Background: an optimization exercise with open tools, aiming at small area. Do not read the settings as production practice.
Function was checked by simulation only, so behaviour that the tests miss may differ from the original.
Some runs may be left out. An edit can pass the tests and still lose a function that they never use.
Treat power and IR drop as tool artefacts here; the default activity estimate runs too high for this design.

--- flow/config.mk ---
export PLATFORM = sky130hd
export DESIGN_NAME = sd_frame_reader_top
export DESIGN_NICKNAME = sd_frame_reader_top
export VERILOG_FILES = /design/flow/design.v
export SDC_FILE = /design/flow/constraint.sdc
export NUM_CORES = 4
export LEC_CHECK = 0
export CAP_MARGIN = 20
export CORE_MARGIN = 2
export CORE_UTILIZATION = 40
export SLEW_MARGIN = 20
--- flow/constraint.sdc ---
create_clock -name core_clock -period 10.0 [get_ports {clk}]
set_input_delay 2.0000 -clock core_clock [delete_from_list [all_inputs] [get_ports {clk}]]
set_output_delay 2.0000 -clock core_clock [all_outputs]
set_load 0.01 [all_outputs]
--- flow/design.v ---
`timescale 1ns / 1ps
module spi_master_byte
#(
  parameter DIV_INIT = 16'd250   
)
(
  input  wire        clk,
  input  wire        rst,
  input  wire [15:0] clk_div,      
  input  wire        start,        
  input  wire [7:0]  mosi_byte,
  output reg  [7:0]  miso_byte,
  output reg         busy,
  output reg         done,         
  output reg         sck,
  output reg         mosi,
  input  wire        miso
);
  reg [15:0] div_cnt;
  reg [2:0]  bit_cnt;
  reg        sck_en;          
  reg [7:0]  shifter_tx;
  reg [7:0]  shifter_rx;
  always @(posedge clk) begin
    if (rst) begin
      sck        <= 1'b0;    
      mosi       <= 1'b1;    
      busy       <= 1'b0;
      done       <= 1'b0;
      div_cnt    <= 16'd0;
      bit_cnt    <= 3'd0;
      sck_en     <= 1'b0;
      shifter_tx <= 8'hFF;
      shifter_rx <= 8'h00;
      miso_byte  <= 8'h00;
    end else begin
      done <= 1'b0;
      if (start && !busy) begin
        busy       <= 1'b1;
        sck_en     <= 1'b1;
        bit_cnt    <= 3'd7;
        shifter_tx <= mosi_byte;
        shifter_rx <= 8'h00;
        mosi       <= mosi_byte[7];   
        sck        <= 1'b0;           
        div_cnt    <= clk_div;
      end
      if (busy && sck_en) begin
        if (div_cnt == 16'd0) begin
          div_cnt <= clk_div;
          sck     <= ~sck;
          if (~sck) begin
            shifter_rx <= {shifter_rx[6:0], miso};
            if (bit_cnt == 3'd0) begin
            end
          end else begin
            if (bit_cnt != 3'd0) begin
              bit_cnt    <= bit_cnt - 3'd1;
              shifter_tx <= {shifter_tx[6:0], 1'b1};
              mosi       <= shifter_tx[6];  
            end else begin
              busy      <= 1'b0;
              sck_en    <= 1'b0;
              sck       <= 1'b0;   
              mosi      <= 1'b1;
              miso_byte <= shifter_rx;    
              done      <= 1'b1;
            end
          end
        end else begin
          div_cnt <= div_cnt - 16'd1;
        end
      end
    end
  end
endmodule
`timescale 1ns / 1ps
module sd_spi_init
#(
  parameter DUMMY_BYTES   = 10,       
  parameter INIT_DIV      = 16'd250,  
  parameter TMO_LONG      = 24'd255,  
  parameter TMO_SHORT     = 24'd127   
)
(
  input  wire        clk,
  input  wire        rst,
  output wire [15:0] spi_div,
  output reg         spi_start,
  output reg  [7:0]  spi_mosi,
  input  wire        spi_busy,
  input  wire        spi_done,
  input  wire [7:0]  spi_miso,
  output reg         sd_cs_n,
  output reg         ready,
  output reg         is_sdhc,
  output reg         error
);
  assign spi_div = INIT_DIV;
  localparam CMD0  = 8'h40;  
  localparam CMD8  = 8'h48;  
  localparam CMD55 = 8'h77;  
  localparam ACMD41= 8'h69;  
  localparam CMD58 = 8'h7A;  
  localparam CMD16 = 8'h50;  
  reg [23:0] timeout;
  reg [7:0]  byte_cnt;
  reg [7:0]  r1;
  reg [31:0] r_long;
  localparam S_RST         = 0,
             S_DUMMY_CS1   = 1,
             S_DUMMY_SEND  = 2,
             S_CMD0_SEND   = 3,
             S_CMD0_R1     = 4,
             S_CMD8_SEND   = 5,
             S_CMD8_R1     = 6,
             S_CMD8_READ   = 7,
             S_ACMD_LOOP   = 8,
             S_CMD55_SEND  = 9,
             S_CMD55_R1    = 10,
             S_ACMD41_SEND = 11,
             S_ACMD41_R1   = 12,
             S_CMD58_SEND  = 13,
             S_CMD58_R1    = 14,
             S_CMD58_READ  = 15,
             S_CMD16_SEND  = 16,
             S_CMD16_R1    = 17,
             S_DONE        = 18,
             S_ERR         = 19;
  reg [4:0] state, next;
  task send_byte;
  begin
    if (!spi_busy && !spi_done) begin
      spi_start <= 1'b1;
    end
  end
  endtask
  always @(posedge clk) begin
    if (rst) begin
      state     <= S_RST;
      sd_cs_n   <= 1'b1;
      spi_start <= 1'b0;
      spi_mosi  <= 8'hFF;
      ready     <= 1'b0;
      is_sdhc   <= 1'b0;
      error     <= 1'b0;
      timeout   <= 24'd0;
      byte_cnt  <= 8'd0;
      r1        <= 8'hFF;
      r_long    <= 32'h0;
    end else begin
      spi_start <= 1'b0;  
      case (state)
        S_RST: begin
          sd_cs_n  <= 1'b1;
          ready    <= 1'b0;
          is_sdhc  <= 1'b0;
          error    <= 1'b0;
          timeout  <= 24'd0;
          byte_cnt <= 8'd0;
          state    <= S_DUMMY_CS1;
        end
        S_DUMMY_CS1: begin
          sd_cs_n  <= 1'b1;
          if (byte_cnt < DUMMY_BYTES) begin
            spi_mosi <= 8'hFF;
            send_byte();
            if (spi_done) byte_cnt <= byte_cnt + 8'd1;
          end else begin
            byte_cnt <= 8'd0;
            state    <= S_CMD0_SEND;
          end
        end
        S_CMD0_SEND: begin
          sd_cs_n  <= 1'b0;
          if (!spi_busy && !spi_done) begin
            case (byte_cnt)
              8'd0: begin spi_mosi<=CMD0;  send_byte(); byte_cnt<=1; end
              8'd1: begin spi_mosi<=8'h00; send_byte(); byte_cnt<=2; end
              8'd2: begin spi_mosi<=8'h00; send_byte(); byte_cnt<=3; end
              8'd3: begin spi_mosi<=8'h00; send_byte(); byte_cnt<=4; end
              8'd4: begin spi_mosi<=8'h00; send_byte(); byte_cnt<=5; end
              8'd5: begin spi_mosi<=8'h95; send_byte(); byte_cnt<=6; end
              default: begin byte_cnt<=0; state<=S_CMD0_R1; timeout<=TMO_LONG; end
            endcase
          end
        end
        S_CMD0_R1: begin
          if (timeout==0) begin error<=1'b1; state<=S_ERR; end
          else begin
            if (!spi_busy && !spi_done) begin spi_mosi<=8'hFF; send_byte(); timeout<=timeout-1; end
            if (spi_done) begin
              r1 <= spi_miso;
              if (spi_miso==8'h01) begin state<=S_CMD8_SEND; end
              else if (spi_miso!=8'hFF) begin error<=1'b1; state<=S_ERR; end
            end
          end
        end
        S_CMD8_SEND: begin
          if (!spi_busy && !spi_done) begin
            case (byte_cnt)
              8'd0: begin spi_mosi<=CMD8;          send_byte(); byte_cnt<=1; end
              8'd1: begin spi_mosi<=8'h00;         send_byte(); byte_cnt<=2; end
              8'd2: begin spi_mosi<=8'h00;         send_byte(); byte_cnt<=3; end
              8'd3: begin spi_mosi<=8'h01;         send_byte(); byte_cnt<=4; end
              8'd4: begin spi_mosi<=8'hAA;         send_byte(); byte_cnt<=5; end
              8'd5: begin spi_mosi<=8'h87;         send_byte(); byte_cnt<=6; end
              default: begin byte_cnt<=0; state<=S_CMD8_R1; timeout<=TMO_LONG; end
            endcase
          end
        end
        S_CMD8_R1: begin
          if (timeout==0) begin error<=1'b1; state<=S_ERR; end
          else begin
            if (!spi_busy && !spi_done) begin spi_mosi<=8'hFF; send_byte(); timeout<=timeout-1; end
            if (spi_done) begin
              r1 <= spi_miso;
              if (spi_miso==8'h01 || spi_miso==8'h05) begin  
                byte_cnt<=0; state<=S_CMD8_READ;
              end else if (spi_miso!=8'hFF) begin error<=1'b1; state<=S_ERR; end
            end
          end
        end
        S_CMD8_READ: begin
          if (byte_cnt<4) begin
            if (!spi_busy && !spi_done) begin spi_mosi<=8'hFF; send_byte(); end
            if (spi_done) begin
              r_long <= {r_long[23:0], spi_miso};
              byte_cnt <= byte_cnt + 1;
            end
          end else begin
            byte_cnt <= 0;
            state    <= S_ACMD_LOOP;
          end
        end
        S_ACMD_LOOP: begin
          state <= S_CMD55_SEND;
        end
        S_CMD55_SEND: begin
          if (!spi_busy && !spi_done) begin
            case (byte_cnt)
              8'd0: begin spi_mosi<=CMD55; send_byte(); byte_cnt<=1; end
              8'd1: begin spi_mosi<=8'h00; send_byte(); byte_cnt<=2; end
              8'd2: begin spi_mosi<=8'h00; send_byte(); byte_cnt<=3; end
              8'd3: begin spi_mosi<=8'h00; send_byte(); byte_cnt<=4; end
              8'd4: begin spi_mosi<=8'h00; send_byte(); byte_cnt<=5; end
              8'd5: begin spi_mosi<=8'h65; send_byte(); byte_cnt<=6; end  
              default: begin byte_cnt<=0; state<=S_CMD55_R1; timeout<=TMO_SHORT; end
            endcase
          end
        end
        S_CMD55_R1: begin
          if (timeout==0) begin error<=1'b1; state<=S_ERR; end
          else begin
            if (!spi_busy && !spi_done) begin spi_mosi<=8'hFF; send_byte(); timeout<=timeout-1; end
            if (spi_done) begin
              r1 <= spi_miso;
              if (spi_miso!=8'hFF) begin state<=S_ACMD41_SEND; byte_cnt<=0; end
            end
          end
        end
        S_ACMD41_SEND: begin
          if (!spi_busy && !spi_done) begin
            case (byte_cnt)
              8'd0: begin spi_mosi<=ACMD41; send_byte(); byte_cnt<=1; end
              8'd1: begin spi_mosi<=8'h40;  send_byte(); byte_cnt<=2; end
              8'd2: begin spi_mosi<=8'h00;  send_byte(); byte_cnt<=3; end
              8'd3: begin spi_mosi<=8'h00;  send_byte(); byte_cnt<=4; end
              8'd4: begin spi_mosi<=8'h00;  send_byte(); byte_cnt<=5; end
              8'd5: begin spi_mosi<=8'h77;  send_byte(); byte_cnt<=6; end  
              default: begin byte_cnt<=0; state<=S_ACMD41_R1; timeout<=TMO_LONG; end
            endcase
          end
        end
        S_ACMD41_R1: begin
          if (timeout==0) begin error<=1'b1; state<=S_ERR; end
          else begin
            if (!spi_busy && !spi_done) begin spi_mosi<=8'hFF; send_byte(); timeout<=timeout-1; end
            if (spi_done) begin
              r1 <= spi_miso;
              if (spi_miso==8'h00) begin state<=S_CMD58_SEND; byte_cnt<=0; end
              else if (spi_miso!=8'hFF) begin state<=S_ACMD_LOOP; end  
            end
          end
        end
        S_CMD58_SEND: begin
          if (!spi_busy && !spi_done) begin
            case (byte_cnt)
              8'd0: begin spi_mosi<=CMD58; send_byte(); byte_cnt<=1; end
              8'd1: begin spi_mosi<=8'h00; send_byte(); byte_cnt<=2; end
              8'd2: begin spi_mosi<=8'h00; send_byte(); byte_cnt<=3; end
              8'd3: begin spi_mosi<=8'h00; send_byte(); byte_cnt<=4; end
              8'd4: begin spi_mosi<=8'h00; send_byte(); byte_cnt<=5; end
              8'd5: begin spi_mosi<=8'hFD; send_byte(); byte_cnt<=6; end  
              default: begin byte_cnt<=0; state<=S_CMD58_R1; timeout<=TMO_SHORT; end
            endcase
          end
        end
        S_CMD58_R1: begin
          if (timeout==0) begin error<=1'b1; state<=S_ERR; end
          else begin
            if (!spi_busy && !spi_done) begin spi_mosi<=8'hFF; send_byte(); timeout<=timeout-1; end
            if (spi_done) begin
              r1 <= spi_miso;
              if (spi_miso==8'h00) begin byte_cnt<=0; r_long<=32'h0; state<=S_CMD58_READ; end
              else if (spi_miso!=8'hFF) begin error<=1'b1; state<=S_ERR; end
            end
          end
        end
        S_CMD58_READ: begin
          if (byte_cnt<4) begin
            if (!spi_busy && !spi_done) begin spi_mosi<=8'hFF; send_byte(); end
            if (spi_done) begin
              r_long <= {r_long[23:0], spi_miso};
              byte_cnt <= byte_cnt + 1;
            end
          end else begin
            is_sdhc <= r_long[30];
            if (!r_long[30]) state <= S_CMD16_SEND;  
            else             state <= S_DONE;
            byte_cnt <= 0;
          end
        end
        S_CMD16_SEND: begin
          if (!spi_busy && !spi_done) begin
            case (byte_cnt)
              8'd0: begin spi_mosi<=CMD16; send_byte(); byte_cnt<=1; end
              8'd1: begin spi_mosi<=8'h00; send_byte(); byte_cnt<=2; end
              8'd2: begin spi_mosi<=8'h00; send_byte(); byte_cnt<=3; end
              8'd3: begin spi_mosi<=8'h02; send_byte(); byte_cnt<=4; end
              8'd4: begin spi_mosi<=8'h00; send_byte(); byte_cnt<=5; end
              8'd5: begin spi_mosi<=8'h15; send_byte(); byte_cnt<=6; end  
              default: begin byte_cnt<=0; state<=S_CMD16_R1; timeout<=TMO_SHORT; end
            endcase
          end
        end
        S_CMD16_R1: begin
          if (timeout==0) begin error<=1'b1; state<=S_ERR; end
          else begin
            if (!spi_busy && !spi_done) begin spi_mosi<=8'hFF; send_byte(); timeout<=timeout-1; end
            if (spi_done) begin
              if (spi_miso==8'h00) state<=S_DONE;
              else if (spi_miso!=8'hFF) begin error<=1'b1; state<=S_ERR; end
            end
          end
        end
        S_DONE: begin
          sd_cs_n <= 1'b1;  
          ready   <= 1'b1;
        end
        S_ERR: begin
          sd_cs_n <= 1'b1;
          ready   <= 1'b0;
        end
        default: state <= S_ERR;
      endcase
    end
  end
endmodule
`timescale 1ns / 1ps
module sd_block_reader
#(
  parameter DATA_DIV    = 16'd4,      
  parameter WAIT_BYTES  = 24'd800000  
)
(
  input  wire        clk,
  input  wire        rst,
  output wire [15:0] spi_div,
  output reg         spi_start,
  output reg  [7:0]  spi_mosi,
  input  wire        spi_busy,
  input  wire        spi_done,
  input  wire [7:0]  spi_miso,
  output reg         sd_cs_n,
  input  wire        start,        
  input  wire        multi,        
  input  wire [31:0] lba_start,
  input  wire [31:0] blocks,       
  input  wire        stop_multi,   
  output reg         data_valid,
  output reg  [7:0]  data_byte,
  output reg         block_done,   
  output reg         all_done,     
  output reg         error
);
  assign spi_div = DATA_DIV;
  localparam CMD17 = 8'h51;
  localparam CMD18 = 8'h52;
  localparam CMD12 = 8'h4C;
  reg [23:0] waitcnt;
  reg [8:0]  bcnt;         
  reg [31:0] cur_lba;
  reg [31:0] blocks_left;
  reg [7:0]  r1;
  reg [7:0]  token;
  localparam R_IDLE       = 0,
             R_CMD_SEND   = 1,
             R_CMD_R1     = 2,
             R_WAIT_TOK   = 3,
             R_STREAM     = 4,
             R_DROP_CRC   = 5,
             R_BLK_DONE   = 6,
             R_NEXT_BLK   = 7,
             R_SEND_STOP  = 8,
             R_STOP_R1    = 9,
             R_DONE       = 10,
             R_ERR        = 11;
  reg [3:0] state;
  reg [2:0] ph;  
  task start_byte;
  begin
    if (!spi_busy && !spi_done) spi_start <= 1'b1;
  end
  endtask
  always @(posedge clk) begin
    if (rst) begin
      sd_cs_n     <= 1'b1;
      spi_start   <= 1'b0;
      spi_mosi    <= 8'hFF;
      data_valid  <= 1'b0;
      data_byte   <= 8'h00;
      block_done  <= 1'b0;
      all_done    <= 1'b0;
      error       <= 1'b0;
      state       <= R_IDLE;
      waitcnt     <= 24'd0;
      bcnt        <= 9'd0;
      cur_lba     <= 32'd0;
      blocks_left <= 32'd0;
      r1          <= 8'hFF;
      token       <= 8'hFF;
      ph          <= 3'd0;
    end else begin
      spi_start  <= 1'b0;
      data_valid <= 1'b0;
      block_done <= 1'b0;
      all_done   <= 1'b0;
      case (state)
        R_IDLE: begin
          sd_cs_n     <= 1'b1;
          if (start) begin
            sd_cs_n     <= 1'b0;
            cur_lba     <= lba_start;
            blocks_left <= blocks;
            ph          <= 3'd0;
            state       <= R_CMD_SEND;
            error       <= 1'b0;
          end
        end
        R_CMD_SEND: begin
          if (!spi_busy && !spi_done) begin
            case (ph)
              3'd0: begin spi_mosi <= multi ? CMD18 : CMD17; start_byte(); ph<=3'd1; end
              3'd1: begin spi_mosi <= cur_lba[31:24];         start_byte(); ph<=3'd2; end
              3'd2: begin spi_mosi <= cur_lba[23:16];         start_byte(); ph<=3'd3; end
              3'd3: begin spi_mosi <= cur_lba[15:8];          start_byte(); ph<=3'd4; end
              3'd4: begin spi_mosi <= cur_lba[7:0];           start_byte(); ph<=3'd5; end
              3'd5: begin spi_mosi <= 8'hFF;                  start_byte(); ph<=3'd6; end  
              default: begin ph<=3'd0; waitcnt<=WAIT_BYTES; state<=R_CMD_R1; end
            endcase
          end
        end
        R_CMD_R1: begin
          if (waitcnt==0) begin error<=1'b1; state<=R_ERR; end
          else if (!spi_busy && !spi_done) begin spi_mosi<=8'hFF; start_byte(); waitcnt<=waitcnt-1; end
          if (spi_done) begin
            r1 <= spi_miso;
            if (spi_miso==8'h00) begin bcnt<=9'd0; state<=R_WAIT_TOK; waitcnt<=WAIT_BYTES; end
            else if (spi_miso!=8'hFF) begin error<=1'b1; state<=R_ERR; end
          end
        end
        R_WAIT_TOK: begin
          if (waitcnt==0) begin error<=1'b1; state<=R_ERR; end
          else if (!spi_busy && !spi_done) begin spi_mosi<=8'hFF; start_byte(); waitcnt<=waitcnt-1; end
          if (spi_done) begin
            token <= spi_miso;
            if (spi_miso==8'hFE) begin state<=R_STREAM; bcnt<=9'd0; end
          end
        end
        R_STREAM: begin
          if (!spi_busy && !spi_done) begin spi_mosi<=8'hFF; start_byte(); end
          if (spi_done) begin
            data_byte  <= spi_miso;
            data_valid <= 1'b1;
            bcnt       <= bcnt + 1;
            if (bcnt == 9'd511) state<=R_DROP_CRC;
          end
        end
        R_DROP_CRC: begin
          if (!spi_busy && !spi_done) begin spi_mosi<=8'hFF; start_byte(); end
          if (spi_done) begin
            if (ph==0) begin ph<=1; end
            else begin ph<=0; state<=R_BLK_DONE; end
          end
        end
        R_BLK_DONE: begin
          block_done <= 1'b1;
          if (!multi) begin
            sd_cs_n  <= 1'b1;  
            all_done <= 1'b1;
            state    <= R_DONE;
          end else begin
            if (stop_multi || (blocks_left==32'd1)) begin
              state <= R_SEND_STOP;
              ph    <= 0;
            end else begin
              cur_lba     <= cur_lba + 32'd1;
              if (blocks_left!=0) blocks_left <= blocks_left - 32'd1;
              state <= R_NEXT_BLK;
            end
          end
        end
        R_NEXT_BLK: begin
          waitcnt <= WAIT_BYTES;
          state   <= R_WAIT_TOK;
        end
        R_SEND_STOP: begin
          if (!spi_busy && !spi_done) begin
            case (ph)
              3'd0: begin spi_mosi<=CMD12; start_byte(); ph<=1; end
              3'd1: begin spi_mosi<=8'h00; start_byte(); ph<=2; end
              3'd2: begin spi_mosi<=8'h00; start_byte(); ph<=3; end
              3'd3: begin spi_mosi<=8'h00; start_byte(); ph<=4; end
              3'd4: begin spi_mosi<=8'h00; start_byte(); ph<=5; end
              3'd5: begin spi_mosi<=8'hFD; start_byte(); ph<=6; end
              default: begin ph<=0; waitcnt<=WAIT_BYTES; state<=R_STOP_R1; end
            endcase
          end
        end
        R_STOP_R1: begin
          if (waitcnt==0) begin error<=1'b1; state<=R_ERR; end
          else if (!spi_busy && !spi_done) begin spi_mosi<=8'hFF; start_byte(); waitcnt<=waitcnt-1; end
          if (spi_done) begin
            if (spi_miso!=8'hFF) begin
              sd_cs_n  <= 1'b1;
              all_done <= 1'b1;
              state    <= R_DONE;
            end
          end
        end
        R_DONE: begin
        end
        R_ERR: begin
          sd_cs_n <= 1'b1;
        end
        default: state <= R_ERR;
      endcase
    end
  end
endmodule
`timescale 1ns / 1ps
module sd_frame_reader_top
#(
  parameter SYSCLK_HZ      = 100_000_000,
  parameter INIT_DIV       = 16'd250,   
  parameter DATA_DIV       = 16'd2,     
  parameter LBA_START      = 32'd2048,  
  parameter BLOCKS_TO_READ = 32'd600    
)
(
  input  wire        clk,
  input  wire        rst,
  output wire        sd_sck,
  output wire        sd_mosi,
  input  wire        sd_miso,
  output wire        sd_cs_n,
  output reg  [31:0] waddr,
  output reg  [7:0]  wdata,
  output reg         we,
  output reg         frame_done,
  output wire        init_ready,
  output wire        init_is_sdhc,
  output wire        any_error
);
  wire [15:0] spi_div_sel;
  wire        spi_start;
  wire [7:0]  spi_mosi_b;
  wire        spi_busy;
  wire        spi_done;
  wire [7:0]  spi_miso_b;
  wire        sck_net, mosi_net;
  wire        cs_from_init, cs_from_rd;
  wire [15:0] div_from_init, div_from_rd;
  wire        start_from_init, start_from_rd;
  wire [7:0]  mosi_from_init,  mosi_from_rd;
reg         use_init;
wire        spi_start_sel;
wire [7:0]  spi_mosi_sel;
wire        spi_busy_own = spi_busy | spi_start_sel;
assign spi_div_sel  = use_init ? div_from_init   : div_from_rd;
assign spi_start_sel= use_init ? start_from_init : start_from_rd;
assign spi_mosi_sel = use_init ? mosi_from_init  : mosi_from_rd;
assign sd_cs_n      = use_init ? cs_from_init    : cs_from_rd;
spi_master_byte spi0 (
  .clk       (clk),
  .rst       (rst),
  .clk_div   (spi_div_sel),    
  .start     (spi_start_sel),  
  .mosi_byte (spi_mosi_sel),   
  .miso_byte (spi_miso_b),
  .busy      (spi_busy),
  .done      (spi_done),
  .sck       (sck_net),
  .mosi      (mosi_net),
  .miso      (sd_miso)
);
assign sd_sck  = sck_net;
assign sd_mosi = mosi_net;
  wire init_ready_w;
  wire init_is_sdhc_w;
  wire init_err;
  sd_spi_init #(
    .DUMMY_BYTES (10),
    .INIT_DIV    (INIT_DIV)
  ) init0 (
    .clk        (clk),
    .rst        (rst),
    .spi_div    (div_from_init),
    .spi_start  (start_from_init),
    .spi_mosi   (mosi_from_init),
    .spi_busy   (spi_busy_own),
    .spi_done   (spi_done),
    .spi_miso   (spi_miso_b),
    .sd_cs_n    (cs_from_init),
    .ready      (init_ready_w),
    .is_sdhc    (init_is_sdhc_w),
    .error      (init_err)
  );
  assign init_ready   = init_ready_w;
  assign init_is_sdhc = init_is_sdhc_w;
  reg         rd_start;
  reg         rd_multi;
  reg  [31:0] rd_lba;
  reg  [31:0] rd_blocks;
  reg         rd_stop;
  wire [15:0] div_from_rd_w;
  assign div_from_rd = div_from_rd_w;
  wire rd_data_valid;
  wire [7:0] rd_data_byte;
  wire rd_block_done, rd_all_done, rd_err;
  sd_block_reader #(
    .DATA_DIV   (DATA_DIV),
    .WAIT_BYTES (24'd20_000)  
  ) reader0 (
    .clk        (clk),
    .rst        (rst),
    .spi_div    (div_from_rd_w),
    .spi_start  (start_from_rd),
    .spi_mosi   (mosi_from_rd),
    .spi_busy   (spi_busy_own),
    .spi_done   (spi_done),
    .spi_miso   (spi_miso_b),
    .sd_cs_n    (cs_from_rd),
    .start      (rd_start),
    .multi      (rd_multi),
    .lba_start  (rd_lba),
    .blocks     (rd_blocks),
    .stop_multi (rd_stop),
    .data_valid (rd_data_valid),
    .data_byte  (rd_data_byte),
    .block_done (rd_block_done),
    .all_done   (rd_all_done),
    .error      (rd_err)
  );
  localparam T_INIT    = 0,
             T_WAIT    = 1,
             T_READ    = 2,
             T_FINISH  = 3;
  reg [1:0] tstate;
  assign any_error = init_err | rd_err;
  always @(posedge clk) begin
    if (rst) begin
      use_init    <= 1'b1;
      waddr       <= 32'd0;
      wdata       <= 8'd0;
      we          <= 1'b0;
      frame_done  <= 1'b0;
      rd_start    <= 1'b0;
      rd_multi    <= 1'b0;
      rd_lba      <= 32'd0;
      rd_blocks   <= 32'd0;
      rd_stop     <= 1'b0;
      tstate      <= T_INIT;
    end else begin
      we         <= 1'b0;
      frame_done <= 1'b0;
      rd_start   <= 1'b0;
      rd_stop    <= 1'b0;
      case (tstate)
        T_INIT: begin
          use_init <= 1'b1;
          if (init_ready_w) begin
            tstate <= T_WAIT;
          end
        end
        T_WAIT: begin
          use_init <= 1'b0;
          if (init_is_sdhc_w)
            rd_lba <= LBA_START;
          else
            rd_lba <= LBA_START << 9;
          rd_blocks <= BLOCKS_TO_READ;
          rd_multi  <= 1'b1;  
          rd_start  <= 1'b1;
          tstate    <= T_READ;
        end
        T_READ: begin
          if (rd_data_valid) begin
            wdata <= rd_data_byte;
            we    <= 1'b1;
            waddr <= waddr + 32'd1;
          end
          if (rd_block_done && (rd_blocks==32'd1)) begin
            rd_stop   <= 1'b1;    
          end
          if (rd_block_done && rd_blocks!=0) begin
            rd_blocks <= rd_blocks - 32'd1;
          end
          if (rd_all_done) begin
            frame_done <= 1'b1;
            tstate     <= T_FINISH;
          end
        end
        T_FINISH: begin
        end
        default: tstate <= T_INIT;
      endcase
    end
  end
endmodule
--- flow/run.sh ---
#!/bin/bash
# synth_recipe.tcl (not shown) runs the flow's synth.tcl, then flattens the netlist and writes it again
# the make line also repeats each setting of config.mk as NAME=value (left out here)
make -C /OpenROAD-flow-scripts/flow DESIGN_CONFIG=/design/flow/config.mk WORK_HOME=/design/flow/orfs CLKGATE_MAP_FILE= SYNTH_SCRIPT=/design/flow/synth_recipe.tcl finish
Figure 1. Wiring heat map (run 1).
Bar = 50 um. The die is cut into 21 by 21 equal tiles; dark blue is low, red is high, scaled to the fullest tile. Values are wire area over tile area, all layers added.
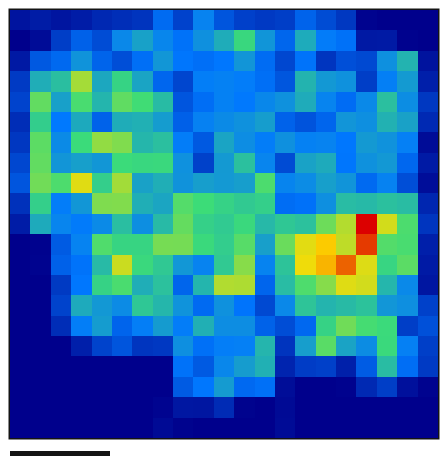
- fullest tile: 0.68
- mean over tiles: 0.18
- tiles over half the peak: 12%
- nearly empty tiles: 17%
- emptiest ninth of the die: bottom left
via count: 16.99k
Total GRT Usage: 22.18%
DRT Wirelength: 50.80 mm
Routed WL per cell: 18.02 um

Figure 2. The metal 3 layer (run 1).
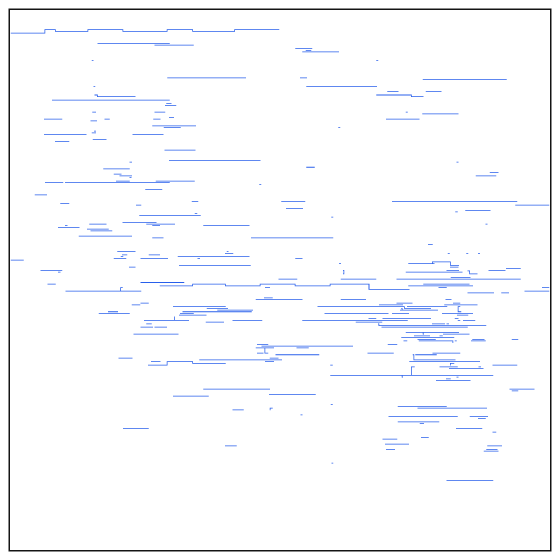
- longest straight run: 64.2 um
- nets with wire on the layer: 138
- share of all routed wire: 5.1%
- wire length on this layer: 2610 um
- main direction: horizontal

==> run summary, run 1 <==
status=no timing/DRC/antenna violations; Post-Synth Simple-Gate Area=27.96%; total setup buffers inserted after CTS=0; initial antenna violation count=0; CP Buf/Inv Count=1; DRC Markers=0; clk sink count=slightly above 300; Worst Path Class, Setup=reg2out; cts hold-fix bufs=0; CTS Root Buffer Type=clkbuf_16; Fin. Hold Viols=0; RSZ-0062 raised after global routing=no; most frequent cells in the layout=dfxtp_1 (309), nor2_1 (233), a21oi_1 (220); CP Capture Type=output port; final clock skew=10.28 ps; fillers=4372; vias in the first global route=15.82k; cts repair resizes=0; H-tree depth=2; DIE WIDTH=roughly 210 um; Worst EP arrival=approximately 2300 ps; Worst Max-Slew Pin Slew=1060 ps; share of cells above drive strength 1=6.759%; post-synthesis average cell area=7.824 sq um; Final setup viols=0; critical-path cell list=mux2_2 > clkdlybuf4s50_1; Critical-path top delay cell=dfxtp_1; Inserted Diodes=0; post-synthesis async set-or-reset flop share=0%; Hold Crit Class=reg2reg; gp weighted congestion=about 0.92; drt pass-1 iters=6; boundary pin count=a little over 50; first-pass GRT wire length=approximately 83 mm; worst skew pair latency=roughly 560 ps; biggest cell delay along the critical path=810 ps; number of enable flip-flop cells after synthesis=0; period utilization=a little over two fifths; synthesized instance count=about 2.2k; clk slew on worst S/H paths=roughly 60 ps; count of pins over their slew limit=0; crit-path max FO=13; Worst path top cell family by delay=flip-flops; Routed Antenna Nets=0; max_slew headroom=29.04%; Initial Utilization=approximately two fifths; fin crit period=4291 ps; gr ovfl total=0; most common cell after layout, fill and taps aside=dfxtp_1; post-synthesis register bit count=slightly above 300; Die Height=213.5 um; post-synthesis mux area share=around 3.2%; Die Area=45570 sq um; post-synthesis compound-gate area fraction=roughly a quarter; Critical Path RT=8000 ps; area of the core=43170 sq um; Max Cap Violations=0; DP Wirelength=34.49 mm; CTS Buf Count=37; CTS Buffer Depth=3; largest net degree at the start of global routing=98; Synth-to-Final Area Change=12.08%; Post-Synth XOR/XNOR Area=2.196%; nets=2234; synth warn=4; synthesized cell area=17550 sq um; Rows=76; total negative slack=0 ps; largest family of logic cells by synthesized area=simple AND/OR/NAND/NOR gates; port buffer count=50; Synth Flop Type=dfxtp_1; Max Clock Freq=0.2330 GHz; Yosys cell types=99; DR iter-0 viols=1361; vias per cell=6.028; CTS tree=built; Synth Area in Adders=1.711%; sequential fraction of the synthesis area=about a third; startpoint types=register
Figure 3. Routed metal, one colour a layer (run 1).
Two of the layers only.
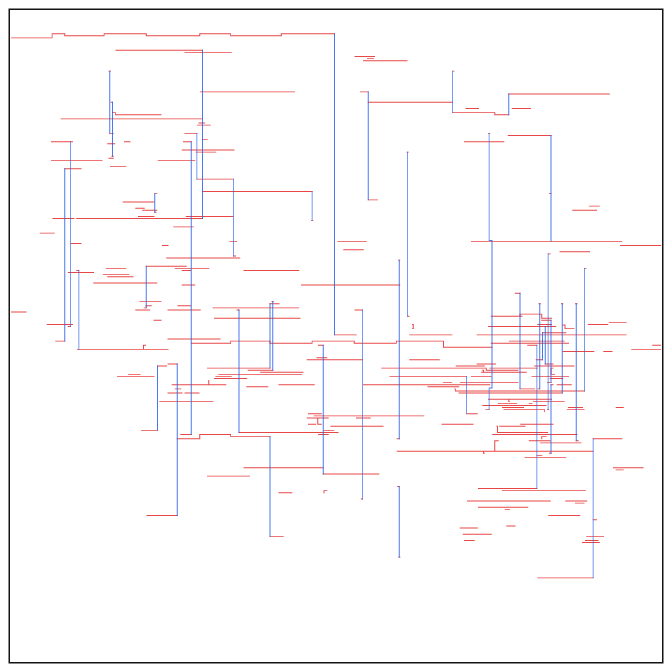
- met3: red (wire length 2610 um)
- met4: blue (wire length 1500 um)

-- run 1: cell type report --
type	instances	area [sq um]	share of cell area, %
clock buffer	49	1011	5.140
timing repair buffer	73	674.4	3.429
tap	585	732.0	3.721
multi-input combinational	1730	10610	53.95
sequential	309	6186	31.45
inverter	56	210.2	1.069
clock inverter	17	245.2	1.247
-- run 1: per-layer routing --
layer	GRT usage, %	wire (um)
met1	30.31	23550
met2	35.39	23150
met3	3.427	2609
met4	8.118	1501
met5	0	0
-- run 1: stage by stage --
step                util, %  worst slack, ps  instance area (sq um)  std cells  hold WS, ps
finish                45.56             5709                  19670       2819        456.0
global route          45.56             5618                  19670       2819        476.5
CTS                   45.53             5671                  19660       2819        460.2
detailed placement    42.62             6019                  18400       2753        449.8
global placement      42.62             6051                  18400       2753        443.1
floorplan                 -             6782                  17550       2243        431.8
-- run 1: worst paths after layout --
path	from	end	slack, ps	cells past startpoint
setup reg to reg	reader0.state[2]	reader0.blocks_left[12]	6090	7
hold / removal	reader0.data_byte[3]	wdata[3]	460	2
setup / recovery	use_init	sd_cs_n	5710	2
hold reg to reg	reader0.data_byte[3]	wdata[3]	460	2
-- run 1: tightest hold or removal path: stages, from the launching register on --
cell	delay (ps)
dfxtp_1	310
nand2_1	50
a21oi_1	50
-- run 1: synth_stat cells (9+ instances only) --
cell type	count	area [sq um]
a21o_1	17	127.6
or2_2	17	106.4
nand2b_1	30	187.7
mux2_2	9	101.4
o22ai_1	15	93.84
xnor2_1	16	140.1
nand3_1	80	400.4
o21a_1	12	90.09
o21ai_0	110	550.5
nor4_1	33	206.5
and4_1	9	78.83
ha_1	24	300.3
nor2_1	233	874.6
and2_1	9	56.30
mux2i_1	43	430.4
and3_1	24	150.1
buf_1	11	41.29
nand4_1	41	256.5
xor2_1	28	245.2
a211oi_1	36	270.3
a311oi_1	20	175.2
inv_1	51	191.4
nand2_1	198	743.2
nor3_1	73	365.4
or3_1	51	319.1
nor2b_1	17	106.4
a211o_1	9	78.83
clkbuf_1	124	465.5
dfxtp_1	309	6186
o311ai_0	13	113.9
o31ai_1	52	390.4
nand3b_1	15	112.6
a31oi_1	31	193.9
a21oi_1	221	1106
o32ai_1	12	105.1
or4_1	57	427.9
o211ai_1	16	120.1
--- run 2 (changed files replaced; the others as in run 1) ---
==> flow/design.v <==
`timescale 1ns / 1ps
module sd_frame_reader_top
#(
  parameter SYSCLK_HZ      = 100_000_000,
  parameter INIT_DIV       = 16'd250,
  parameter DATA_DIV       = 16'd2,
  parameter LBA_START      = 32'd2048,
  parameter BLOCKS_TO_READ = 32'd600
)
(
  input  wire        clk,
  input  wire        rst,
  output wire        sd_sck,
  output wire        sd_mosi,
  input  wire        sd_miso,
  output wire        sd_cs_n,
  output wire [31:0] waddr,
  output reg  [7:0]  wdata,
  output reg         we,
  output reg         frame_done,
  output wire        init_ready,
  output wire        init_is_sdhc,
  output wire        any_error
);
  localparam S_RST      = 5'd0,
             S_DUMMY    = 5'd1,
             S_CMD0_S   = 5'd2,
             S_CMD0_R   = 5'd3,
             S_CMD8_S   = 5'd4,
             S_CMD8_R   = 5'd5,
             S_CMD8_RD  = 5'd6,
             S_LOOP     = 5'd7,
             S_CMD55_S  = 5'd8,
             S_CMD55_R  = 5'd9,
             S_ACMD41_S = 5'd10,
             S_ACMD41_R = 5'd11,
             S_CMD58_S  = 5'd12,
             S_CMD58_R  = 5'd13,
             S_CMD58_RD = 5'd14,
             S_CMD16_S  = 5'd15,
             S_CMD16_R  = 5'd16,
             S_DONE     = 5'd17,
             S_RCMD_S   = 5'd18,
             S_RCMD_R   = 5'd19,
             S_WTOK     = 5'd20,
             S_STREAM   = 5'd21,
             S_DROP     = 5'd22,
             S_BLK      = 5'd23,
             S_NEXT     = 5'd24,
             S_STOP_S   = 5'd25,
             S_STOP_R   = 5'd26,
             S_FIN1     = 5'd27,
             S_FIN      = 5'd28,
             S_ERR      = 5'd29;
  reg [4:0]  state;
  reg [14:0] cnt;       
  reg        start, busy, done, sck;
  reg [2:0]  bitc;
  reg [7:0]  divc;
  reg [7:0]  rx;
  reg        cs_n, ready, sdhc, ccs, dv;
  reg [18:0] addr;
  wire idle = !busy && !start && !done;
  reg [7:0] tx;
  always @* begin
    tx = 8'hFF;
    case (state)
      S_CMD0_S:   case (cnt[2:0]) 3'd1: tx = 8'h40; 3'd6: tx = 8'h95; default: tx = 8'h00; endcase
      S_CMD8_S:   case (cnt[2:0]) 3'd1: tx = 8'h48; 3'd4: tx = 8'h01; 3'd5: tx = 8'hAA; 3'd6: tx = 8'h87; default: tx = 8'h00; endcase
      S_CMD55_S:  case (cnt[2:0]) 3'd1: tx = 8'h77; 3'd6: tx = 8'h65; default: tx = 8'h00; endcase
      S_ACMD41_S: case (cnt[2:0]) 3'd1: tx = 8'h69; 3'd2: tx = 8'h40; 3'd6: tx = 8'h77; default: tx = 8'h00; endcase
      S_CMD58_S:  case (cnt[2:0]) 3'd1: tx = 8'h7A; 3'd6: tx = 8'hFD; default: tx = 8'h00; endcase
      S_CMD16_S:  case (cnt[2:0]) 3'd1: tx = 8'h50; 3'd4: tx = 8'h02; 3'd6: tx = 8'h15; default: tx = 8'h00; endcase
      S_RCMD_S:   case (cnt[2:0]) 3'd1: tx = 8'h52; 3'd3: tx = sdhc ? 8'h00 : 8'h10; 3'd4: tx = sdhc ? 8'h08 : 8'h00; 3'd6: tx = 8'hFF; default: tx = 8'h00; endcase
      S_STOP_S:   case (cnt[2:0]) 3'd1: tx = 8'h4C; 3'd6: tx = 8'hFD; default: tx = 8'h00; endcase
      default:    tx = 8'hFF;
    endcase
  end
  assign sd_sck       = sck;
  assign sd_mosi      = busy ? tx[bitc] : 1'b1;
  assign sd_cs_n      = cs_n;
  assign waddr        = {13'd0, addr};
  assign init_ready   = ready;
  assign init_is_sdhc = sdhc;
  assign any_error    = (state == S_ERR);
  always @(posedge clk) begin
    if (rst) begin
      busy <= 1'b0;
      done <= 1'b0;
      sck  <= 1'b0;
      bitc <= 3'd0;
      divc <= 8'd0;
      rx   <= 8'd0;
    end else begin
      done <= 1'b0;
      if (start) begin
        busy <= 1'b1;
        bitc <= 3'd7;
        divc <= ready ? DATA_DIV[7:0] : INIT_DIV[7:0];
      end
      if (busy) begin
        if (divc == 8'd0) begin
          divc <= ready ? DATA_DIV[7:0] : INIT_DIV[7:0];
          sck  <= ~sck;
          if (!sck) rx <= {rx[6:0], sd_miso};
          else if (bitc != 3'd0) bitc <= bitc - 3'd1;
          else begin busy <= 1'b0; done <= 1'b1; end
        end else begin
          divc <= divc - 8'd1;
        end
      end
    end
  end
  reg [4:0] nstate;
  reg       issue, inc;
  always @* begin
    nstate = state;
    issue  = 1'b0;
    inc    = 1'b0;
    case (state)
      S_RST: nstate = S_DUMMY;
      S_DUMMY: begin
        if (!(cnt[3] & cnt[1])) begin issue = idle; inc = done; end
        else nstate = S_CMD0_S;
      end
      S_CMD0_S, S_CMD8_S, S_CMD55_S, S_ACMD41_S, S_CMD58_S, S_CMD16_S,
      S_RCMD_S, S_STOP_S: begin
        if (idle) begin
          if (!(cnt[2] & cnt[1])) begin issue = 1'b1; inc = 1'b1; end
          else case (state)
            S_CMD0_S:   nstate = S_CMD0_R;
            S_CMD8_S:   nstate = S_CMD8_R;
            S_CMD55_S:  nstate = S_CMD55_R;
            S_ACMD41_S: nstate = S_ACMD41_R;
            S_CMD58_S:  nstate = S_CMD58_R;
            S_CMD16_S:  nstate = S_CMD16_R;
            S_RCMD_S:   nstate = S_RCMD_R;
            default:    nstate = S_STOP_R;
          endcase
        end
      end
      S_CMD0_R, S_CMD8_R, S_ACMD41_R: begin
        if (&cnt[7:0]) nstate = S_ERR;
        else begin
          issue = idle; inc = idle;
          if (done) begin
            case (state)
              S_CMD0_R:
                if (rx == 8'h01) nstate = S_CMD8_S;
                else if (rx != 8'hFF) nstate = S_ERR;
              S_CMD8_R:
                if (rx == 8'h01 || rx == 8'h05) nstate = S_CMD8_RD;
                else if (rx != 8'hFF) nstate = S_ERR;
              default:
                if (rx == 8'h00) nstate = S_CMD58_S;
                else if (rx != 8'hFF) nstate = S_LOOP;
            endcase
          end
        end
      end
      S_CMD55_R, S_CMD58_R, S_CMD16_R: begin
        if (&cnt[6:0]) nstate = S_ERR;
        else begin
          issue = idle; inc = idle;
          if (done) begin
            case (state)
              S_CMD55_R:
                if (rx != 8'hFF) nstate = S_ACMD41_S;
              S_CMD58_R:
                if (rx == 8'h00) nstate = S_CMD58_RD;
                else if (rx != 8'hFF) nstate = S_ERR;
              default:
                if (rx == 8'h00) nstate = S_DONE;
                else if (rx != 8'hFF) nstate = S_ERR;
            endcase
          end
        end
      end
      S_CMD8_RD, S_CMD58_RD: begin
        if (!cnt[2]) begin issue = idle; inc = done; end
        else if (state == S_CMD8_RD) nstate = S_LOOP;
        else nstate = ccs ? S_DONE : S_CMD16_S;
      end
      S_LOOP: nstate = S_CMD55_S;
      S_DONE: begin
        inc = 1'b1;
        if (cnt[1] & cnt[0]) nstate = S_RCMD_S;
      end
      S_RCMD_R, S_WTOK, S_STOP_R: begin
        if (cnt[14] & cnt[11] & cnt[10] & cnt[9] & cnt[5]) nstate = S_ERR;
        else begin
          issue = idle; inc = idle;
        end
        if (done) begin
          case (state)
            S_RCMD_R:
              if (rx == 8'h00) nstate = S_WTOK;
              else if (rx != 8'hFF) nstate = S_ERR;
            S_WTOK:
              if (rx == 8'hFE) nstate = S_STREAM;
            default:
              if (rx != 8'hFF) nstate = S_FIN1;
          endcase
        end
      end
      S_STREAM: begin
        issue = idle;
        if (done && (&addr[8:0])) nstate = S_DROP;
      end
      S_DROP: begin
        issue = idle; inc = done;
        if (done && cnt[0]) nstate = S_BLK;
      end
      S_BLK:  nstate = (addr[18] & addr[15] & addr[13] & addr[12]) ? S_STOP_S : S_NEXT;
      S_NEXT: nstate = S_WTOK;
      S_STOP_S: ;
      S_FIN1: nstate = S_FIN;
      S_FIN:  ;
      default: nstate = S_ERR;
    endcase
  end
  always @(posedge clk) begin
    if (rst) begin
      state      <= S_RST;
      cnt        <= 15'd0;
      start      <= 1'b0;
      cs_n       <= 1'b1;
      ready      <= 1'b0;
      sdhc       <= 1'b0;
      ccs        <= 1'b0;
      dv         <= 1'b0;
      we         <= 1'b0;
      wdata      <= 8'd0;
      addr       <= 19'd0;
      frame_done <= 1'b0;
    end else begin
      state <= nstate;
      start <= issue;
      if (nstate != state) cnt <= 15'd0;
      else if (inc)        cnt <= cnt + 15'd1;
      case (state)
        S_CMD0_S: cs_n <= 1'b0;
        S_DONE:   cs_n <= cnt[1] & cnt[0] ? 1'b0 : 1'b1;
        S_ERR:    cs_n <= 1'b1;
        default: ;
      endcase
      if (nstate == S_FIN1) cs_n <= 1'b1;
      if (state == S_DONE) ready <= 1'b1;
      if (state == S_CMD58_RD && done && cnt[2:0] == 3'd0) ccs <= rx[6];
      if (state == S_CMD58_RD && cnt[2]) sdhc <= ccs;
      dv <= (state == S_STREAM) && done;
      we <= dv;
      if (dv) begin
        wdata <= rx;
        addr  <= addr + 19'd1;
      end
      frame_done <= (state == S_FIN1);
    end
  end
endmodule
==> flow/config.mk <==
export PLATFORM = sky130hd
export DESIGN_NAME = sd_frame_reader_top
export DESIGN_NICKNAME = sd_frame_reader_top
export VERILOG_FILES = /design/flow/design.v
export SDC_FILE = /design/flow/constraint.sdc
export NUM_CORES = 4
export LEC_CHECK = 0
export ABC_AREA = 1
export CAP_MARGIN = 20
export CORE_MARGIN = 2
export CORE_UTILIZATION = 40
export SLEW_MARGIN = 20
Figure 4. The metal 3 layer (run 2).
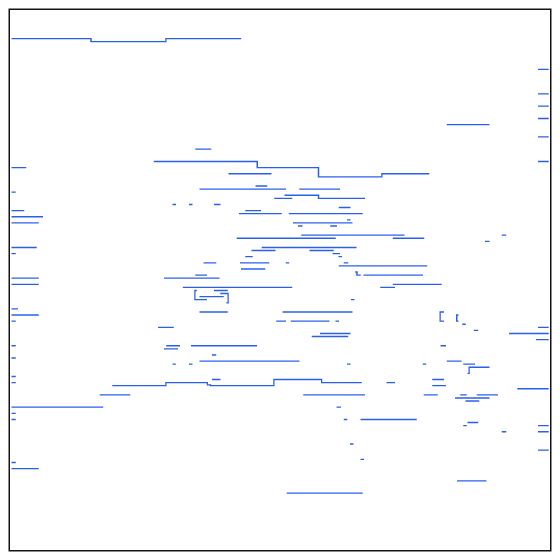
- longest straight run: 23.9 um
- share of all routed wire: 5.3%
M3 GR Usage: 4.420%
via count: 5458
DRT Wirelength: 15.13 mm

Figure 5. Clock distribution (run 2).
Bar = 20 um.
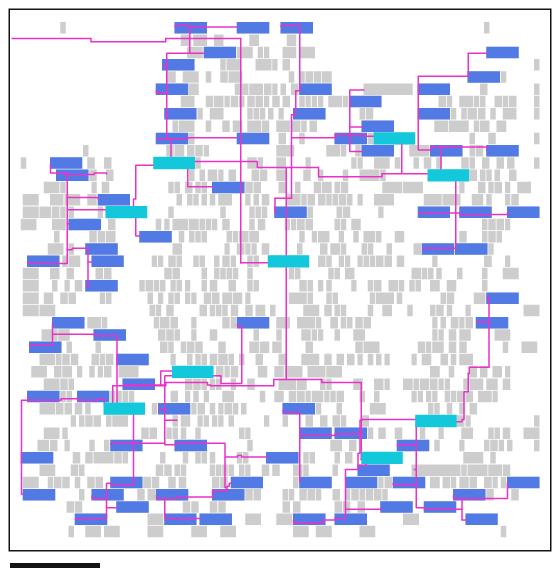
- cells driving clock nets: cyan (count 9)
- clock wires: magenta (length 1210 um)
- flip-flops: blue (count 77)
- routed clock nets: 10
- flops lie: all over the die
worst skew pair latency: 350 ps
final clock skew: 8.326 ps

==> run 2 against run 1 <==
- clock skew is 2.0 ps lower
- non-clock buffer count is 33 lower
- global-route usage is 0.30 points lower
- synthesized cell count is 63% lower
- largest cell class unchanged
- core utilization is 0.68 points higher
- critical path type unchanged
==> run summary, run 2 <==
clk slew on worst S/H paths=60 ps (about the same); total setup buffers inserted after CTS=0 (unchanged); top cells by area, synth=dfxtp_1 (29%), nand2_1 (12%), nor2_1 (7.9%); WL met3=807 um (-69%); Total GRT Usage=21.88% (-0.30 points); Routed WL per cell=14.42 um (-20%); boundary pin count=51 (unchanged); drt pass-1 iters=5 (-1); Critical Path RT=8000 ps (about the same); clk sink count=77 (-75%); largest net degree at the start of global routing=34 (-65%); Hold Crit Class=reg2reg; post-synthesis register bit count=77 (-75%); Rows=42 (-45%); Max Cap Violations=0 (unchanged); DRC Markers=0 (unchanged); Worst Max-Slew Pin Slew=918.3 ps (-142.0 ps); DR iter-0 viols=345 (-75%); Top Metal Used=met4; most frequent cells in the layout=nand2_1 (171), nor2_1 (113), inv_1 (87); Die Height=119.6 um (-44%); synth warn=1 (-3); Crit Reg-Reg Startpoint=state[3]; Worst Hold Depth=2 (unchanged); Post-synth top cells=nand2_1 (171), nor2_1 (113), inv_1 (87), dfxtp_1 (77), nand3_1 (75); largest register by flop count=addr; status=no timing/DRC/antenna violations; Final setup viols=0 (unchanged); gp weighted congestion=0.9482 (+3.6%); share of cells above drive strength 1=8.247% (+1.5 points); DIE WIDTH=119.6 um (-44%); hold endpoint=divc[1]; nets=881 (-61%); port buffer count=37 (-26%); Max Clock Freq=0.1912 GHz (-18%); synthesized cell area=5341 sq um (-70%); Synth Flop Type=dfxtp_1; CTS Root Buffer Type=clkbuf_16; metal2 WL=6.764 mm (-71%); cts repair resizes=0 (unchanged); hold path startpoint=divc[1]; crit path from=state[1]; largest registers=addr: 19 flops, cnt: 15 flops; most frequent cell after synthesis=nand2_1; CTS tree=built; reg2reg end=cnt[1]; met1 WL=6.934 mm (-71%); R2R depth=16 (+9); CTS Buf Count=9 (-76%); CTS Buffer Depth=2 (-1); max_slew headroom=38.71% (+9.7 points); startpoint types=register; Routed Antenna Nets=0 (unchanged); post-synthesis average cell area=6.359 sq um (-19%); period utilization=52.31% (+9.4 points); RSZ-0062 raised after global routing=no; count of pins over their slew limit=0 (unchanged); fin crit period=5231 ps (+939.2 ps); cell taking the most area after synthesis=dfxtp_1; post-synthesis async set-or-reset flop share=0% (unchanged); CP Capture Type=output port; Fin. Hold Viols=0 (unchanged); Worst Path Class, Setup=reg2out; Inserted Diodes=0 (unchanged); crit-path max FO=9 (-4); Initial Utilization=40.66% (about the same); sequential fraction of the synthesis area=28.86% (-6.4 points); Yosys cell types=46 (-54%); most common cell after layout, fill and taps aside=nand2_1; vias in the first global route=5111 (-68%); max FFs per register=19; total negative slack=0 ps (unchanged); H-tree depth=3 (+1); top cell type's share of synthesized area=28.86% (-6.4 points); dpl cells=1033 (-62%); initial antenna violation count=0 (unchanged); Synth-to-Final Area Change=13.75%; DP Wirelength=11.28 mm (-67%); cts hold-fix bufs=0 (unchanged); synthesized instance count=840 (-63%); gr ovfl total=0 (unchanged); first-pass GRT wire length=25.09 mm (-70%); r2r setup slk=7030 ps (+940 ps); Die Area=14290 sq um (-69%); number of enable flip-flop cells after synthesis=0 (unchanged); area of the core=13140 sq um (-70%); Post-Layout Cell Count=1049 (-63%); Worst EP arrival=3230 ps (+940 ps); vias per cell=5.203 (-14%)
[run 2: cell count changes in the layout (fill, tap and decap cells not counted), moves of 51 or more]
cell	previous run	this run
dfxtp_1	309	77
a21oi_1	220	62
nor2_1	233	113
or4_1	57	0
o21ai_0	110	56
o31ai_1	52	1
or3_1	51	0
[run 2: metrics by stage]
step           cell area (sq um)  worst slack, ps  util, %  hold WS [ps]
2_1_floorplan               5386             6046        -         463.1
3_3_place_gp                5768             5230    43.90         487.3
3_5_place_dp                5768             5149    43.90         491.7
4_1_cts                     6076             4786    46.25         500.9
5_1_grt                     6076             4491    46.25         526.9
6_report                    6076             4769    46.25         498.0
[run 2: logic make-up (layout without fill, tap and decap cells)]
family | count (synthesis) | in the layout | synth area share (%)
xor gates and xnor gates | 17 | 17 | 2.787
adders and majority gates | 10 | 10 | 2.342
DFF | 77 | 77 | 28.86
buffers and inverters | 130 | 151 | 11.01
muxes | 7 | 7 | 1.312
and+or+nand+nor | 453 | 453 | 38.77
other | 1 | 13 | 0.07021
AOI/OAI and AO/OA | 145 | 145 | 14.85
[run 2: routing by layer]
metal	track usage, %	vias to the layer above
met4	10.59	0
met3	4.420	43
met5	0	-
met1	27.85	2416
li1	-	2800
met2	35.39	199
[run 2: cell type report]
type	instances	area (sq um)
Clock buffer	11	232.7
Clock inverter	5	75.07
Fill cell	1398	7062
Inverter	95	356.6
Multi-Input combinational cell	645	3257
Sequential cell	77	1541
Tap cell	176	220.2
Timing Repair Buffer	40	392.9
[run 2: worst max path at each step]
stage	endpoint	slack, ps	depth (start not counted)
4_1_cts	sd_mosi	4790	14
5_1_grt	sd_mosi	4490	14
3_3_place_gp	sd_mosi	5230	14
3_5_place_dp	sd_mosi	5150	14
2_1_floorplan	sd_mosi	6050	12
6_report	sd_mosi	4770	14
[run 2: critical path: stages (launching register included)]
cell and delay (ps):
dfxtp_1 610, inv_2 190, nor2_4 210, nand2_1 110, nor2_1 270, inv_1 110
o21ai_0 220, nor2_1 90, nand3_1 70, o2bb2ai_1 60, and2_0 130, o21ai_0 160
nand2_1 70, nand2_1 60, clkdlybuf4s50_1 520
## Run 3: files that changed since run 2, shown whole
==> flow/design.v <==
`timescale 1ns / 1ps
module sd_frame_reader_top
(
  input  wire        clk,
  input  wire        rst,
  output wire        sd_sck,
  output wire        sd_mosi,
  input  wire        sd_miso,
  output wire        sd_cs_n,
  output wire [31:0] waddr,
  output reg  [7:0]  wdata,
  output wire        we,
  output wire        frame_done,
  output wire        init_ready,
  output wire        init_is_sdhc,
  output wire        any_error
);
  localparam [4:0]
    S_RST      = 5'd0,
    S_DUMMY    = 5'd1,
    S_CMD0_S   = 5'd2,
    S_CMD0_R   = 5'd3,
    S_CMD8_S   = 5'd4,
    S_CMD8_R   = 5'd5,
    S_CMD8_RD  = 5'd6,
    S_LOOP     = 5'd7,
    S_CMD55_S  = 5'd8,
    S_CMD55_R  = 5'd9,
    S_ACMD41_S = 5'd10,
    S_ACMD41_R = 5'd11,
    S_CMD58_S  = 5'd12,
    S_CMD58_R  = 5'd13,
    S_CMD58_RD = 5'd14,
    S_CMD16_S  = 5'd15,
    S_CMD16_R  = 5'd16,
    S_DONE     = 5'd17,
    S_RCMD_S   = 5'd18,
    S_RCMD_R   = 5'd19,
    S_WTOK     = 5'd20,
    S_STRF     = 5'd21,
    S_STREAM   = 5'd22,
    S_DROP     = 5'd23,
    S_BLK      = 5'd24,
    S_NEXT     = 5'd25,
    S_STOP_S   = 5'd26,
    S_STOP_R   = 5'd27,
    S_FIN1     = 5'd28,
    S_FIN2     = 5'd29,
    S_FIN      = 5'd30,
    S_ERR      = 5'd31;
  reg [4:0]  state;
  reg [16:0] R;
  wire [3:0] idx = R[11:8];
  reg        start, busy, done, sck;
  reg [2:0]  bitc;
  reg [7:0]  rx;
  reg        cs_n, ready, sdhc, ccs;
  reg [18:0] addr;
  wire idle = !busy && !start && !done;
  wire st_send = (state == S_CMD0_S) | (state == S_CMD8_S) | (state == S_CMD55_S) |
                 (state == S_ACMD41_S) | (state == S_CMD58_S) | (state == S_CMD16_S) |
                 (state == S_RCMD_S) | (state == S_STOP_S);
  wire st_long  = (state == S_CMD0_R) | (state == S_CMD8_R) | (state == S_ACMD41_R);
  wire st_short = (state == S_CMD55_R) | (state == S_CMD58_R) | (state == S_CMD16_R);
  wire st_wait  = (state == S_RCMD_R) | (state == S_WTOK) | (state == S_STOP_R);
  wire st_poll  = st_long | st_short | st_wait;
  wire st_read  = (state == S_CMD8_RD) | (state == S_CMD58_RD);
  wire lim = st_long  ? &R[15:8] :
             st_short ? &R[14:8] :
             (R[16] & R[13] & R[12] & R[11] & R[7]);    
  wire rx_ff = &rx;
  wire rx_00 = ~|rx;
  wire rx_01 = (rx == 8'h01);
  wire dv = idle  && ((state == S_STREAM) || (state == S_DROP && idx[0] == 1'b0));
  assign we = start && ((state == S_STREAM) || (state == S_DROP && idx[0] == 1'b0));
  reg [7:0] tx;
  always @* begin
    case (state)
      S_CMD0_S:   case (idx[2:0]) 3'd1: tx = 8'h40; 3'd6: tx = 8'h95; default: tx = 8'h00; endcase
      S_CMD8_S:   case (idx[2:0]) 3'd1: tx = 8'h48; 3'd4: tx = 8'h01; 3'd5: tx = 8'hAA; 3'd6: tx = 8'h87; default: tx = 8'h00; endcase
      S_CMD55_S:  case (idx[2:0]) 3'd1: tx = 8'h77; 3'd6: tx = 8'h65; default: tx = 8'h00; endcase
      S_ACMD41_S: case (idx[2:0]) 3'd1: tx = 8'h69; 3'd2: tx = 8'h40; 3'd6: tx = 8'h77; default: tx = 8'h00; endcase
      S_CMD58_S:  case (idx[2:0]) 3'd1: tx = 8'h7A; 3'd6: tx = 8'hFD; default: tx = 8'h00; endcase
      S_CMD16_S:  case (idx[2:0]) 3'd1: tx = 8'h50; 3'd4: tx = 8'h02; 3'd6: tx = 8'h15; default: tx = 8'h00; endcase
      S_RCMD_S:   case (idx[2:0]) 3'd1: tx = 8'h52; 3'd3: tx = sdhc ? 8'h00 : 8'h10; 3'd4: tx = sdhc ? 8'h08 : 8'h00; 3'd6: tx = 8'hFF; default: tx = 8'h00; endcase
      S_STOP_S:   case (idx[2:0]) 3'd1: tx = 8'h4C; 3'd6: tx = 8'hFD; default: tx = 8'h00; endcase
      default:    tx = 8'hFF;
    endcase
  end
  assign sd_sck       = sck;
  assign sd_mosi      = busy ? tx[bitc] : 1'b1;
  assign sd_cs_n      = cs_n;
  assign waddr        = {13'd0, addr};
  assign init_ready   = ready;
  assign init_is_sdhc = sdhc;
  assign any_error    = (state == S_ERR);
  assign frame_done   = (state == S_FIN2);
  wire tc = ready ? R[1] : (&R[7:3] & R[1]);
  always @(posedge clk) begin
    if (start) bitc <= 3'd7;
    else if (busy && tc && sck) bitc <= bitc - 3'd1;
    if (busy && tc && !sck) rx <= {rx[6:0], sd_miso};
    if (state == S_CMD58_RD && done && idx[2:0] == 3'd0) ccs <= rx[6];
  end
  always @(posedge clk) begin
    if (rst) begin
      busy <= 1'b0;
      done <= 1'b0;
      sck  <= 1'b0;
    end else begin
      done <= 1'b0;
      if (start) busy <= 1'b1;
      if (busy && tc) begin
        sck <= ~sck;
        if (sck && bitc == 3'd0) begin busy <= 1'b0; done <= 1'b1; end
      end
    end
  end
  reg [4:0] nstate;
  reg       issue, iinc, iclr, pclr, gox;
  always @* begin
    nstate = state;
    gox    = 1'b0;
    issue  = 1'b0;
    iinc   = 1'b0;
    iclr   = 1'b0;
    pclr   = 1'b0;
    if (st_send) begin
      if (idle) begin
        if (!(idx[2] & idx[1])) begin issue = 1'b1; iinc = 1'b1; end
        else begin
          iclr = 1'b1;
          case (state)
            S_CMD0_S:   begin gox = 1'b1; nstate = S_CMD0_R; end
            S_CMD8_S:   begin gox = 1'b1; nstate = S_CMD8_R; end
            S_CMD55_S:  begin gox = 1'b1; nstate = S_CMD55_R; end
            S_ACMD41_S: begin gox = 1'b1; nstate = S_ACMD41_R; end
            S_CMD58_S:  begin gox = 1'b1; nstate = S_CMD58_R; end
            S_CMD16_S:  begin gox = 1'b1; nstate = S_CMD16_R; end
            S_RCMD_S:   begin gox = 1'b1; nstate = S_RCMD_R; end
            default:    begin gox = 1'b1; nstate = S_STOP_R; end
          endcase
        end
      end
    end
    if (st_long | st_short) begin
      if (lim) begin gox = 1'b1; nstate = S_ERR; end
      else begin
        issue = idle;
        if (done) begin
          case (state)
            S_CMD0_R:
              if (rx_01) begin gox = 1'b1; nstate = S_CMD8_S; end
              else if (!rx_ff) begin gox = 1'b1; nstate = S_ERR; end
            S_CMD8_R:
              if (rx_01 || rx == 8'h05) begin gox = 1'b1; nstate = S_CMD8_RD; end
              else if (!rx_ff) begin gox = 1'b1; nstate = S_ERR; end
            S_ACMD41_R:
              if (rx_00) begin gox = 1'b1; nstate = S_CMD58_S; end
              else if (!rx_ff) begin gox = 1'b1; nstate = S_LOOP; end
            S_CMD55_R:
              if (!rx_ff) begin gox = 1'b1; nstate = S_ACMD41_S; end
            S_CMD58_R:
              if (rx_00) begin gox = 1'b1; nstate = S_CMD58_RD; end
              else if (!rx_ff) begin gox = 1'b1; nstate = S_ERR; end
            default:
              if (rx_00) begin gox = 1'b1; nstate = S_DONE; end
              else if (!rx_ff) begin gox = 1'b1; nstate = S_ERR; end
          endcase
        end
      end
    end
    if (st_wait) begin
      if (lim) begin gox = 1'b1; nstate = S_ERR; end
      else issue = idle;
      if (done) begin
        case (state)
          S_RCMD_R:
            if (rx_00) begin begin gox = 1'b1; nstate = S_WTOK; end pclr = 1'b1; end
            else if (!rx_ff) begin gox = 1'b1; nstate = S_ERR; end
          S_WTOK:
            if (rx == 8'hFE) begin gox = 1'b1; nstate = S_STRF; end
          default:
            if (!rx_ff) begin gox = 1'b1; nstate = S_FIN1; end
        endcase
      end
    end
    if (st_read) begin
      if (!idx[2]) begin issue = idle; iinc = done; end
      else begin
        iclr = 1'b1;
        if (state == S_CMD8_RD) begin gox = 1'b1; nstate = S_LOOP; end
        else begin gox = 1'b1; nstate = ccs ? S_DONE : S_CMD16_S; end
      end
    end
    case (state)
      S_RST: begin gox = 1'b1; nstate = S_DUMMY; end
      S_DUMMY: begin
        if (!(idx[3] & idx[1])) begin issue = idle; iinc = done; end
        else begin iclr = 1'b1; begin gox = 1'b1; nstate = S_CMD0_S; end end
      end
      S_LOOP: begin gox = 1'b1; nstate = S_CMD55_S; end
      S_DONE: begin
        iinc = 1'b1;
        if (idx[1] & idx[0]) begin iclr = 1'b1; begin gox = 1'b1; nstate = S_RCMD_S; end end
      end
      S_STRF: begin
        issue = idle;
        if (done) begin gox = 1'b1; nstate = S_STREAM; end
      end
      S_STREAM: begin
        issue = idle;
        if (done && (&addr[8:0])) begin gox = 1'b1; nstate = S_DROP; end
      end
      S_DROP: begin
        issue = idle; iinc = done;
        if (done && idx[0]) begin iclr = 1'b1; begin gox = 1'b1; nstate = S_BLK; end end
      end
      S_BLK:  begin gox = 1'b1; nstate = (addr[18] & addr[15] & addr[13] & addr[12]) ? S_STOP_S : S_NEXT; end
      S_NEXT: begin gox = 1'b1; nstate = S_WTOK; end
      S_FIN1: begin gox = 1'b1; nstate = S_FIN2; end
      S_FIN2: begin gox = 1'b1; nstate = S_FIN; end
      default: ;
    endcase
  end
  wire        go    = gox | pclr;
  wire        pstep = issue & st_poll;
  wire        c0    = busy & !tc;
  wire        c2    = ready & pstep;
  wire        c8    = (!ready & pstep) | iinc;
  wire [1:0]  s0    = R[1:0] + {1'b0, c0};
  wire        k2    = (c0 & R[1] & R[0]) | c2;
  wire [5:0]  s2    = R[7:2] + {5'd0, k2};
  wire        k8    = (k2 & (&R[7:2])) | c8;
  wire [8:0]  s8    = R[16:8] + {8'd0, k8};
  wire        dclr  = start | (busy & tc);
  always @(posedge clk) begin
    if (rst || go) R <= 17'd0;
    else if (dclr) R <= {s8, ready ? s2 : 6'd0, 2'd0};
    else R <= {s8, s2, s0};
  end
  always @(posedge clk) begin
    if (rst) begin
      state      <= S_RST;
      start      <= 1'b0;
      cs_n       <= 1'b1;
      ready      <= 1'b0;
      sdhc       <= 1'b0;
      wdata      <= 8'd0;
      addr       <= 19'd0;
    end else begin
      state <= nstate;
      start <= issue;
      if (state == S_CMD0_S) cs_n <= 1'b0;
      if (state == S_DONE) cs_n <= idx[1] & idx[0] ? 1'b0 : 1'b1;
      if (state == S_ERR || nstate == S_FIN1) cs_n <= 1'b1;
      if (state == S_DONE) ready <= 1'b1;
      if (state == S_CMD58_RD && idx[2]) sdhc <= ccs;
      if (dv) begin
        wdata <= rx;
        addr  <= addr + 19'd1;
      end
    end
  end
endmodule
Figure 6. Static IR drop (run 3).
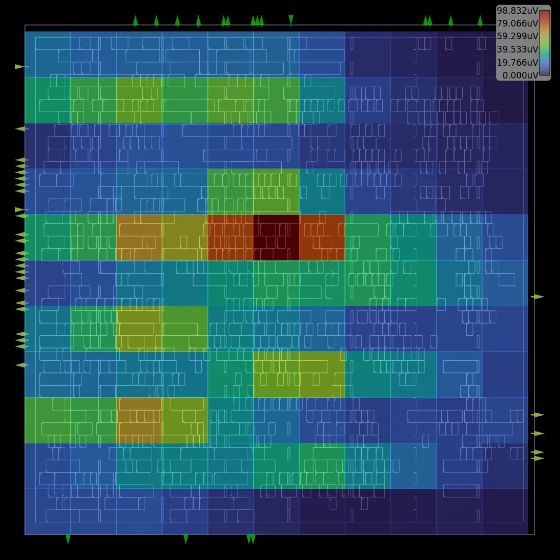

Figure 7. Routed metal, one colour a layer (run 3).
Two of the layers only.
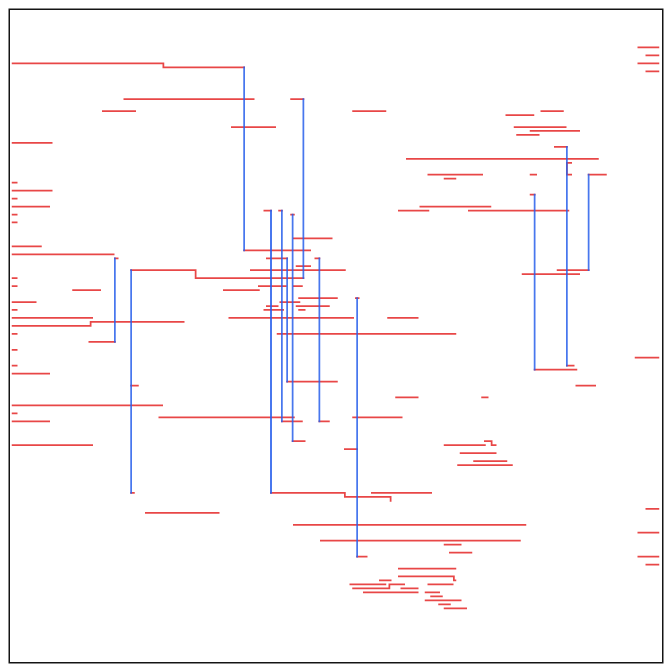
- met3: red (wire length 852 um)
- met4: blue (wire length 414 um)

==> run 3 against run 2 <==
- non-clock buffer count fell by 3
- highest routed layer unchanged
- sequential share of layout area rose by 1.8 points
- first-iteration DRC count rose by 35%
==> run summary, run 3 <==
largest register by flop count=addr; post-synthesis average cell area=6.226 sq um (-2.1%); top cells by area, synth=dfxtp_1 (26%), nand2_1 (14%), nor2_1 (10%); share of cells above drive strength 1=4.738% (-3.5 points); initial antenna violation count=0 (unchanged); Synth-to-Final Area Change=15.44%; Post-synth top cells=nand2_1 (169), nor2_1 (128), inv_1 (102), dfxtp_1 (59), nand3_1 (50); dpl cells=908 (-12%); cts repair resizes=0 (unchanged); sequential fraction of the synthesis area=31.42% (+2.6 points); Rows=39 (-7.1%); placed instance area=5052 sq um (-12%); utilization after layout=47.10% (+0.86 points); CTS Buffer Depth=2 (unchanged); synthesized cell area=4619 sq um (-14%); most common cell after layout, fill and taps aside=nand2_1; Final setup viols=0 (unchanged); cell taking the most area after synthesis=dfxtp_1; Yosys cell types=46 (unchanged); Worst Path Class, Setup=reg2out; number of enable flip-flop cells after synthesis=9 (+9); DP Wirelength=10.92 mm (-3.2%); H-tree depth=3 (unchanged); startpoint types=register; total negative slack=0 ps (unchanged); final clock skew=6.682 ps (-1.644 ps); vias in the first global route=4590 (-10%); period utilization=50.41% (-1.9 points); count of pins over their slew limit=0 (unchanged); max FFs per register=19 (unchanged); top cell type's share of synthesized area=25.57% (-3.3 points); Setup WS pre-CTS=5374 ps (+225.5 ps); largest net degree at the start of global routing=24 (-29%); synthesized instance count=742 (-12%); Worst Max-Slew Pin Slew=784.5 ps (-133.8 ps); Max Clock Freq=0.1984 GHz (+3.8%); Routed WL per cell=14.94 um (+3.6%); fin crit period=5041 ps (-189.8 ps); post-synthesis async set-or-reset flop share=0% (unchanged); CTS Buf Count=9 (unchanged); CTS Root Buffer Type=clkbuf_16; cts hold-fix bufs=0 (unchanged); status=no timing/DRC/antenna violations; Initial Utilization=40.80% (+0.15 points); Final Instance Area=5333 sq um (-12%); Hold Crit Class=reg2reg; clk slew on worst S/H paths=60 ps (about the same); most frequent cells in the layout=nand2_1 (169), nor2_1 (128), inv_1 (102); boundary pin count=51 (unchanged); Max Cap Violations=0 (unchanged); worst hold margin=490.9 ps (-7.058 ps); largest registers=addr: 19 flops, R: 17 flops; CTS tree=built; Post-Layout Cell Count=924 (-12%); area of the core=11320 sq um (-14%); DRC Markers=0 (unchanged); Inserted Diodes=0 (unchanged); drt pass-1 iters=5 (unchanged); first-pass GRT wire length=22.56 mm (-10%); post-synthesis register bit count=68 (-12%); clk sink count=68 (-12%); Total GRT Usage=22.52% (+0.64 points); total setup buffers inserted after CTS=0 (unchanged); Critical Path RT=8000 ps (about the same); via count=4833 (-11%); crit-path max FO=8 (-1); Routed Antenna Nets=0 (unchanged); Synth Flop Type=dfxtp_1
## run 3: cell types whose count changed in the layout (fill, tap and decap cells not counted), sizes merged, moves of 9 or more
cell	change
o21ai	-14
a21oi	-18
nand3	-27
edfxtp	+9
inv	+14
nand2	-11
dfxtp	-18
## run 3: kinds of logic after synthesis
| group | Yosys count | share of synthesized area [%] |
|---|---|---|
| AO/OA/AOI/OAI | 117 | 14.49 |
| XOR/XNOR | 7 | 1.327 |
| other | 1 | 0.08118 |
| buffers and inverters | 135 | 12.35 |
| AND/OR/NAND/NOR | 405 | 37.89 |
| adder cells (fa/ha/maj) | 9 | 2.438 |
| flip-flops | 68 | 31.42 |
## run 3: path summary, 6_finish.rpt
path	from	to	slack, ps	cells past startpoint
worst min-delay path	cs_n	cs_n	490	2
worst max register to register	state[4]	R[16]	6410	18
worst min register to register	cs_n	cs_n	490	2
worst max-delay path	state[3]	sd_mosi	4960	12
## run 3: final cells by class
type	count	area, sq um	area share, %
well taps	143	178.9	3.355
clock inverters	3	20.02	0.3754
flip-flops and latches	68	1451	27.22
repair buffers	37	370.4	6.945
clock buffers	13	260.3	4.880
inverters	109	409.1	7.672
multi-input cells	551	2643	49.55
## run 3: metal layers
metal  vias to the layer above  global-route usage [%]  wire length, um
li1                       2446                       -                -
met1                      2163                   30.93             6562
met2                       195                   34.55             5977
met3                        29                   4.518              852
met4                         0                   9.630              414
met5                         -                       0                0
## run 3: worst max-delay path, cell delays in order, from the launching register on
cell and delay (ps):
dfxtp_1 380, nor2_1 310, nand2_1 170, nor2_1 260, inv_1 100, nor2_1 220, nor2_1 110, nand2_1 80
nor2_1 40, o311ai_0 300, o21ai_0 140, nand2_1 70, clkdlybuf4s50_1 520
--- run 4 (diff from run 3) ---
==> flow/flow/run.sh (new file) <==
#!/bin/bash
# Own layout flow: the standard synthesis, then an area re-mapping of the
# combinational logic (registers untouched), then the standard layout.
set -euo pipefail
W=$(pwd)
R=$W/orfs/results/$FLOW_PLATFORM/sd_frame_reader_top/base
YOSYS=$FLOW_HOME/../tools/install/yosys/bin/yosys
[[ -x $YOSYS ]] || YOSYS=yosys

bash standard.sh synth > $W/log_synth.txt 2>&1
cp $R/1_2_yosys.v $W/std_synth.v

export REMAP_LIB=$FLOW_HOME/platforms/$FLOW_PLATFORM/lib/sky130_fd_sc_hd__tt_025C_1v80.lib
export REMAP_TOP=$FLOW_TOP
export REMAP_IN=$W/std_synth.v
export REMAP_OUT=$W/remap.v
export REMAP_ABC_TIME=60
export REMAP_DONT_USE="$(cat $W/flow/dont_use.txt)"
$YOSYS -c $W/flow/remap.tcl > $W/log_remap.txt 2>&1

cp $W/remap.v $R/1_2_yosys.v
rm -f $R/1_synth.odb $R/1_synth.sdc
bash standard.sh > $W/log_layout.txt 2>&1
==> flow/flow/dont_use.txt (new file) <==
sky130_fd_sc_hd__probe_p_8 sky130_fd_sc_hd__probec_p_8 sky130_fd_sc_hd__lpflow_bleeder_1 sky130_fd_sc_hd__lpflow_clkbufkapwr_1 sky130_fd_sc_hd__lpflow_clkbufkapwr_16 sky130_fd_sc_hd__lpflow_clkbufkapwr_2 sky130_fd_sc_hd__lpflow_clkbufkapwr_4 sky130_fd_sc_hd__lpflow_clkbufkapwr_8 sky130_fd_sc_hd__lpflow_clkinvkapwr_1 sky130_fd_sc_hd__lpflow_clkinvkapwr_16 sky130_fd_sc_hd__lpflow_clkinvkapwr_2 sky130_fd_sc_hd__lpflow_clkinvkapwr_4 sky130_fd_sc_hd__lpflow_clkinvkapwr_8 sky130_fd_sc_hd__lpflow_decapkapwr_12 sky130_fd_sc_hd__lpflow_decapkapwr_3 sky130_fd_sc_hd__lpflow_decapkapwr_4 sky130_fd_sc_hd__lpflow_decapkapwr_6 sky130_fd_sc_hd__lpflow_decapkapwr_8 sky130_fd_sc_hd__lpflow_inputiso0n_1 sky130_fd_sc_hd__lpflow_inputiso0p_1 sky130_fd_sc_hd__lpflow_inputiso1n_1 sky130_fd_sc_hd__lpflow_inputiso1p_1 sky130_fd_sc_hd__lpflow_inputisolatch_1 sky130_fd_sc_hd__lpflow_isobufsrc_1 sky130_fd_sc_hd__lpflow_isobufsrc_16 sky130_fd_sc_hd__lpflow_isobufsrc_2 sky130_fd_sc_hd__lpflow_isobufsrc_4 sky130_fd_sc_hd__lpflow_isobufsrc_8 sky130_fd_sc_hd__lpflow_isobufsrckapwr_16 sky130_fd_sc_hd__lpflow_lsbuf_lh_hl_isowell_tap_1 sky130_fd_sc_hd__lpflow_lsbuf_lh_hl_isowell_tap_2 sky130_fd_sc_hd__lpflow_lsbuf_lh_hl_isowell_tap_4 sky130_fd_sc_hd__lpflow_lsbuf_lh_isowell_4 sky130_fd_sc_hd__lpflow_lsbuf_lh_isowell_tap_1 sky130_fd_sc_hd__lpflow_lsbuf_lh_isowell_tap_2 sky130_fd_sc_hd__lpflow_lsbuf_lh_isowell_tap_4
==> flow/flow/remap.tcl (new file) <==
# Area re-mapping of the standard synthesis netlist's combinational logic.
# Every register instance keeps its name and cell type; only the logic
# between registers and ports is re-synthesised (ABC, area oriented).
yosys -import
set lib      $::env(REMAP_LIB)
set top      $::env(REMAP_TOP)
set abc_time $::env(REMAP_ABC_TIME)
set du {}
foreach c $::env(REMAP_DONT_USE) { lappend du -dont_use $c }

read_liberty -ignore_miss_func $lib
read_verilog $::env(REMAP_IN)
hierarchy -top $top
# sequential cells stay instances
setattr -mod -set keep_hierarchy 1 sky130_fd_sc_hd__*df* sky130_fd_sc_hd__*dl*
flatten
opt_clean -purge
select -module $top
tee -o $::env(REMAP_OUT).pre_stat.txt stat
abc -liberty $lib {*}$du -script "+strash;&get,-n;&deepsyn,-T,$abc_time;&put;dch,-f;amap;topo"
opt_clean -purge
splitnets
opt_clean -purge
hilomap -singleton -hicell sky130_fd_sc_hd__conb_1 HI -locell sky130_fd_sc_hd__conb_1 LO
insbuf -buf sky130_fd_sc_hd__buf_4 A X
opt_clean -purge
select -clear
select $top
write_verilog -noattr -nohex -nodec -selected $::env(REMAP_OUT)
==> flow/standard.sh (new file) <==
#!/bin/bash
# synth_recipe.tcl (not shown) runs the flow's synth.tcl, then flattens the netlist and writes it again
# the make line also repeats each setting of config.mk as NAME=value (left out here)
make -C /OpenROAD-flow-scripts/flow DESIGN_CONFIG=/design/flow/config.mk WORK_HOME=/design/flow/orfs CLKGATE_MAP_FILE= SYNTH_SCRIPT=/design/flow/synth_recipe.tcl "${@:-finish}"
removed: flow/run.sh
Figure 8. Clock distribution (run 4).
Bar = 20 um.
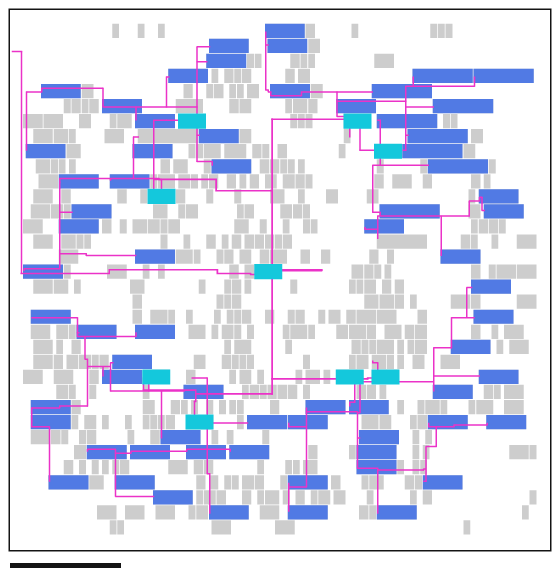
- clock wires: magenta (length 925 um)
- flip-flops: blue (count 68)
- cells driving clock nets: cyan (count 9)
- routed clock nets: 10
- flops lie: all over the die

Figure 9. The metal 3 layer (run 4).
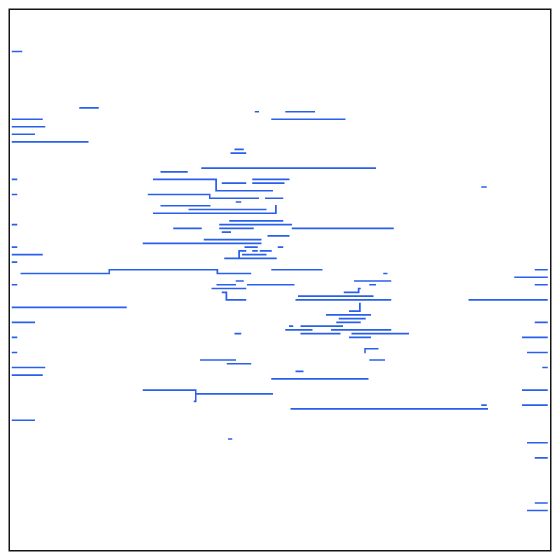
- main direction: horizontal
- share of all routed wire: 7.5%
- nets with wire on the layer: 79
- wire length on this layer: 693 um

==> run 4 against run 3 <==
- synthesized cell count decreased by 37%
- via count is 32% lower
- die area is 23% lower
- register-to-register slack worse by 1200 ps
- cell count fell by 35%
- highest routed layer unchanged
- count of clock-buffer cells in the layout unchanged
- clock skew rose by 2.3 ps
- still clean
==> run summary, run 4 <==
H-tree depth=3 (unchanged); Critical Path RT=8000 ps (about the same); Synth-to-Final Area Change=13.42%; cts repair resizes=0 (unchanged); gr ovfl total=0; cts hold-fix bufs=0 (unchanged); CTS tree=built; hold path startpoint=wdata[4]; biggest cell delay along the critical path=600 ps (+80 ps); DP Wirelength=6.844 mm (-37%); status=no timing/DRC/antenna violations; most frequent cells in the layout=nor2_1 (94), dfxtp_1 (59), nor3_1 (54); placed instance area=3762 sq um (-26%); Crit Reg-Reg Startpoint=state[2]; Final Instance Area=3975 sq um (-25%); max_slew headroom=44.84%; worst skew pair latency=between 300 and 400 ps; Fin. Hold Viols=0; largest registers=addr: 19 flops, R: 17 flops; Die Area=9527 sq um; Worst Path Class, Setup=reg2out; RSZ-0062 raised after global routing=no; Rows=34 (-13%); Max Clock Freq=0.1750 GHz (-12%); count of pins over their slew limit=0 (unchanged); vias in the first global route=3074 (-33%); CTS Buffer Depth=2 (unchanged); dpl cells=585 (-36%); drt pass-1 iters=6 (+1); vias per cell=5.498; Hold Crit Class=reg2reg; DIE WIDTH=97.61 um; initial antenna violation count=0 (unchanged); port buffer count=37; CP Capture Type=output port; Total GRT Usage=19.81% (-2.7 points); synthesized instance count=467 (-37%); Final setup viols=0 (unchanged); critical-path cell list=clkinv_1 > nand2_1 > nor3_1 > a221o_1 > o21ai_0 > nor2_1 > a221oi_1 > a31oi_1 > o21ai_0 > a31oi_1 > or3_1 > clkdlybuf4s50_1; Routed WL per cell=15.28 um (+2.3%); nets=491; final clock skew=9.002 ps (+2.320 ps); gp weighted congestion=around 0.98; DRC Markers=0 (unchanged); Critical-path top delay cell=dfxtp_1; crit-path max FO=12 (+4); via count=3304 (-32%); Setup WS pre-CTS=4817 ps (-557.3 ps); Max Cap Violations=0 (unchanged); fin crit period=5713 ps (+672.6 ps); first-pass GRT wire length=15.25 mm (-32%); synth warn=1; final worst slack=4287 ps; clk slew on worst S/H paths=70 ps (about the same); largest net degree at the start of global routing=34 (+42%); boundary pin count=51 (unchanged); startpoint types=register; Post-Layout Cell Count=601 (-35%); DRT Wirelength=9.182 mm; total setup buffers inserted after CTS=0 (unchanged); max FFs per register=19 (unchanged); Initial Utilization=40.78% (about the same); Inserted Diodes=0 (unchanged); most common cell after layout, fill and taps aside=nor2_1; utilization after layout=46.26% (-0.85 points); synthesized cell area=3505 sq um (-24%); DR iter-0 viols=310; period utilization=57.13% (+6.7 points); largest register by flop count=addr; Worst EP arrival=~3700 ps; clk sink count=68 (unchanged); Die Height=97.61 um; total negative slack=0 ps (unchanged); area of the core=8593 sq um (-24%); Worst Max-Slew Pin Slew=815.9 ps (+31.37 ps); post-synthesis average cell area=7.505 sq um (+21%); CTS Buf Count=9 (unchanged); Routed Antenna Nets=0 (unchanged); crit path from=state[3]; CTS Root Buffer Type=clkbuf_8; share of cells above drive strength 1=3.043% (-1.7 points)
## run 4: worst paths after layout
check | to | slack (ps) | cells past startpoint
hold reg to reg | wdata[4] | 450 | 2
hold / removal | wdata[4] | 450 | 2
setup / recovery | sd_mosi | 4290 | 12
setup reg to reg | addr[18] | 5200 | 21
## run 4: cell type report
| cell class | count | area [sq um] |
|---|---|---|
| tap | 108 | 135.1 |
| fill | 893 | 4618 |
| timing repair buffer | 38 | 377.9 |
| inverter | 52 | 195.2 |
| clock buffer | 13 | 170.2 |
| sequential | 68 | 1451 |
| multi-input combinational | 319 | 1603 |
| clock inverter | 3 | 42.54 |
## run 4: critical path, delay by kind of cell, from the launching register on
kind            cells  cell delay, ps
compound gates      6            1100
buf+inv             2             900
simple gates        4             750
flops               1             600
## run 4: routing by layer
layer	vias up	track usage, %	wire length [um]
met2	157	30.19	4030
met5	-	0	0
met3	26	5.180	692
li1	1619	-	-
met1	1502	26.07	4160
met4	0	9.509	298
## run 4: through the flow
step / hold slack, ps
2_1_floorplan: 426.3
3_3_place_gp: 434.0
3_5_place_dp: 441.2
6_report: 451.6
4_1_cts: 456.8
5_1_grt: 484.2
==> run 5: a larger rewrite; changed files in full <==
==> flow/design.v <==
`timescale 1ns / 1ps
module sd_frame_reader_top
(
  input  wire        clk,
  input  wire        rst,
  output wire        sd_sck,
  output wire        sd_mosi,
  input  wire        sd_miso,
  output wire        sd_cs_n,
  output wire [31:0] waddr,
  output reg  [7:0]  wdata,
  output wire        we,
  output wire        frame_done,
  output wire        init_ready,
  output wire        init_is_sdhc,
  output wire        any_error
);
  localparam [4:0]
    S_RST      = 5'd0,
    S_DUMMY    = 5'd1,
    S_CMD0_S   = 5'd2,
    S_CMD0_R   = 5'd3,
    S_CMD8_S   = 5'd4,
    S_CMD8_R   = 5'd5,
    S_CMD8_RD  = 5'd6,
    S_LOOP     = 5'd7,
    S_CMD55_S  = 5'd8,
    S_CMD55_R  = 5'd9,
    S_ACMD41_S = 5'd10,
    S_ACMD41_R = 5'd11,
    S_CMD58_S  = 5'd12,
    S_CMD58_R  = 5'd13,
    S_CMD58_RD = 5'd14,
    S_CMD16_S  = 5'd15,
    S_CMD16_R  = 5'd16,
    S_ERR_I    = 5'd17,
    S_DONE     = 5'd18,
    S_RCMD_S   = 5'd19,
    S_RCMD_R   = 5'd20,
    S_WTOK     = 5'd21,
    S_STRF     = 5'd22,
    S_STREAM   = 5'd23,
    S_DROP     = 5'd24,
    S_BLK      = 5'd25,
    S_NEXT     = 5'd26,
    S_STOP_S   = 5'd27,
    S_STOP_R   = 5'd28,
    S_FIN      = 5'd29,
    S_ERR_R    = 5'd30;
  reg [4:0]  state;
  reg [16:0] R;
  wire [3:0] idx = R[11:8];
  reg [1:0]  ph;
  reg        sck;
  reg [2:0]  bitc;
  reg [7:0]  rx;
  reg        sdhc;
  reg [18:0] addr;
  wire idle  = (ph == 2'd0);
  wire start = (ph == 2'd1);
  wire busy  = (ph == 2'd2);
  wire done  = (ph == 2'd3);
  wire rd    = (state > S_DONE);           
  wire st_send  = (state == S_CMD0_S) | (state == S_CMD8_S) | (state == S_CMD55_S) |
                  (state == S_ACMD41_S) | (state == S_CMD58_S) | (state == S_CMD16_S) |
                  (state == S_RCMD_S) | (state == S_STOP_S);
  wire st_long  = (state == S_CMD0_R) | (state == S_CMD8_R) | (state == S_ACMD41_R);
  wire st_short = (state == S_CMD55_R) | (state == S_CMD58_R) | (state == S_CMD16_R);
  wire st_wait  = (state == S_RCMD_R) | (state == S_WTOK) | (state == S_STOP_R);
  wire st_poll  = st_long | st_short | st_wait;
  wire st_read  = (state == S_CMD8_RD) | (state == S_CMD58_RD);
  wire st_err   = (state == S_ERR_I) | (state == S_ERR_R);
  wire lim = st_long  ? &R[15:8] :
             st_short ? &R[14:8] :
             (R[16] & R[13] & R[12] & R[11] & R[7]);    
  wire rx_ff = &rx;
  wire rx_00 = ~|rx;
  wire rx_01 = (rx == 8'h01);
  wire wr_st = (state == S_STREAM) || (state == S_DROP && idx[0] == 1'b0);
  wire dv = idle && wr_st;
  assign we = start && wr_st;
  reg [7:0] tx;
  always @* begin
    case (state)
      S_CMD0_S:   case (idx[2:0]) 3'd1: tx = 8'h40; 3'd6: tx = 8'h95; default: tx = 8'h00; endcase
      S_CMD8_S:   case (idx[2:0]) 3'd1: tx = 8'h48; 3'd4: tx = 8'h01; 3'd5: tx = 8'hAA; 3'd6: tx = 8'h87; default: tx = 8'h00; endcase
      S_CMD55_S:  case (idx[2:0]) 3'd1: tx = 8'h77; 3'd6: tx = 8'h65; default: tx = 8'h00; endcase
      S_ACMD41_S: case (idx[2:0]) 3'd1: tx = 8'h69; 3'd2: tx = 8'h40; 3'd6: tx = 8'h77; default: tx = 8'h00; endcase
      S_CMD58_S:  case (idx[2:0]) 3'd1: tx = 8'h7A; 3'd6: tx = 8'hFD; default: tx = 8'h00; endcase
      S_CMD16_S:  case (idx[2:0]) 3'd1: tx = 8'h50; 3'd4: tx = 8'h02; 3'd6: tx = 8'h15; default: tx = 8'h00; endcase
      S_RCMD_S:   case (idx[2:0]) 3'd1: tx = 8'h52; 3'd3: tx = sdhc ? 8'h00 : 8'h10; 3'd4: tx = sdhc ? 8'h08 : 8'h00; 3'd6: tx = 8'hFF; default: tx = 8'h00; endcase
      S_STOP_S:   case (idx[2:0]) 3'd1: tx = 8'h4C; 3'd6: tx = 8'hFD; default: tx = 8'h00; endcase
      default:    tx = 8'hFF;
    endcase
  end
  assign sd_sck       = sck;
  assign sd_mosi      = busy ? tx[bitc] : 1'b1;
  assign sd_cs_n      = (state == S_RST) | (state == S_DUMMY) |
                        ((state == S_CMD0_S) & (idx[2:0] == 3'd0)) |
                        ((state == S_DONE) & (idx[1:0] != 2'd0)) |
                        (state == S_FIN) | (st_err & idx[0]);
  assign waddr        = {13'd0, addr};
  assign init_ready   = rd | ((state == S_DONE) & (idx[1:0] != 2'd0));
  assign init_is_sdhc = sdhc;
  assign any_error    = st_err;
  assign frame_done   = (state == S_FIN) & (idx[1:0] == 2'd1);
  wire tc  = rd ? R[1] : (&R[7:3] & R[1]);
  wire fin = busy && tc && sck && bitc == 3'd0;
  always @(posedge clk) begin
    if (start) bitc <= 3'd7;
    else if (busy && tc && sck) bitc <= bitc - 3'd1;
    if (busy && tc && !sck) rx <= {rx[6:0], sd_miso};
  end
  reg [4:0] nstate;
  reg       issue, iinc, go;
  always @* begin
    nstate = state;
    go     = 1'b0;
    issue  = 1'b0;
    iinc   = 1'b0;
    if (st_send) begin
      if (idle) begin
        if (!(idx[2] & idx[1])) begin issue = 1'b1; iinc = 1'b1; end
        else begin
          go = 1'b1;
          case (state)
            S_CMD0_S:   nstate = S_CMD0_R;
            S_CMD8_S:   nstate = S_CMD8_R;
            S_CMD55_S:  nstate = S_CMD55_R;
            S_ACMD41_S: nstate = S_ACMD41_R;
            S_CMD58_S:  nstate = S_CMD58_R;
            S_CMD16_S:  nstate = S_CMD16_R;
            S_RCMD_S:   nstate = S_RCMD_R;
            default:    nstate = S_STOP_R;
          endcase
        end
      end
    end
    if (st_long | st_short) begin
      if (lim) begin go = 1'b1; nstate = S_ERR_I; end
      else begin
        issue = idle;
        if (done) begin
          case (state)
            S_CMD0_R:
              if (rx_01) begin go = 1'b1; nstate = S_CMD8_S; end
              else if (!rx_ff) begin go = 1'b1; nstate = S_ERR_I; end
            S_CMD8_R:
              if (rx_01 || rx == 8'h05) begin go = 1'b1; nstate = S_CMD8_RD; end
              else if (!rx_ff) begin go = 1'b1; nstate = S_ERR_I; end
            S_ACMD41_R:
              if (rx_00) begin go = 1'b1; nstate = S_CMD58_S; end
              else if (!rx_ff) begin go = 1'b1; nstate = S_LOOP; end
            S_CMD55_R:
              if (!rx_ff) begin go = 1'b1; nstate = S_ACMD41_S; end
            S_CMD58_R:
              if (rx_00) begin go = 1'b1; nstate = S_CMD58_RD; end
              else if (!rx_ff) begin go = 1'b1; nstate = S_ERR_I; end
            default:
              if (rx_00) begin go = 1'b1; nstate = S_DONE; end
              else if (!rx_ff) begin go = 1'b1; nstate = S_ERR_I; end
          endcase
        end
      end
    end
    if (st_wait) begin
      if (lim) begin go = 1'b1; nstate = S_ERR_R; end
      else issue = idle;
      if (done) begin
        case (state)
          S_RCMD_R:
            if (rx_00) begin go = 1'b1; nstate = S_WTOK; end
            else if (!rx_ff) begin go = 1'b1; nstate = S_ERR_R; end
          S_WTOK:
            if (rx == 8'hFE) begin go = 1'b1; nstate = S_STRF; end
          default:
            if (!rx_ff) begin go = 1'b1; nstate = S_FIN; end
        endcase
      end
    end
    if (st_read) begin
      if (!idx[2]) begin issue = idle; iinc = done; end
      else begin
        go = 1'b1;
        if (state == S_CMD8_RD) nstate = S_LOOP;
        else nstate = R[12] ? S_DONE : S_CMD16_S;
      end
    end
    if (st_err) iinc = !idx[0];
    case (state)
      S_RST: begin go = 1'b1; nstate = S_DUMMY; end
      S_DUMMY: begin
        if (!(idx[3] & idx[1])) begin issue = idle; iinc = done; end
        else begin go = 1'b1; nstate = S_CMD0_S; end
      end
      S_LOOP: begin go = 1'b1; nstate = S_CMD55_S; end
      S_DONE: begin
        iinc = 1'b1;
        if (idx[1] & idx[0]) begin go = 1'b1; nstate = S_RCMD_S; end
      end
      S_STRF: begin
        issue = idle;
        if (done) begin go = 1'b1; nstate = S_STREAM; end
      end
      S_STREAM: begin
        issue = idle;
        if (done && (&addr[8:0])) begin go = 1'b1; nstate = S_DROP; end
      end
      S_DROP: begin
        issue = idle; iinc = done;
        if (done && idx[0]) begin go = 1'b1; nstate = S_BLK; end
      end
      S_BLK:  begin go = 1'b1; nstate = (addr[18] & addr[15] & addr[13] & addr[12]) ? S_STOP_S : S_NEXT; end
      S_NEXT: begin go = 1'b1; nstate = S_WTOK; end
      S_FIN:  iinc = !idx[1];
      default: ;
    endcase
  end
  wire        pstep = issue & st_poll;
  wire        c0    = busy & !tc;
  wire        c2    = rd & pstep;
  wire        c8    = (!rd & pstep) | iinc;
  wire [1:0]  s0    = R[1:0] + {1'b0, c0};
  wire        k2    = (c0 & R[1] & R[0]) | c2;
  wire [5:0]  s2    = R[7:2] + {5'd0, k2};
  wire        k8    = (k2 & (&R[7:2])) | c8;
  wire [8:0]  s8    = R[16:8] + {8'd0, k8};
  wire        dclr  = start | (busy & tc);
  wire        ccs_ld = (state == S_CMD58_RD) & done & (idx[2:0] == 3'd0);
  always @(posedge clk) begin
    if (go) R <= 17'd0;
    else begin
      if (dclr) R <= {s8, rd ? s2 : 6'd0, 2'd0};
      else      R <= {s8, s2, s0};
      if (ccs_ld) R[12] <= rx[6];
    end
  end
  always @(posedge clk) begin
    if (rst) begin
      state <= S_RST;
      ph    <= 2'd0;
      sck   <= 1'b0;
      sdhc  <= 1'b0;
      wdata <= 8'd0;
      addr  <= 19'd0;
    end else begin
      state <= nstate;
      case (ph)
        2'd0:    ph <= issue ? 2'd1 : 2'd0;
        2'd1:    ph <= 2'd2;
        2'd2:    ph <= fin ? 2'd3 : 2'd2;
        default: ph <= 2'd0;
      endcase
      if (busy && tc) sck <= ~sck;
      if (state == S_CMD58_RD && idx[2]) sdhc <= R[12];
      if (dv) begin
        wdata <= rx;
        addr  <= addr + 19'd1;
      end
    end
  end
endmodule
==> flow/flow/run.sh <==
#!/bin/bash
# Own layout flow: the standard synthesis, then an area re-mapping of the
# combinational logic (registers untouched), then the standard layout.
set -euo pipefail
W=$(pwd)
R=$W/orfs/results/$FLOW_PLATFORM/sd_frame_reader_top/base
YOSYS=$FLOW_HOME/../tools/install/yosys/bin/yosys
[[ -x $YOSYS ]] || YOSYS=yosys

export BUFFER_PORTS_ARGS="-buffer_cell sky130_fd_sc_hd__buf_1"
export CTS_ARGS="-sink_clustering_enable -repair_clock_nets -dont_use_dummy_load -buf_list sky130_fd_sc_hd__clkbuf_8"

bash standard.sh synth > $W/log_synth.txt 2>&1
cp $R/1_2_yosys.v $W/std_synth.v

export REMAP_LIB=$FLOW_HOME/platforms/$FLOW_PLATFORM/lib/sky130_fd_sc_hd__tt_025C_1v80.lib
export REMAP_TOP=$FLOW_TOP
export REMAP_IN=$W/std_synth.v
export REMAP_OUT=$W/remap.v
export REMAP_ABC_TIME=60
export REMAP_DONT_USE="$(cat $W/flow/dont_use.txt)"
$YOSYS -c $W/flow/remap.tcl > $W/log_remap.txt 2>&1

cp $W/remap.v $R/1_2_yosys.v
rm -f $R/1_synth.odb $R/1_synth.sdc
bash standard.sh > $W/log_layout.txt 2>&1
==> flow/config.mk <==
export PLATFORM = sky130hd
export DESIGN_NAME = sd_frame_reader_top
export DESIGN_NICKNAME = sd_frame_reader_top
export VERILOG_FILES = /design/flow/design.v
export SDC_FILE = /design/flow/constraint.sdc
export NUM_CORES = 4
export LEC_CHECK = 0
export ABC_AREA = 1
export CAP_MARGIN = 20
export CORE_MARGIN = 2
export CORE_UTILIZATION = 60
export PLACE_DENSITY = 0.7
export SLEW_MARGIN = 20
Figure 10. Register map, names as in the netlist (run 5).
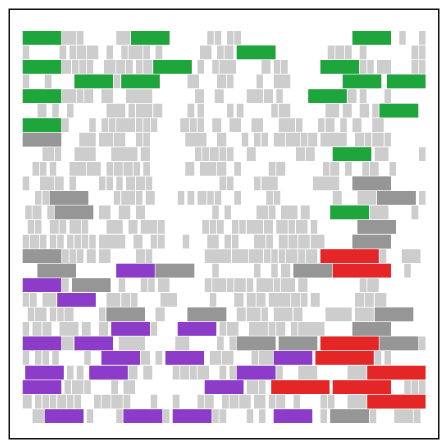
- rx: red (sequential cells 8; where bottom right)
- R: green (sequential cells 17)
- addr: purple (sequential cells 19)
- not coloured: 20
Reg area: 1361 sq um
utilization after layout: 64.59%

Figure 11. The metal 3 layer (run 5).
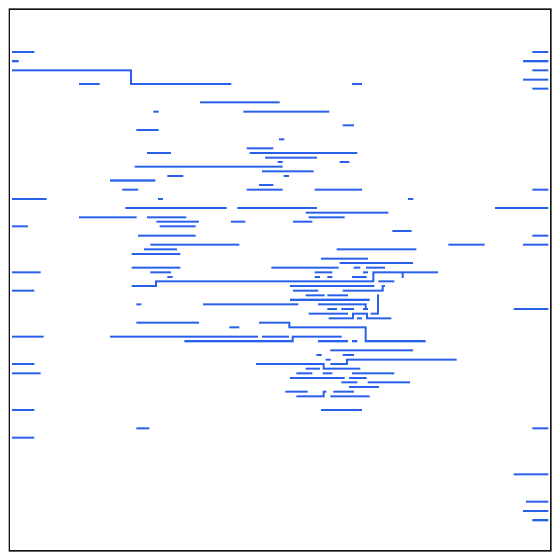
- share of all routed wire: 8.0%
- longest straight run: 32.2 um
via count: 3370
DRT Wirelength: 9.194 mm
M3 GR Usage: 4.638%

==> run 5 against run 4 <==
- core utilization increased by 18 points
- critical path type unchanged
- sequential share of layout area increased by 1.5 points
- highest routed layer unchanged
- first-iteration DRC count increased by 29%
- still clean on timing, DRC and antenna
- clock skew increased by 4.8 ps
==> run summary, run 5 <==
Top Metal Used=met4; Hold Crit Class=reg2reg; Setup WS pre-CTS=5651 ps (+834.2 ps); Worst EP arrival=2880 ps (-830 ps); Final setup viols=0 (unchanged); CTS Buffer Depth=2 (unchanged); cts repair resizes=0 (unchanged); Die Height=80 um (-18%); CTS Buf Count=9 (unchanged); gp weighted congestion=1.004 (+2.1%); Inserted Diodes=0 (unchanged); DRC Markers=0 (unchanged); boundary pin count=51 (unchanged); final worst slack=5118 ps (+831.2 ps); met1 WL=3.973 mm (-4.5%); R2R depth=15 (-29%); nets=486 (-1.0%); clk slew on worst S/H paths=50 ps (-20 ps); biggest cell delay along the critical path=610 ps (about the same); startpoint types=register; Die Area=6400 sq um (-33%); DR iter-0 viols=401 (+29%); DIE WIDTH=80 um (-18%); Post-Layout Cell Count=553 (-8.0%); DP Wirelength=6.885 mm (+0.60%); Synth-to-Final Area Change=3.249%; crit path from=state[2]; largest net degree at the start of global routing=29 (-15%); metal2 WL=4.124 mm (+2.3%); count of pins over their slew limit=0 (unchanged); dpl cells=544 (-7.0%); port buffer count=37 (unchanged); post-synthesis average cell area=7.518 sq um (+0.18%); CTS Root Buffer Type=clkbuf_8; RSZ-0062 raised after global routing=no; most frequent cells in the layout=nor2_1 (103), dfxtp_1 (56), clkinv_1 (50); Worst Path Class, Setup=reg2out; cts hold-fix bufs=0 (unchanged); fin crit period=4882 ps (-831.2 ps); Routed WL per cell=16.63 um (+8.8%); final clock skew=13.83 ps (+4.829 ps); H-tree depth=3 (unchanged); CTS tree=built; clk sink count=64 (-5.9%); worst skew pair latency=340 ps (about the same); Crit Reg-Reg Startpoint=state[2]; Max Cap Violations=0 (unchanged); hold endpoint=R[6]; Max Clock Freq=0.2048 GHz (+17%); fillers=520 (-42%); max FFs per register=19 (unchanged); critical-path cell list=clkinv_1 > o21ai_0 > a21oi_1 > a2111oi_0 > o22ai_1 > nand3b_1 > nand4b_1 > buf_1; first-pass GRT wire length=14.54 mm (-4.7%); max_slew headroom=44.74% (-0.11 points); synthesized instance count=461 (-1.3%); area of the multi-input gates=1662 sq um (+3.7%); Worst Hold Depth=2 (unchanged); Rows=27 (-21%); drt pass-1 iters=10 (+4); vias in the first global route=2970 (-3.4%); Critical-path top delay cell=a2111oi_0; Worst Max-Slew Pin Slew=825.9 ps (+10.04 ps); share of cells above drive strength 1=2.287% (-0.76 points); crit-path max FO=14 (+2); largest registers=addr: 19 flops, R: 17 flops; status=no timing/DRC/antenna violations; reg2reg end=addr[18]; hold path startpoint=R[6]; gr ovfl total=0 (unchanged); initial antenna violation count=0 (unchanged); Fin. Hold Viols=0 (unchanged); vias per cell=6.094 (+11%); total negative slack=0 ps (unchanged); Total GRT Usage=29.81% (+10 points); area of the core=5540 sq um (-36%); r2r setup slk=5700 ps (+500 ps); total setup buffers inserted after CTS=0 (unchanged); Routed Antenna Nets=0 (unchanged); CP Capture Type=output port; period utilization=48.82% (-8.3 points); Initial Utilization=62.56% (+22 points); Critical Path RT=8000 ps (about the same); most common cell after layout, fill and taps aside=nor2_1; synth warn=1 (unchanged); WL met3=733 um (+5.9%); largest register by flop count=addr; synthesized cell area=3466 sq um (-1.1%)
## run 5: cell count changes in the layout (fill, tap and decap cells not counted), sizes merged, moves of 4 or more
cell	before	now
buf	1	39
clkdlybuf4s50	37	0
nor3	54	40
nor2	94	103
a32o	0	8
nor4	9	4
clkbuf	13	9
## run 5: worst max-delay path, delay by kind of cell, from the launching register on
family / cells / cell delay, ps
AO/OA/AOI/OAI: 4 / 1250
buffers and inverters: 2 / 590
flip-flops: 1 / 490
AND/OR/NAND/NOR: 2 / 220
## run 5: worst max path at each step
stage / to / slack [ps] / cells past startpoint
global placement: sd_mosi / 5660 / 8
detailed placement: sd_mosi / 5650 / 8
global route: sd_mosi / 4990 / 8
floorplan: sd_mosi / 6240 / 7
CTS: sd_mosi / 5280 / 8
finish: sd_mosi / 5120 / 8
## run 5: cell type report
cell class              instances  area share [%]
clock buffers                   9           3.462
inverters                      50           5.245
multi-input cells             319           46.43
flip-flops and latches         64           38.04
well taps                      72           2.517
repair buffers                 39           4.301
## run 5: stage by stage
| step | hold slack [ps] | area [sq um] |
|---|---|---|
| 3_3_place_gp | 460.9 | 3455 |
| 3_5_place_dp | 458.7 | 3455 |
| 2_1_floorplan | 440.8 | 3511 |
| 5_1_grt | 490.2 | 3578 |
| 6_report | 464.4 | 3578 |
| 4_1_cts | 467.1 | 3578 |
## run 5: per-layer routing
| layer | track usage [%] | vias up |
|---|---|---|
| met5 | 0 | - |
| met4 | 15.42 | 0 |
| met3 | 4.638 | 48 |
| met2 | 46.92 | 195 |
| met1 | 39.38 | 1505 |
| li1 | - | 1622 |
--- run 6 (diff from run 5) ---
--- a/flow/flow/run.sh
+++ b/flow/flow/run.sh
@@ -8,7 +8,6 @@
 [[ -x $YOSYS ]] || YOSYS=yosys
 
 export BUFFER_PORTS_ARGS="-buffer_cell sky130_fd_sc_hd__buf_1"
-export CTS_ARGS="-sink_clustering_enable -repair_clock_nets -dont_use_dummy_load -buf_list sky130_fd_sc_hd__clkbuf_8"
 
 bash standard.sh synth > $W/log_synth.txt 2>&1
 cp $R/1_2_yosys.v $W/std_synth.v
--- a/flow/config.mk
+++ b/flow/config.mk
@@ -8,6 +8,5 @@
 export ABC_AREA = 1
 export CAP_MARGIN = 20
 export CORE_MARGIN = 2
-export CORE_UTILIZATION = 60
-export PLACE_DENSITY = 0.7
+export CORE_UTILIZATION = 40
 export SLEW_MARGIN = 20
Figure 12. Routed metal, one colour a layer (run 6).
Two of the layers only.
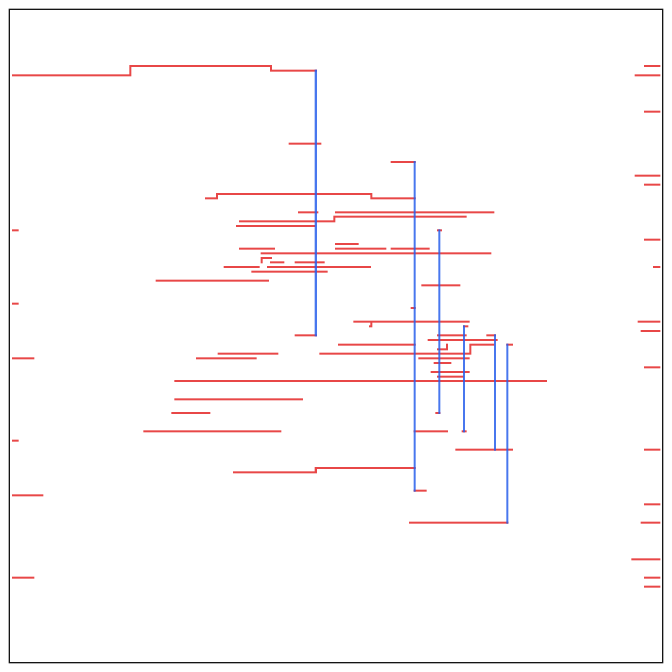
- met3: red (wire length 600 um)
- met4: blue (wire length 175 um)

Figure 13. Clock distribution (run 6).
Bar = 20 um.
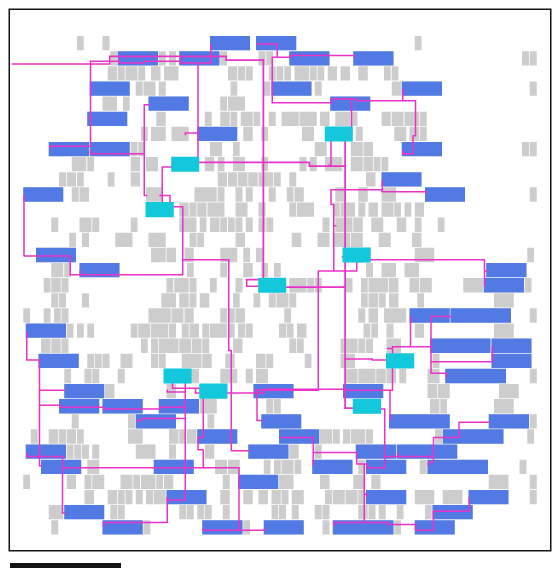
- clock wires: magenta (length 1040 um)
- flip-flops: blue (count 64)
- cells driving clock nets: cyan (count 9)
- flops lie: all over the die

==> run 6 against run 5 <==
- clock skew up 2.0 ps
- critical path type unchanged
- fmax up 0.93%
- via count down 1.6%
==> run summary, run 6 <==
status=no timing/DRC/antenna violations; synth warn=1 (unchanged); hold path startpoint=R[3]; DRC Markers=0 (unchanged); final clock skew=15.83 ps (+1.999 ps); Total GRT Usage=19.93% (-9.9 points); Rows=33 (+22%); fin crit period=4837 ps (-44.96 ps); Worst Max-Slew Pin Slew=858.8 ps (+32.86 ps); Worst Path Class, Setup=reg2out; CTS Root Buffer Type=clkbuf_8; Routed Antenna Nets=0 (unchanged); Worst Hold Depth=2 (unchanged); Worst path top cell family by delay=buffers and inverters; initial antenna violation count=0 (unchanged); biggest cell delay along the critical path=510 ps (-100 ps); DR iter-0 viols=211 (-47%); largest register by flop count=addr; Critical Path RT=8000 ps (about the same); clk sink count=64 (unchanged); critical-path cell list=clkinv_1 > nor2_1 > clkinv_1 > o21ai_0 > nor2_1 > a221oi_1 > nand4b_1 > buf_1; Synth-to-Final Area Change=6.065%; post-synthesis average cell area=7.518 sq um (unchanged); crit-path max FO=14 (unchanged); CTS Buffer Depth=2 (unchanged); total setup buffers inserted after CTS=0 (unchanged); R2R depth=15 (unchanged); synthesized cell area=3466 sq um (unchanged); most common cell after layout, fill and taps aside=nor2_1; RSZ-0062 raised after global routing=no; Max Cap Violations=0 (unchanged); boundary pin count=51 (unchanged); Worst EP arrival=2840 ps (-40 ps); clk slew on worst S/H paths=90 ps (+40 ps); CTS tree=built; Critical Path Stages=8 (unchanged); DP Wirelength=7.192 mm (+4.5%); count of pins over their slew limit=0 (unchanged); Fin. Hold Viols=0 (unchanged); area of the core=8299 sq um (+50%); Crit Reg-Reg Startpoint=state[2]; H-tree depth=3 (unchanged); crit path from=state[2]; CTS Buf Count=9 (unchanged); Routed WL per cell=16.00 um (-3.8%); gr ovfl total=0 (unchanged); share of cells above drive strength 1=3.689% (+1.4 points); nets=486 (unchanged); cts hold-fix bufs=0 (unchanged); Critical-path top delay cell=dfxtp_1; Hold Crit Class=reg2reg; startpoint types=register; period utilization=48.37% (-0.45 points); Final setup viols=0 (unchanged); Die Area=9426 sq um (+47%); Max Clock Freq=0.2067 GHz (+0.93%); largest net degree at the start of global routing=29 (unchanged); port buffer count=37 (unchanged); synthesized instance count=461 (unchanged); DIE WIDTH=97.09 um (+21%); Initial Utilization=41.76% (-21 points); gp weighted congestion=0.9245 (-7.9%); cts repair resizes=0 (unchanged); vias per cell=5.592 (-8.2%); worst skew pair latency=350 ps (about the same); max_slew headroom=42.54% (-2.2 points); DRT Wirelength=9.489 mm (+3.2%); total negative slack=0 ps (unchanged); Die Height=97.09 um (+21%); most frequent cells in the layout=nor2_1 (103), dfxtp_1 (56), clkinv_1 (50); max FFs per register=19 (unchanged); CP Capture Type=output port; CP Buf/Inv Count=3 (+1); drt pass-1 iters=5 (-5); first-pass GRT wire length=15.14 mm (+4.1%); largest registers=addr: 19 flops, R: 17 flops; vias in the first global route=2961 (-0.30%); Inserted Diodes=0 (unchanged); via count=3316 (-1.6%)
## run 6: cell type report
cell class                      count  area (sq um)
Clock buffer                        9         123.9
Clock inverter                      7         56.30
Fill cell                         859          4623
Inverter                           50         187.7
Multi-Input combinational cell    319          1662
Sequential cell                    64          1361
Tap cell                          105         131.4
Timing Repair Buffer               39         153.9
## run 6: routing by layer
metal / global-route usage (%) / vias to the layer above / part of all wire, %
li1: - / 1633 / -
met1: 27.27 / 1556 / 46
met2: 31.68 / 110 / 46
met3: 4.101 / 17 / 6.3
met4: 6.176 / 0 / 1.8
met5: 0 / - / 0
## run 6: final timing paths
path / slack [ps] / endpoint
setup reg to reg: 5700 / addr[18]
hold reg to reg: 470 / R[3]
hold / removal: 470 / R[3]
setup / recovery: 5160 / sd_mosi
## run 6: per-stage QoR
step                      hold WS, ps  instances  utilization (%)  setup WS (ps)  area (sq um)
after floorplan                 440.8        473                -           6241          3511
after global placement          459.9        577            42.12           5688          3496
after detailed placement        462.6        577            42.12           5618          3496
after CTS                       475.9        593            44.29           5221          3676
after global routing            494.0        593            44.29           4913          3676
final                           473.5        593            44.29           5163          3676
## run 6: worst register-to-register path, delay by kind of cell, from the launching register on
family	cells	cell delay, ps
AND/OR/NAND/NOR	11	2750
buffers and inverters	2	620
flip-flops	1	510
AO/OA/AOI/OAI	2	340
--- run 7 (diff from run 6) ---
--- a/flow/flow/run.sh
+++ b/flow/flow/run.sh
@@ -8,6 +8,7 @@
 [[ -x $YOSYS ]] || YOSYS=yosys
 
 export BUFFER_PORTS_ARGS="-buffer_cell sky130_fd_sc_hd__buf_1"
+export CTS_ARGS="-sink_clustering_enable -repair_clock_nets -dont_use_dummy_load -buf_list sky130_fd_sc_hd__clkbuf_16 -sink_clustering_size 64 -sink_clustering_max_diameter 300"
 
 bash standard.sh synth > $W/log_synth.txt 2>&1
 cp $R/1_2_yosys.v $W/std_synth.v
--- a/flow/config.mk
+++ b/flow/config.mk
@@ -8,5 +8,6 @@
 export ABC_AREA = 1
 export CAP_MARGIN = 20
 export CORE_MARGIN = 2
-export CORE_UTILIZATION = 40
+export CORE_UTILIZATION = 60
+export PLACE_DENSITY = 0.7
 export SLEW_MARGIN = 20
Figure 14. Routed metal, one colour a layer (run 7).
Two of the layers only.
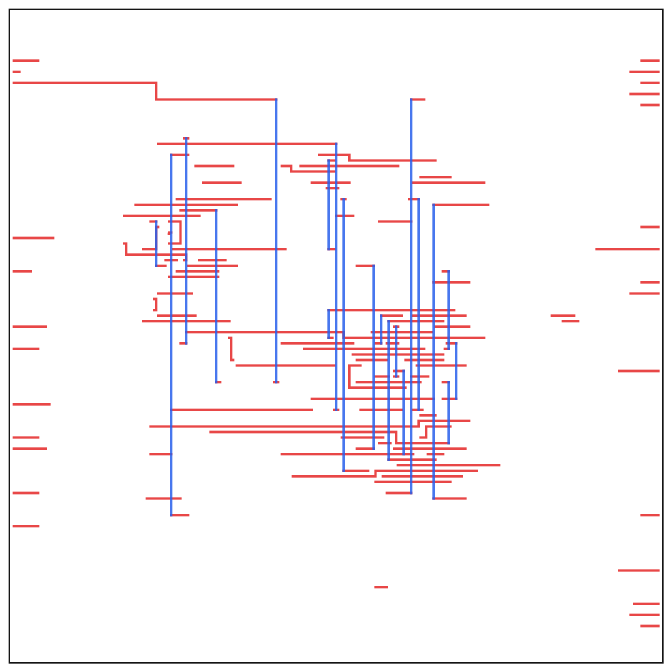
- met4: blue (wire length 404 um)
- met3: red (wire length 754 um)

Figure 15. Register map, names as in the netlist (run 7).
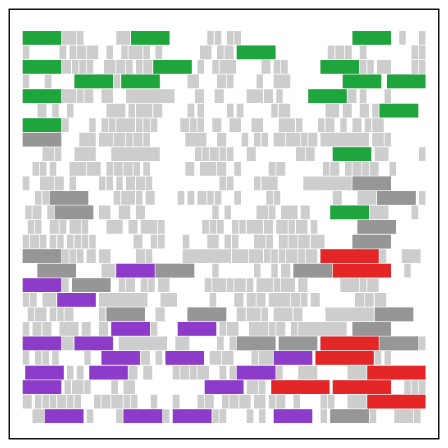
- addr: purple (sequential cells 19)
- R: green (sequential cells 17)
- rx: red (sequential cells 8; where bottom right)
sequential cell area share: 36.99%
utilization after layout: 66.42%

==> run 7 against run 6 <==
- cell count decreased by 6.7%
- fmax decreased by 0.45%
- non-clock buffer count unchanged
- critical endpoint unchanged
- routed wire length decreased by 2.6%
- hold slack got worse by 10 ps
- setup slack got worse by 22 ps
- die area decreased by 32%
- global-route usage increased by 10 points
- first-iteration DRC count increased by 120%
==> run summary, run 7 <==
crit path from=state[3]; final worst slack=5141 ps (-21.75 ps); worst skew pair latency=320 ps (-30 ps); r2r setup slk=5660 ps (-40 ps); synthesized cell area=3466 sq um (unchanged); Critical Path RT=8000 ps (about the same); area of the core=5540 sq um (-33%); Fin. Hold Viols=0 (unchanged); Total GRT Usage=29.93% (+10 points); Final Instance Area=3680 sq um (+0.10%); worst hold margin=463.2 ps (-10.28 ps); initial antenna violation count=0 (unchanged); Worst Path Class, Setup=reg2out; cts hold-fix bufs=0 (unchanged); drt pass-1 iters=7 (+2); placed instance area=3455 sq um (-1.2%); Setup WS pre-CTS=5651 ps (+32.77 ps); most common cell after layout, fill and taps aside=nor2_1; DRT Wirelength=9.243 mm (-2.6%); total negative slack=0 ps (unchanged); vias per cell=6.060 (+8.4%); CTS Root Buffer Type=clkbuf_16; post-synthesis average cell area=7.518 sq um (unchanged); Worst EP arrival=2860 ps (+20 ps); Die Area=6400 sq um (-32%); CTS Buffer Depth=2 (unchanged); largest net degree at the start of global routing=29 (unchanged); clk sink count=64 (unchanged); Initial Utilization=62.56% (+21 points); via count=3351 (+1.1%); Final setup viols=0 (unchanged); Max Cap Violations=0 (unchanged); period utilization=48.59% (+0.22 points); DP Wirelength=6.885 mm (-4.3%); fin crit period=4859 ps (+21.75 ps); DIE WIDTH=80 um (-18%); nets=486 (unchanged); Die Height=80 um (-18%); fillers=501 (-42%); Worst Max-Slew Pin Slew=823.4 ps (-35.39 ps); clk slew on worst S/H paths=40 ps (-50 ps); Max Clock Freq=0.2058 GHz (-0.45%); cts repair resizes=0 (unchanged); Routed WL per cell=16.71 um (+4.5%); gp weighted congestion=1.004 (+8.6%); total setup buffers inserted after CTS=0 (unchanged); crit-path max FO=10 (-4); synthesized instance count=461 (unchanged); share of cells above drive strength 1=2.287% (-1.4 points); CTS Buf Count=9 (unchanged); Crit Reg-Reg Startpoint=state[2]; R2R depth=15 (unchanged); max_slew headroom=44.91% (+2.4 points); Rows=27 (-18%); most frequent cells in the layout=nor2_1 (103), dfxtp_1 (56), clkinv_1 (50); Inserted Diodes=0 (unchanged); synth warn=1 (unchanged); status=no timing/DRC/antenna violations; RSZ-0062 raised after global routing=no; largest register by flop count=addr; vias in the first global route=2982 (+0.71%); port buffer count=37 (unchanged); Synth-to-Final Area Change=6.173%; H-tree depth=3 (unchanged); CTS tree=built; largest registers=addr: 19 flops, R: 17 flops; count of pins over their slew limit=0 (unchanged); first-pass GRT wire length=14.61 mm (-3.5%); DRC Markers=0 (unchanged); CP Capture Type=output port; Reg area=1361 sq um (unchanged); reg2reg end=addr[18]; CP Capture Point=sd_mosi; gr ovfl total=0 (unchanged); max FFs per register=19 (unchanged); Hold Crit Class=reg2reg; startpoint types=register; final clock skew=10.62 ps (-5.208 ps); DR iter-0 viols=468 (+120%); boundary pin count=51 (unchanged); area of the multi-input gates=1662 sq um (unchanged); Routed Antenna Nets=0 (unchanged)
[run 7: critical path: stages (launching register included)]
cell,delay (ps)
dfxtp_1,530
clkinv_1,300
nor2_1,370
a21oi_1,170
a2111oi_0,620
o22ai_1,160
nand3b_1,110
nand4b_1,110
buf_1,160
[run 7: cell type report]
class                   instances  share of cell area (%)
multi-input cells             319                   45.15
flip-flops and latches         64                   36.99
clock buffers                   9                   6.120
inverters                      50                   5.100
repair buffers                 39                   4.182
well taps                      72                   2.448
[run 7: metrics by stage]
step	instances	utilization, %
after floorplan	473	-
after global placement	544	62.35
after detailed placement	544	62.35
after CTS	553	66.42
after global routing	553	66.42
final	553	66.42
[run 7: worst min path at each step]
stage | from | endpoint | cells past startpoint
final | R[6] | R[6] | 2
after global routing | R[3] | R[3] | 2
after CTS | R[6] | R[6] | 2
after detailed placement | R[6] | R[6] | 2
after global placement | R[6] | R[6] | 2
after floorplan | R[16] | R[16] | 2
[run 7: layer usage]
layer  vias to the layer above  wire (um)  GRT usage (%)
li1                       1619          -              -
met1                      1489       3957          39.38
met2                       193       4127          47.25
met3                        50        754          4.751
met4                         0        403          15.42
met5                         -          0              0
--- run 8 (diff from run 7) ---
--- a/flow/flow/run.sh
+++ b/flow/flow/run.sh
@@ -8,7 +8,7 @@
 [[ -x $YOSYS ]] || YOSYS=yosys
 
 export BUFFER_PORTS_ARGS="-buffer_cell sky130_fd_sc_hd__buf_1"
-export CTS_ARGS="-sink_clustering_enable -repair_clock_nets -dont_use_dummy_load -buf_list sky130_fd_sc_hd__clkbuf_16 -sink_clustering_size 64 -sink_clustering_max_diameter 300"
+export CTS_ARGS="-sink_clustering_enable -repair_clock_nets -dont_use_dummy_load -buf_list sky130_fd_sc_hd__clkbuf_8 -sink_clustering_size 32 -sink_clustering_max_diameter 300"
 
 bash standard.sh synth > $W/log_synth.txt 2>&1
 cp $R/1_2_yosys.v $W/std_synth.v
Figure 16. Routed metal, one colour a layer (run 8).
Two of the layers only.
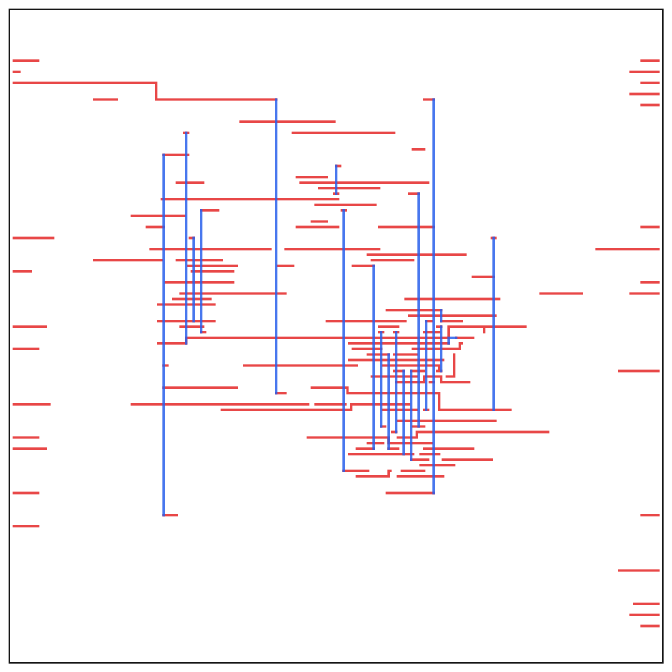
- met3: red (wire length 734 um)
- met4: blue (wire length 363 um)

Figure 17. Wires after detailed routing (run 8).
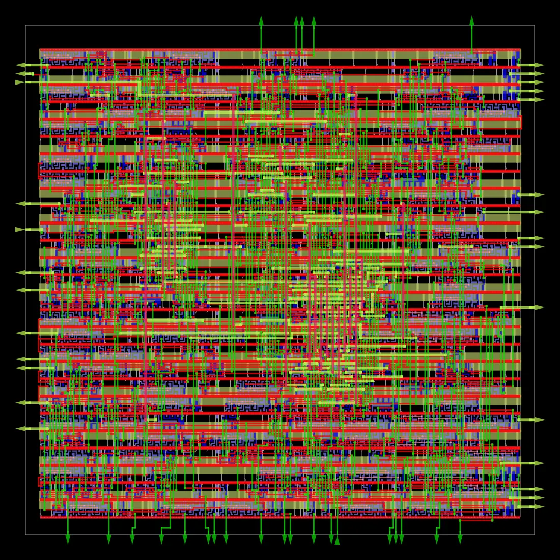
Routed WL per cell: 16.63 um
Total GRT Usage: 29.81%

==> run 8 against run 7 <==
- fmax fell by 0.48%
- register-to-register slack improved by 40 ps
- critical path depth did not move
- critical endpoint unchanged
- count of clock-buffer cells in the layout did not move
- first-iteration DRC count fell by 14%
- global-route usage fell by 0.12 points
- core utilization fell by 1.8 points
- synthesized cell count did not move
==> run summary, run 8 <==
DR iter-0 viols=401 (-14%); H-tree depth=3 (unchanged); Initial Utilization=62.56% (unchanged); vias in the first global route=2970 (-0.40%); largest net degree at the start of global routing=29 (unchanged); CTS Buffer Depth=2 (unchanged); most frequent cells in the layout=nor2_1 (103), dfxtp_1 (56), clkinv_1 (50); Max Clock Freq=0.2048 GHz (-0.48%); Synth-to-Final Area Change=3.249%; Critical-path top delay cell=a2111oi_0; share of cells above drive strength 1=2.287% (unchanged); nets=486 (unchanged); Die Area=6400 sq um (unchanged); max FFs per register=19 (unchanged); Worst path top cell family by delay=compound AO/OA/AOI/OAI gates; biggest cell delay along the critical path=610 ps (about the same); synth warn=1 (unchanged); boundary pin count=51 (unchanged); crit-path max FO=14 (+4); critical-path cell list=clkinv_1 > o21ai_0 > a21oi_1 > a2111oi_0 > o22ai_1 > nand3b_1 > nand4b_1 > buf_1; CTS Buf Count=9 (unchanged); period utilization=48.82% (+0.23 points); largest registers=addr: 19 flops, R: 17 flops; Final setup viols=0 (unchanged); initial antenna violation count=0 (unchanged); total setup buffers inserted after CTS=0 (unchanged); gp weighted congestion=1.004 (unchanged); DRT Wirelength=9.194 mm (-0.53%); area of the core=5540 sq um (unchanged); placed instance area=3455 sq um (unchanged); CTS Root Buffer Type=clkbuf_8; synthesized instance count=461 (unchanged); CTS tree=built; Hold Crit Class=reg2reg; Die Height=80 um (unchanged); Max Cap Violations=0 (unchanged); Worst Max-Slew Pin Slew=825.9 ps (+2.529 ps); clk sink count=64 (unchanged); fillers=520 (+3.8%); first-pass GRT wire length=14.54 mm (-0.47%); final clock skew=13.83 ps (+3.209 ps); Final Instance Area=3578 sq um (-2.8%); count of pins over their slew limit=0 (unchanged); port buffer count=37 (unchanged); Routed Antenna Nets=0 (unchanged); total negative slack=0 ps (unchanged); RSZ-0062 raised after global routing=no; gr ovfl total=0 (unchanged); startpoint types=register; cts hold-fix bufs=0 (unchanged); fin crit period=4882 ps (+23.21 ps); DP Wirelength=6.885 mm (unchanged); Critical Path RT=8000 ps (about the same); vias per cell=6.094 (+0.57%); max_slew headroom=44.74% (-0.17 points); via count=3370 (+0.57%); Fin. Hold Viols=0 (unchanged); drt pass-1 iters=10 (+3); clk slew on worst S/H paths=50 ps (about the same); CP Buf/Inv Count=2 (unchanged); Worst Path Class, Setup=reg2out; largest register by flop count=addr; DRC Markers=0 (unchanged); CP Capture Type=output port; Rows=27 (unchanged); dpl cells=544 (unchanged); DIE WIDTH=80 um (unchanged); post-synthesis average cell area=7.518 sq um (unchanged); worst skew pair latency=340 ps (+20 ps); Inserted Diodes=0 (unchanged); cts repair resizes=0 (unchanged); status=no timing/DRC/antenna violations; most common cell after layout, fill and taps aside=nor2_1; Worst EP arrival=2880 ps (+20 ps); synthesized cell area=3466 sq um (unchanged); Post-Layout Cell Count=553 (unchanged)
==> run 8: worst paths after layout <==
path | startpoint | end | slack, ps | cells past startpoint
min | R[6] | R[6] | 460 | 2
min reg2reg | R[6] | R[6] | 460 | 2
max reg2reg | state[2] | addr[18] | 5700 | 15
max | state[2] | sd_mosi | 5120 | 8
==> run 8: final cells by class <==
class                           count  area (sq um)  share of cell area, %
Multi-Input combinational cell    319          1662                  46.43
Sequential cell                    64          1361                  38.04
Inverter                           50         187.7                  5.245
Timing Repair Buffer               39         153.9                  4.301
Clock buffer                        9         123.9                  3.462
Tap cell                           72         90.09                  2.517
==> run 8: worst min-delay path, cell delays in order, from the launching register on <==
cell	delay, ps
dfxtp_1	300
clkinv_1	60
a211oi_1	60
==> run 8: metrics by stage <==
stage | setup slack [ps] | hold WS (ps) | utilization, %
6_report | 5118 | 464.4 | 64.59
5_1_grt | 4994 | 490.2 | 64.59
4_1_cts | 5276 | 467.1 | 64.59
3_5_place_dp | 5651 | 458.7 | 62.35
3_3_place_gp | 5656 | 460.9 | 62.35
2_1_floorplan | 6241 | 440.8 | -
==> run 8: metal layers <==
| metal | up-vias | track usage, % | wire length (um) |
|---|---|---|---|
| li1 | 1622 | - | - |
| met1 | 1505 | 39.38 | 3973 |
| met2 | 195 | 46.92 | 4124 |
| met3 | 48 | 4.638 | 733 |
| met4 | 0 | 15.42 | 362 |
| met5 | - | 0 | 0 |

[static timing again, ports no longer ideal]
The flow's constraints put no driver on any port. The routed layouts listed below were extracted and timed again, unchanged, in two steps.
Step 1 sets driving cells, clkbuf_16 on the clock port and buf_2 on the other inputs (assumed; they add their load-dependent delay and slew).
Step 2 also shifts input and output timing later by t, the mid clock arrival at the registers, as if the neighbouring blocks saw the same clock.
Slacks: no drivers / after step 1 / after step 2; pairs: no drivers / after step 1.
run | t, ns | setup slack, ns | hold WS [ns] | worst data-port slew with drivers (ns)
run 1 | 0.611 | 5.709 / 5.651 / 5.992 | 0.456 / 0.456 / 0.456 | 0.04
run 2 | 0.384 | 4.769 / 4.729 / 5.113 | 0.498 / 0.498 / 0.498 | 0.04
run 3 | 0.367 | 4.959 / 4.924 / 5.291 | 0.491 / 0.491 / 0.491 | 0.03
run 4 | 0.376 | 4.287 / 4.257 / 4.632 | 0.452 / 0.452 / 0.452 | 0.03
run 5 | 0.363 | 5.118 / 5.086 / 5.449 | 0.464 / 0.464 / 0.464 | 0.03
run 6 | 0.379 | 5.163 / 5.128 / 5.507 | 0.473 / 0.473 / 0.473 | 0.03
run 7 | 0.353 | 5.141 / 5.106 / 5.459 | 0.463 / 0.463 / 0.463 | 0.03
run 8 | 0.363 | 5.118 / 5.086 / 5.449 | 0.464 / 0.464 / 0.464 | 0.03
After both steps setup and hold are still met in every run listed.
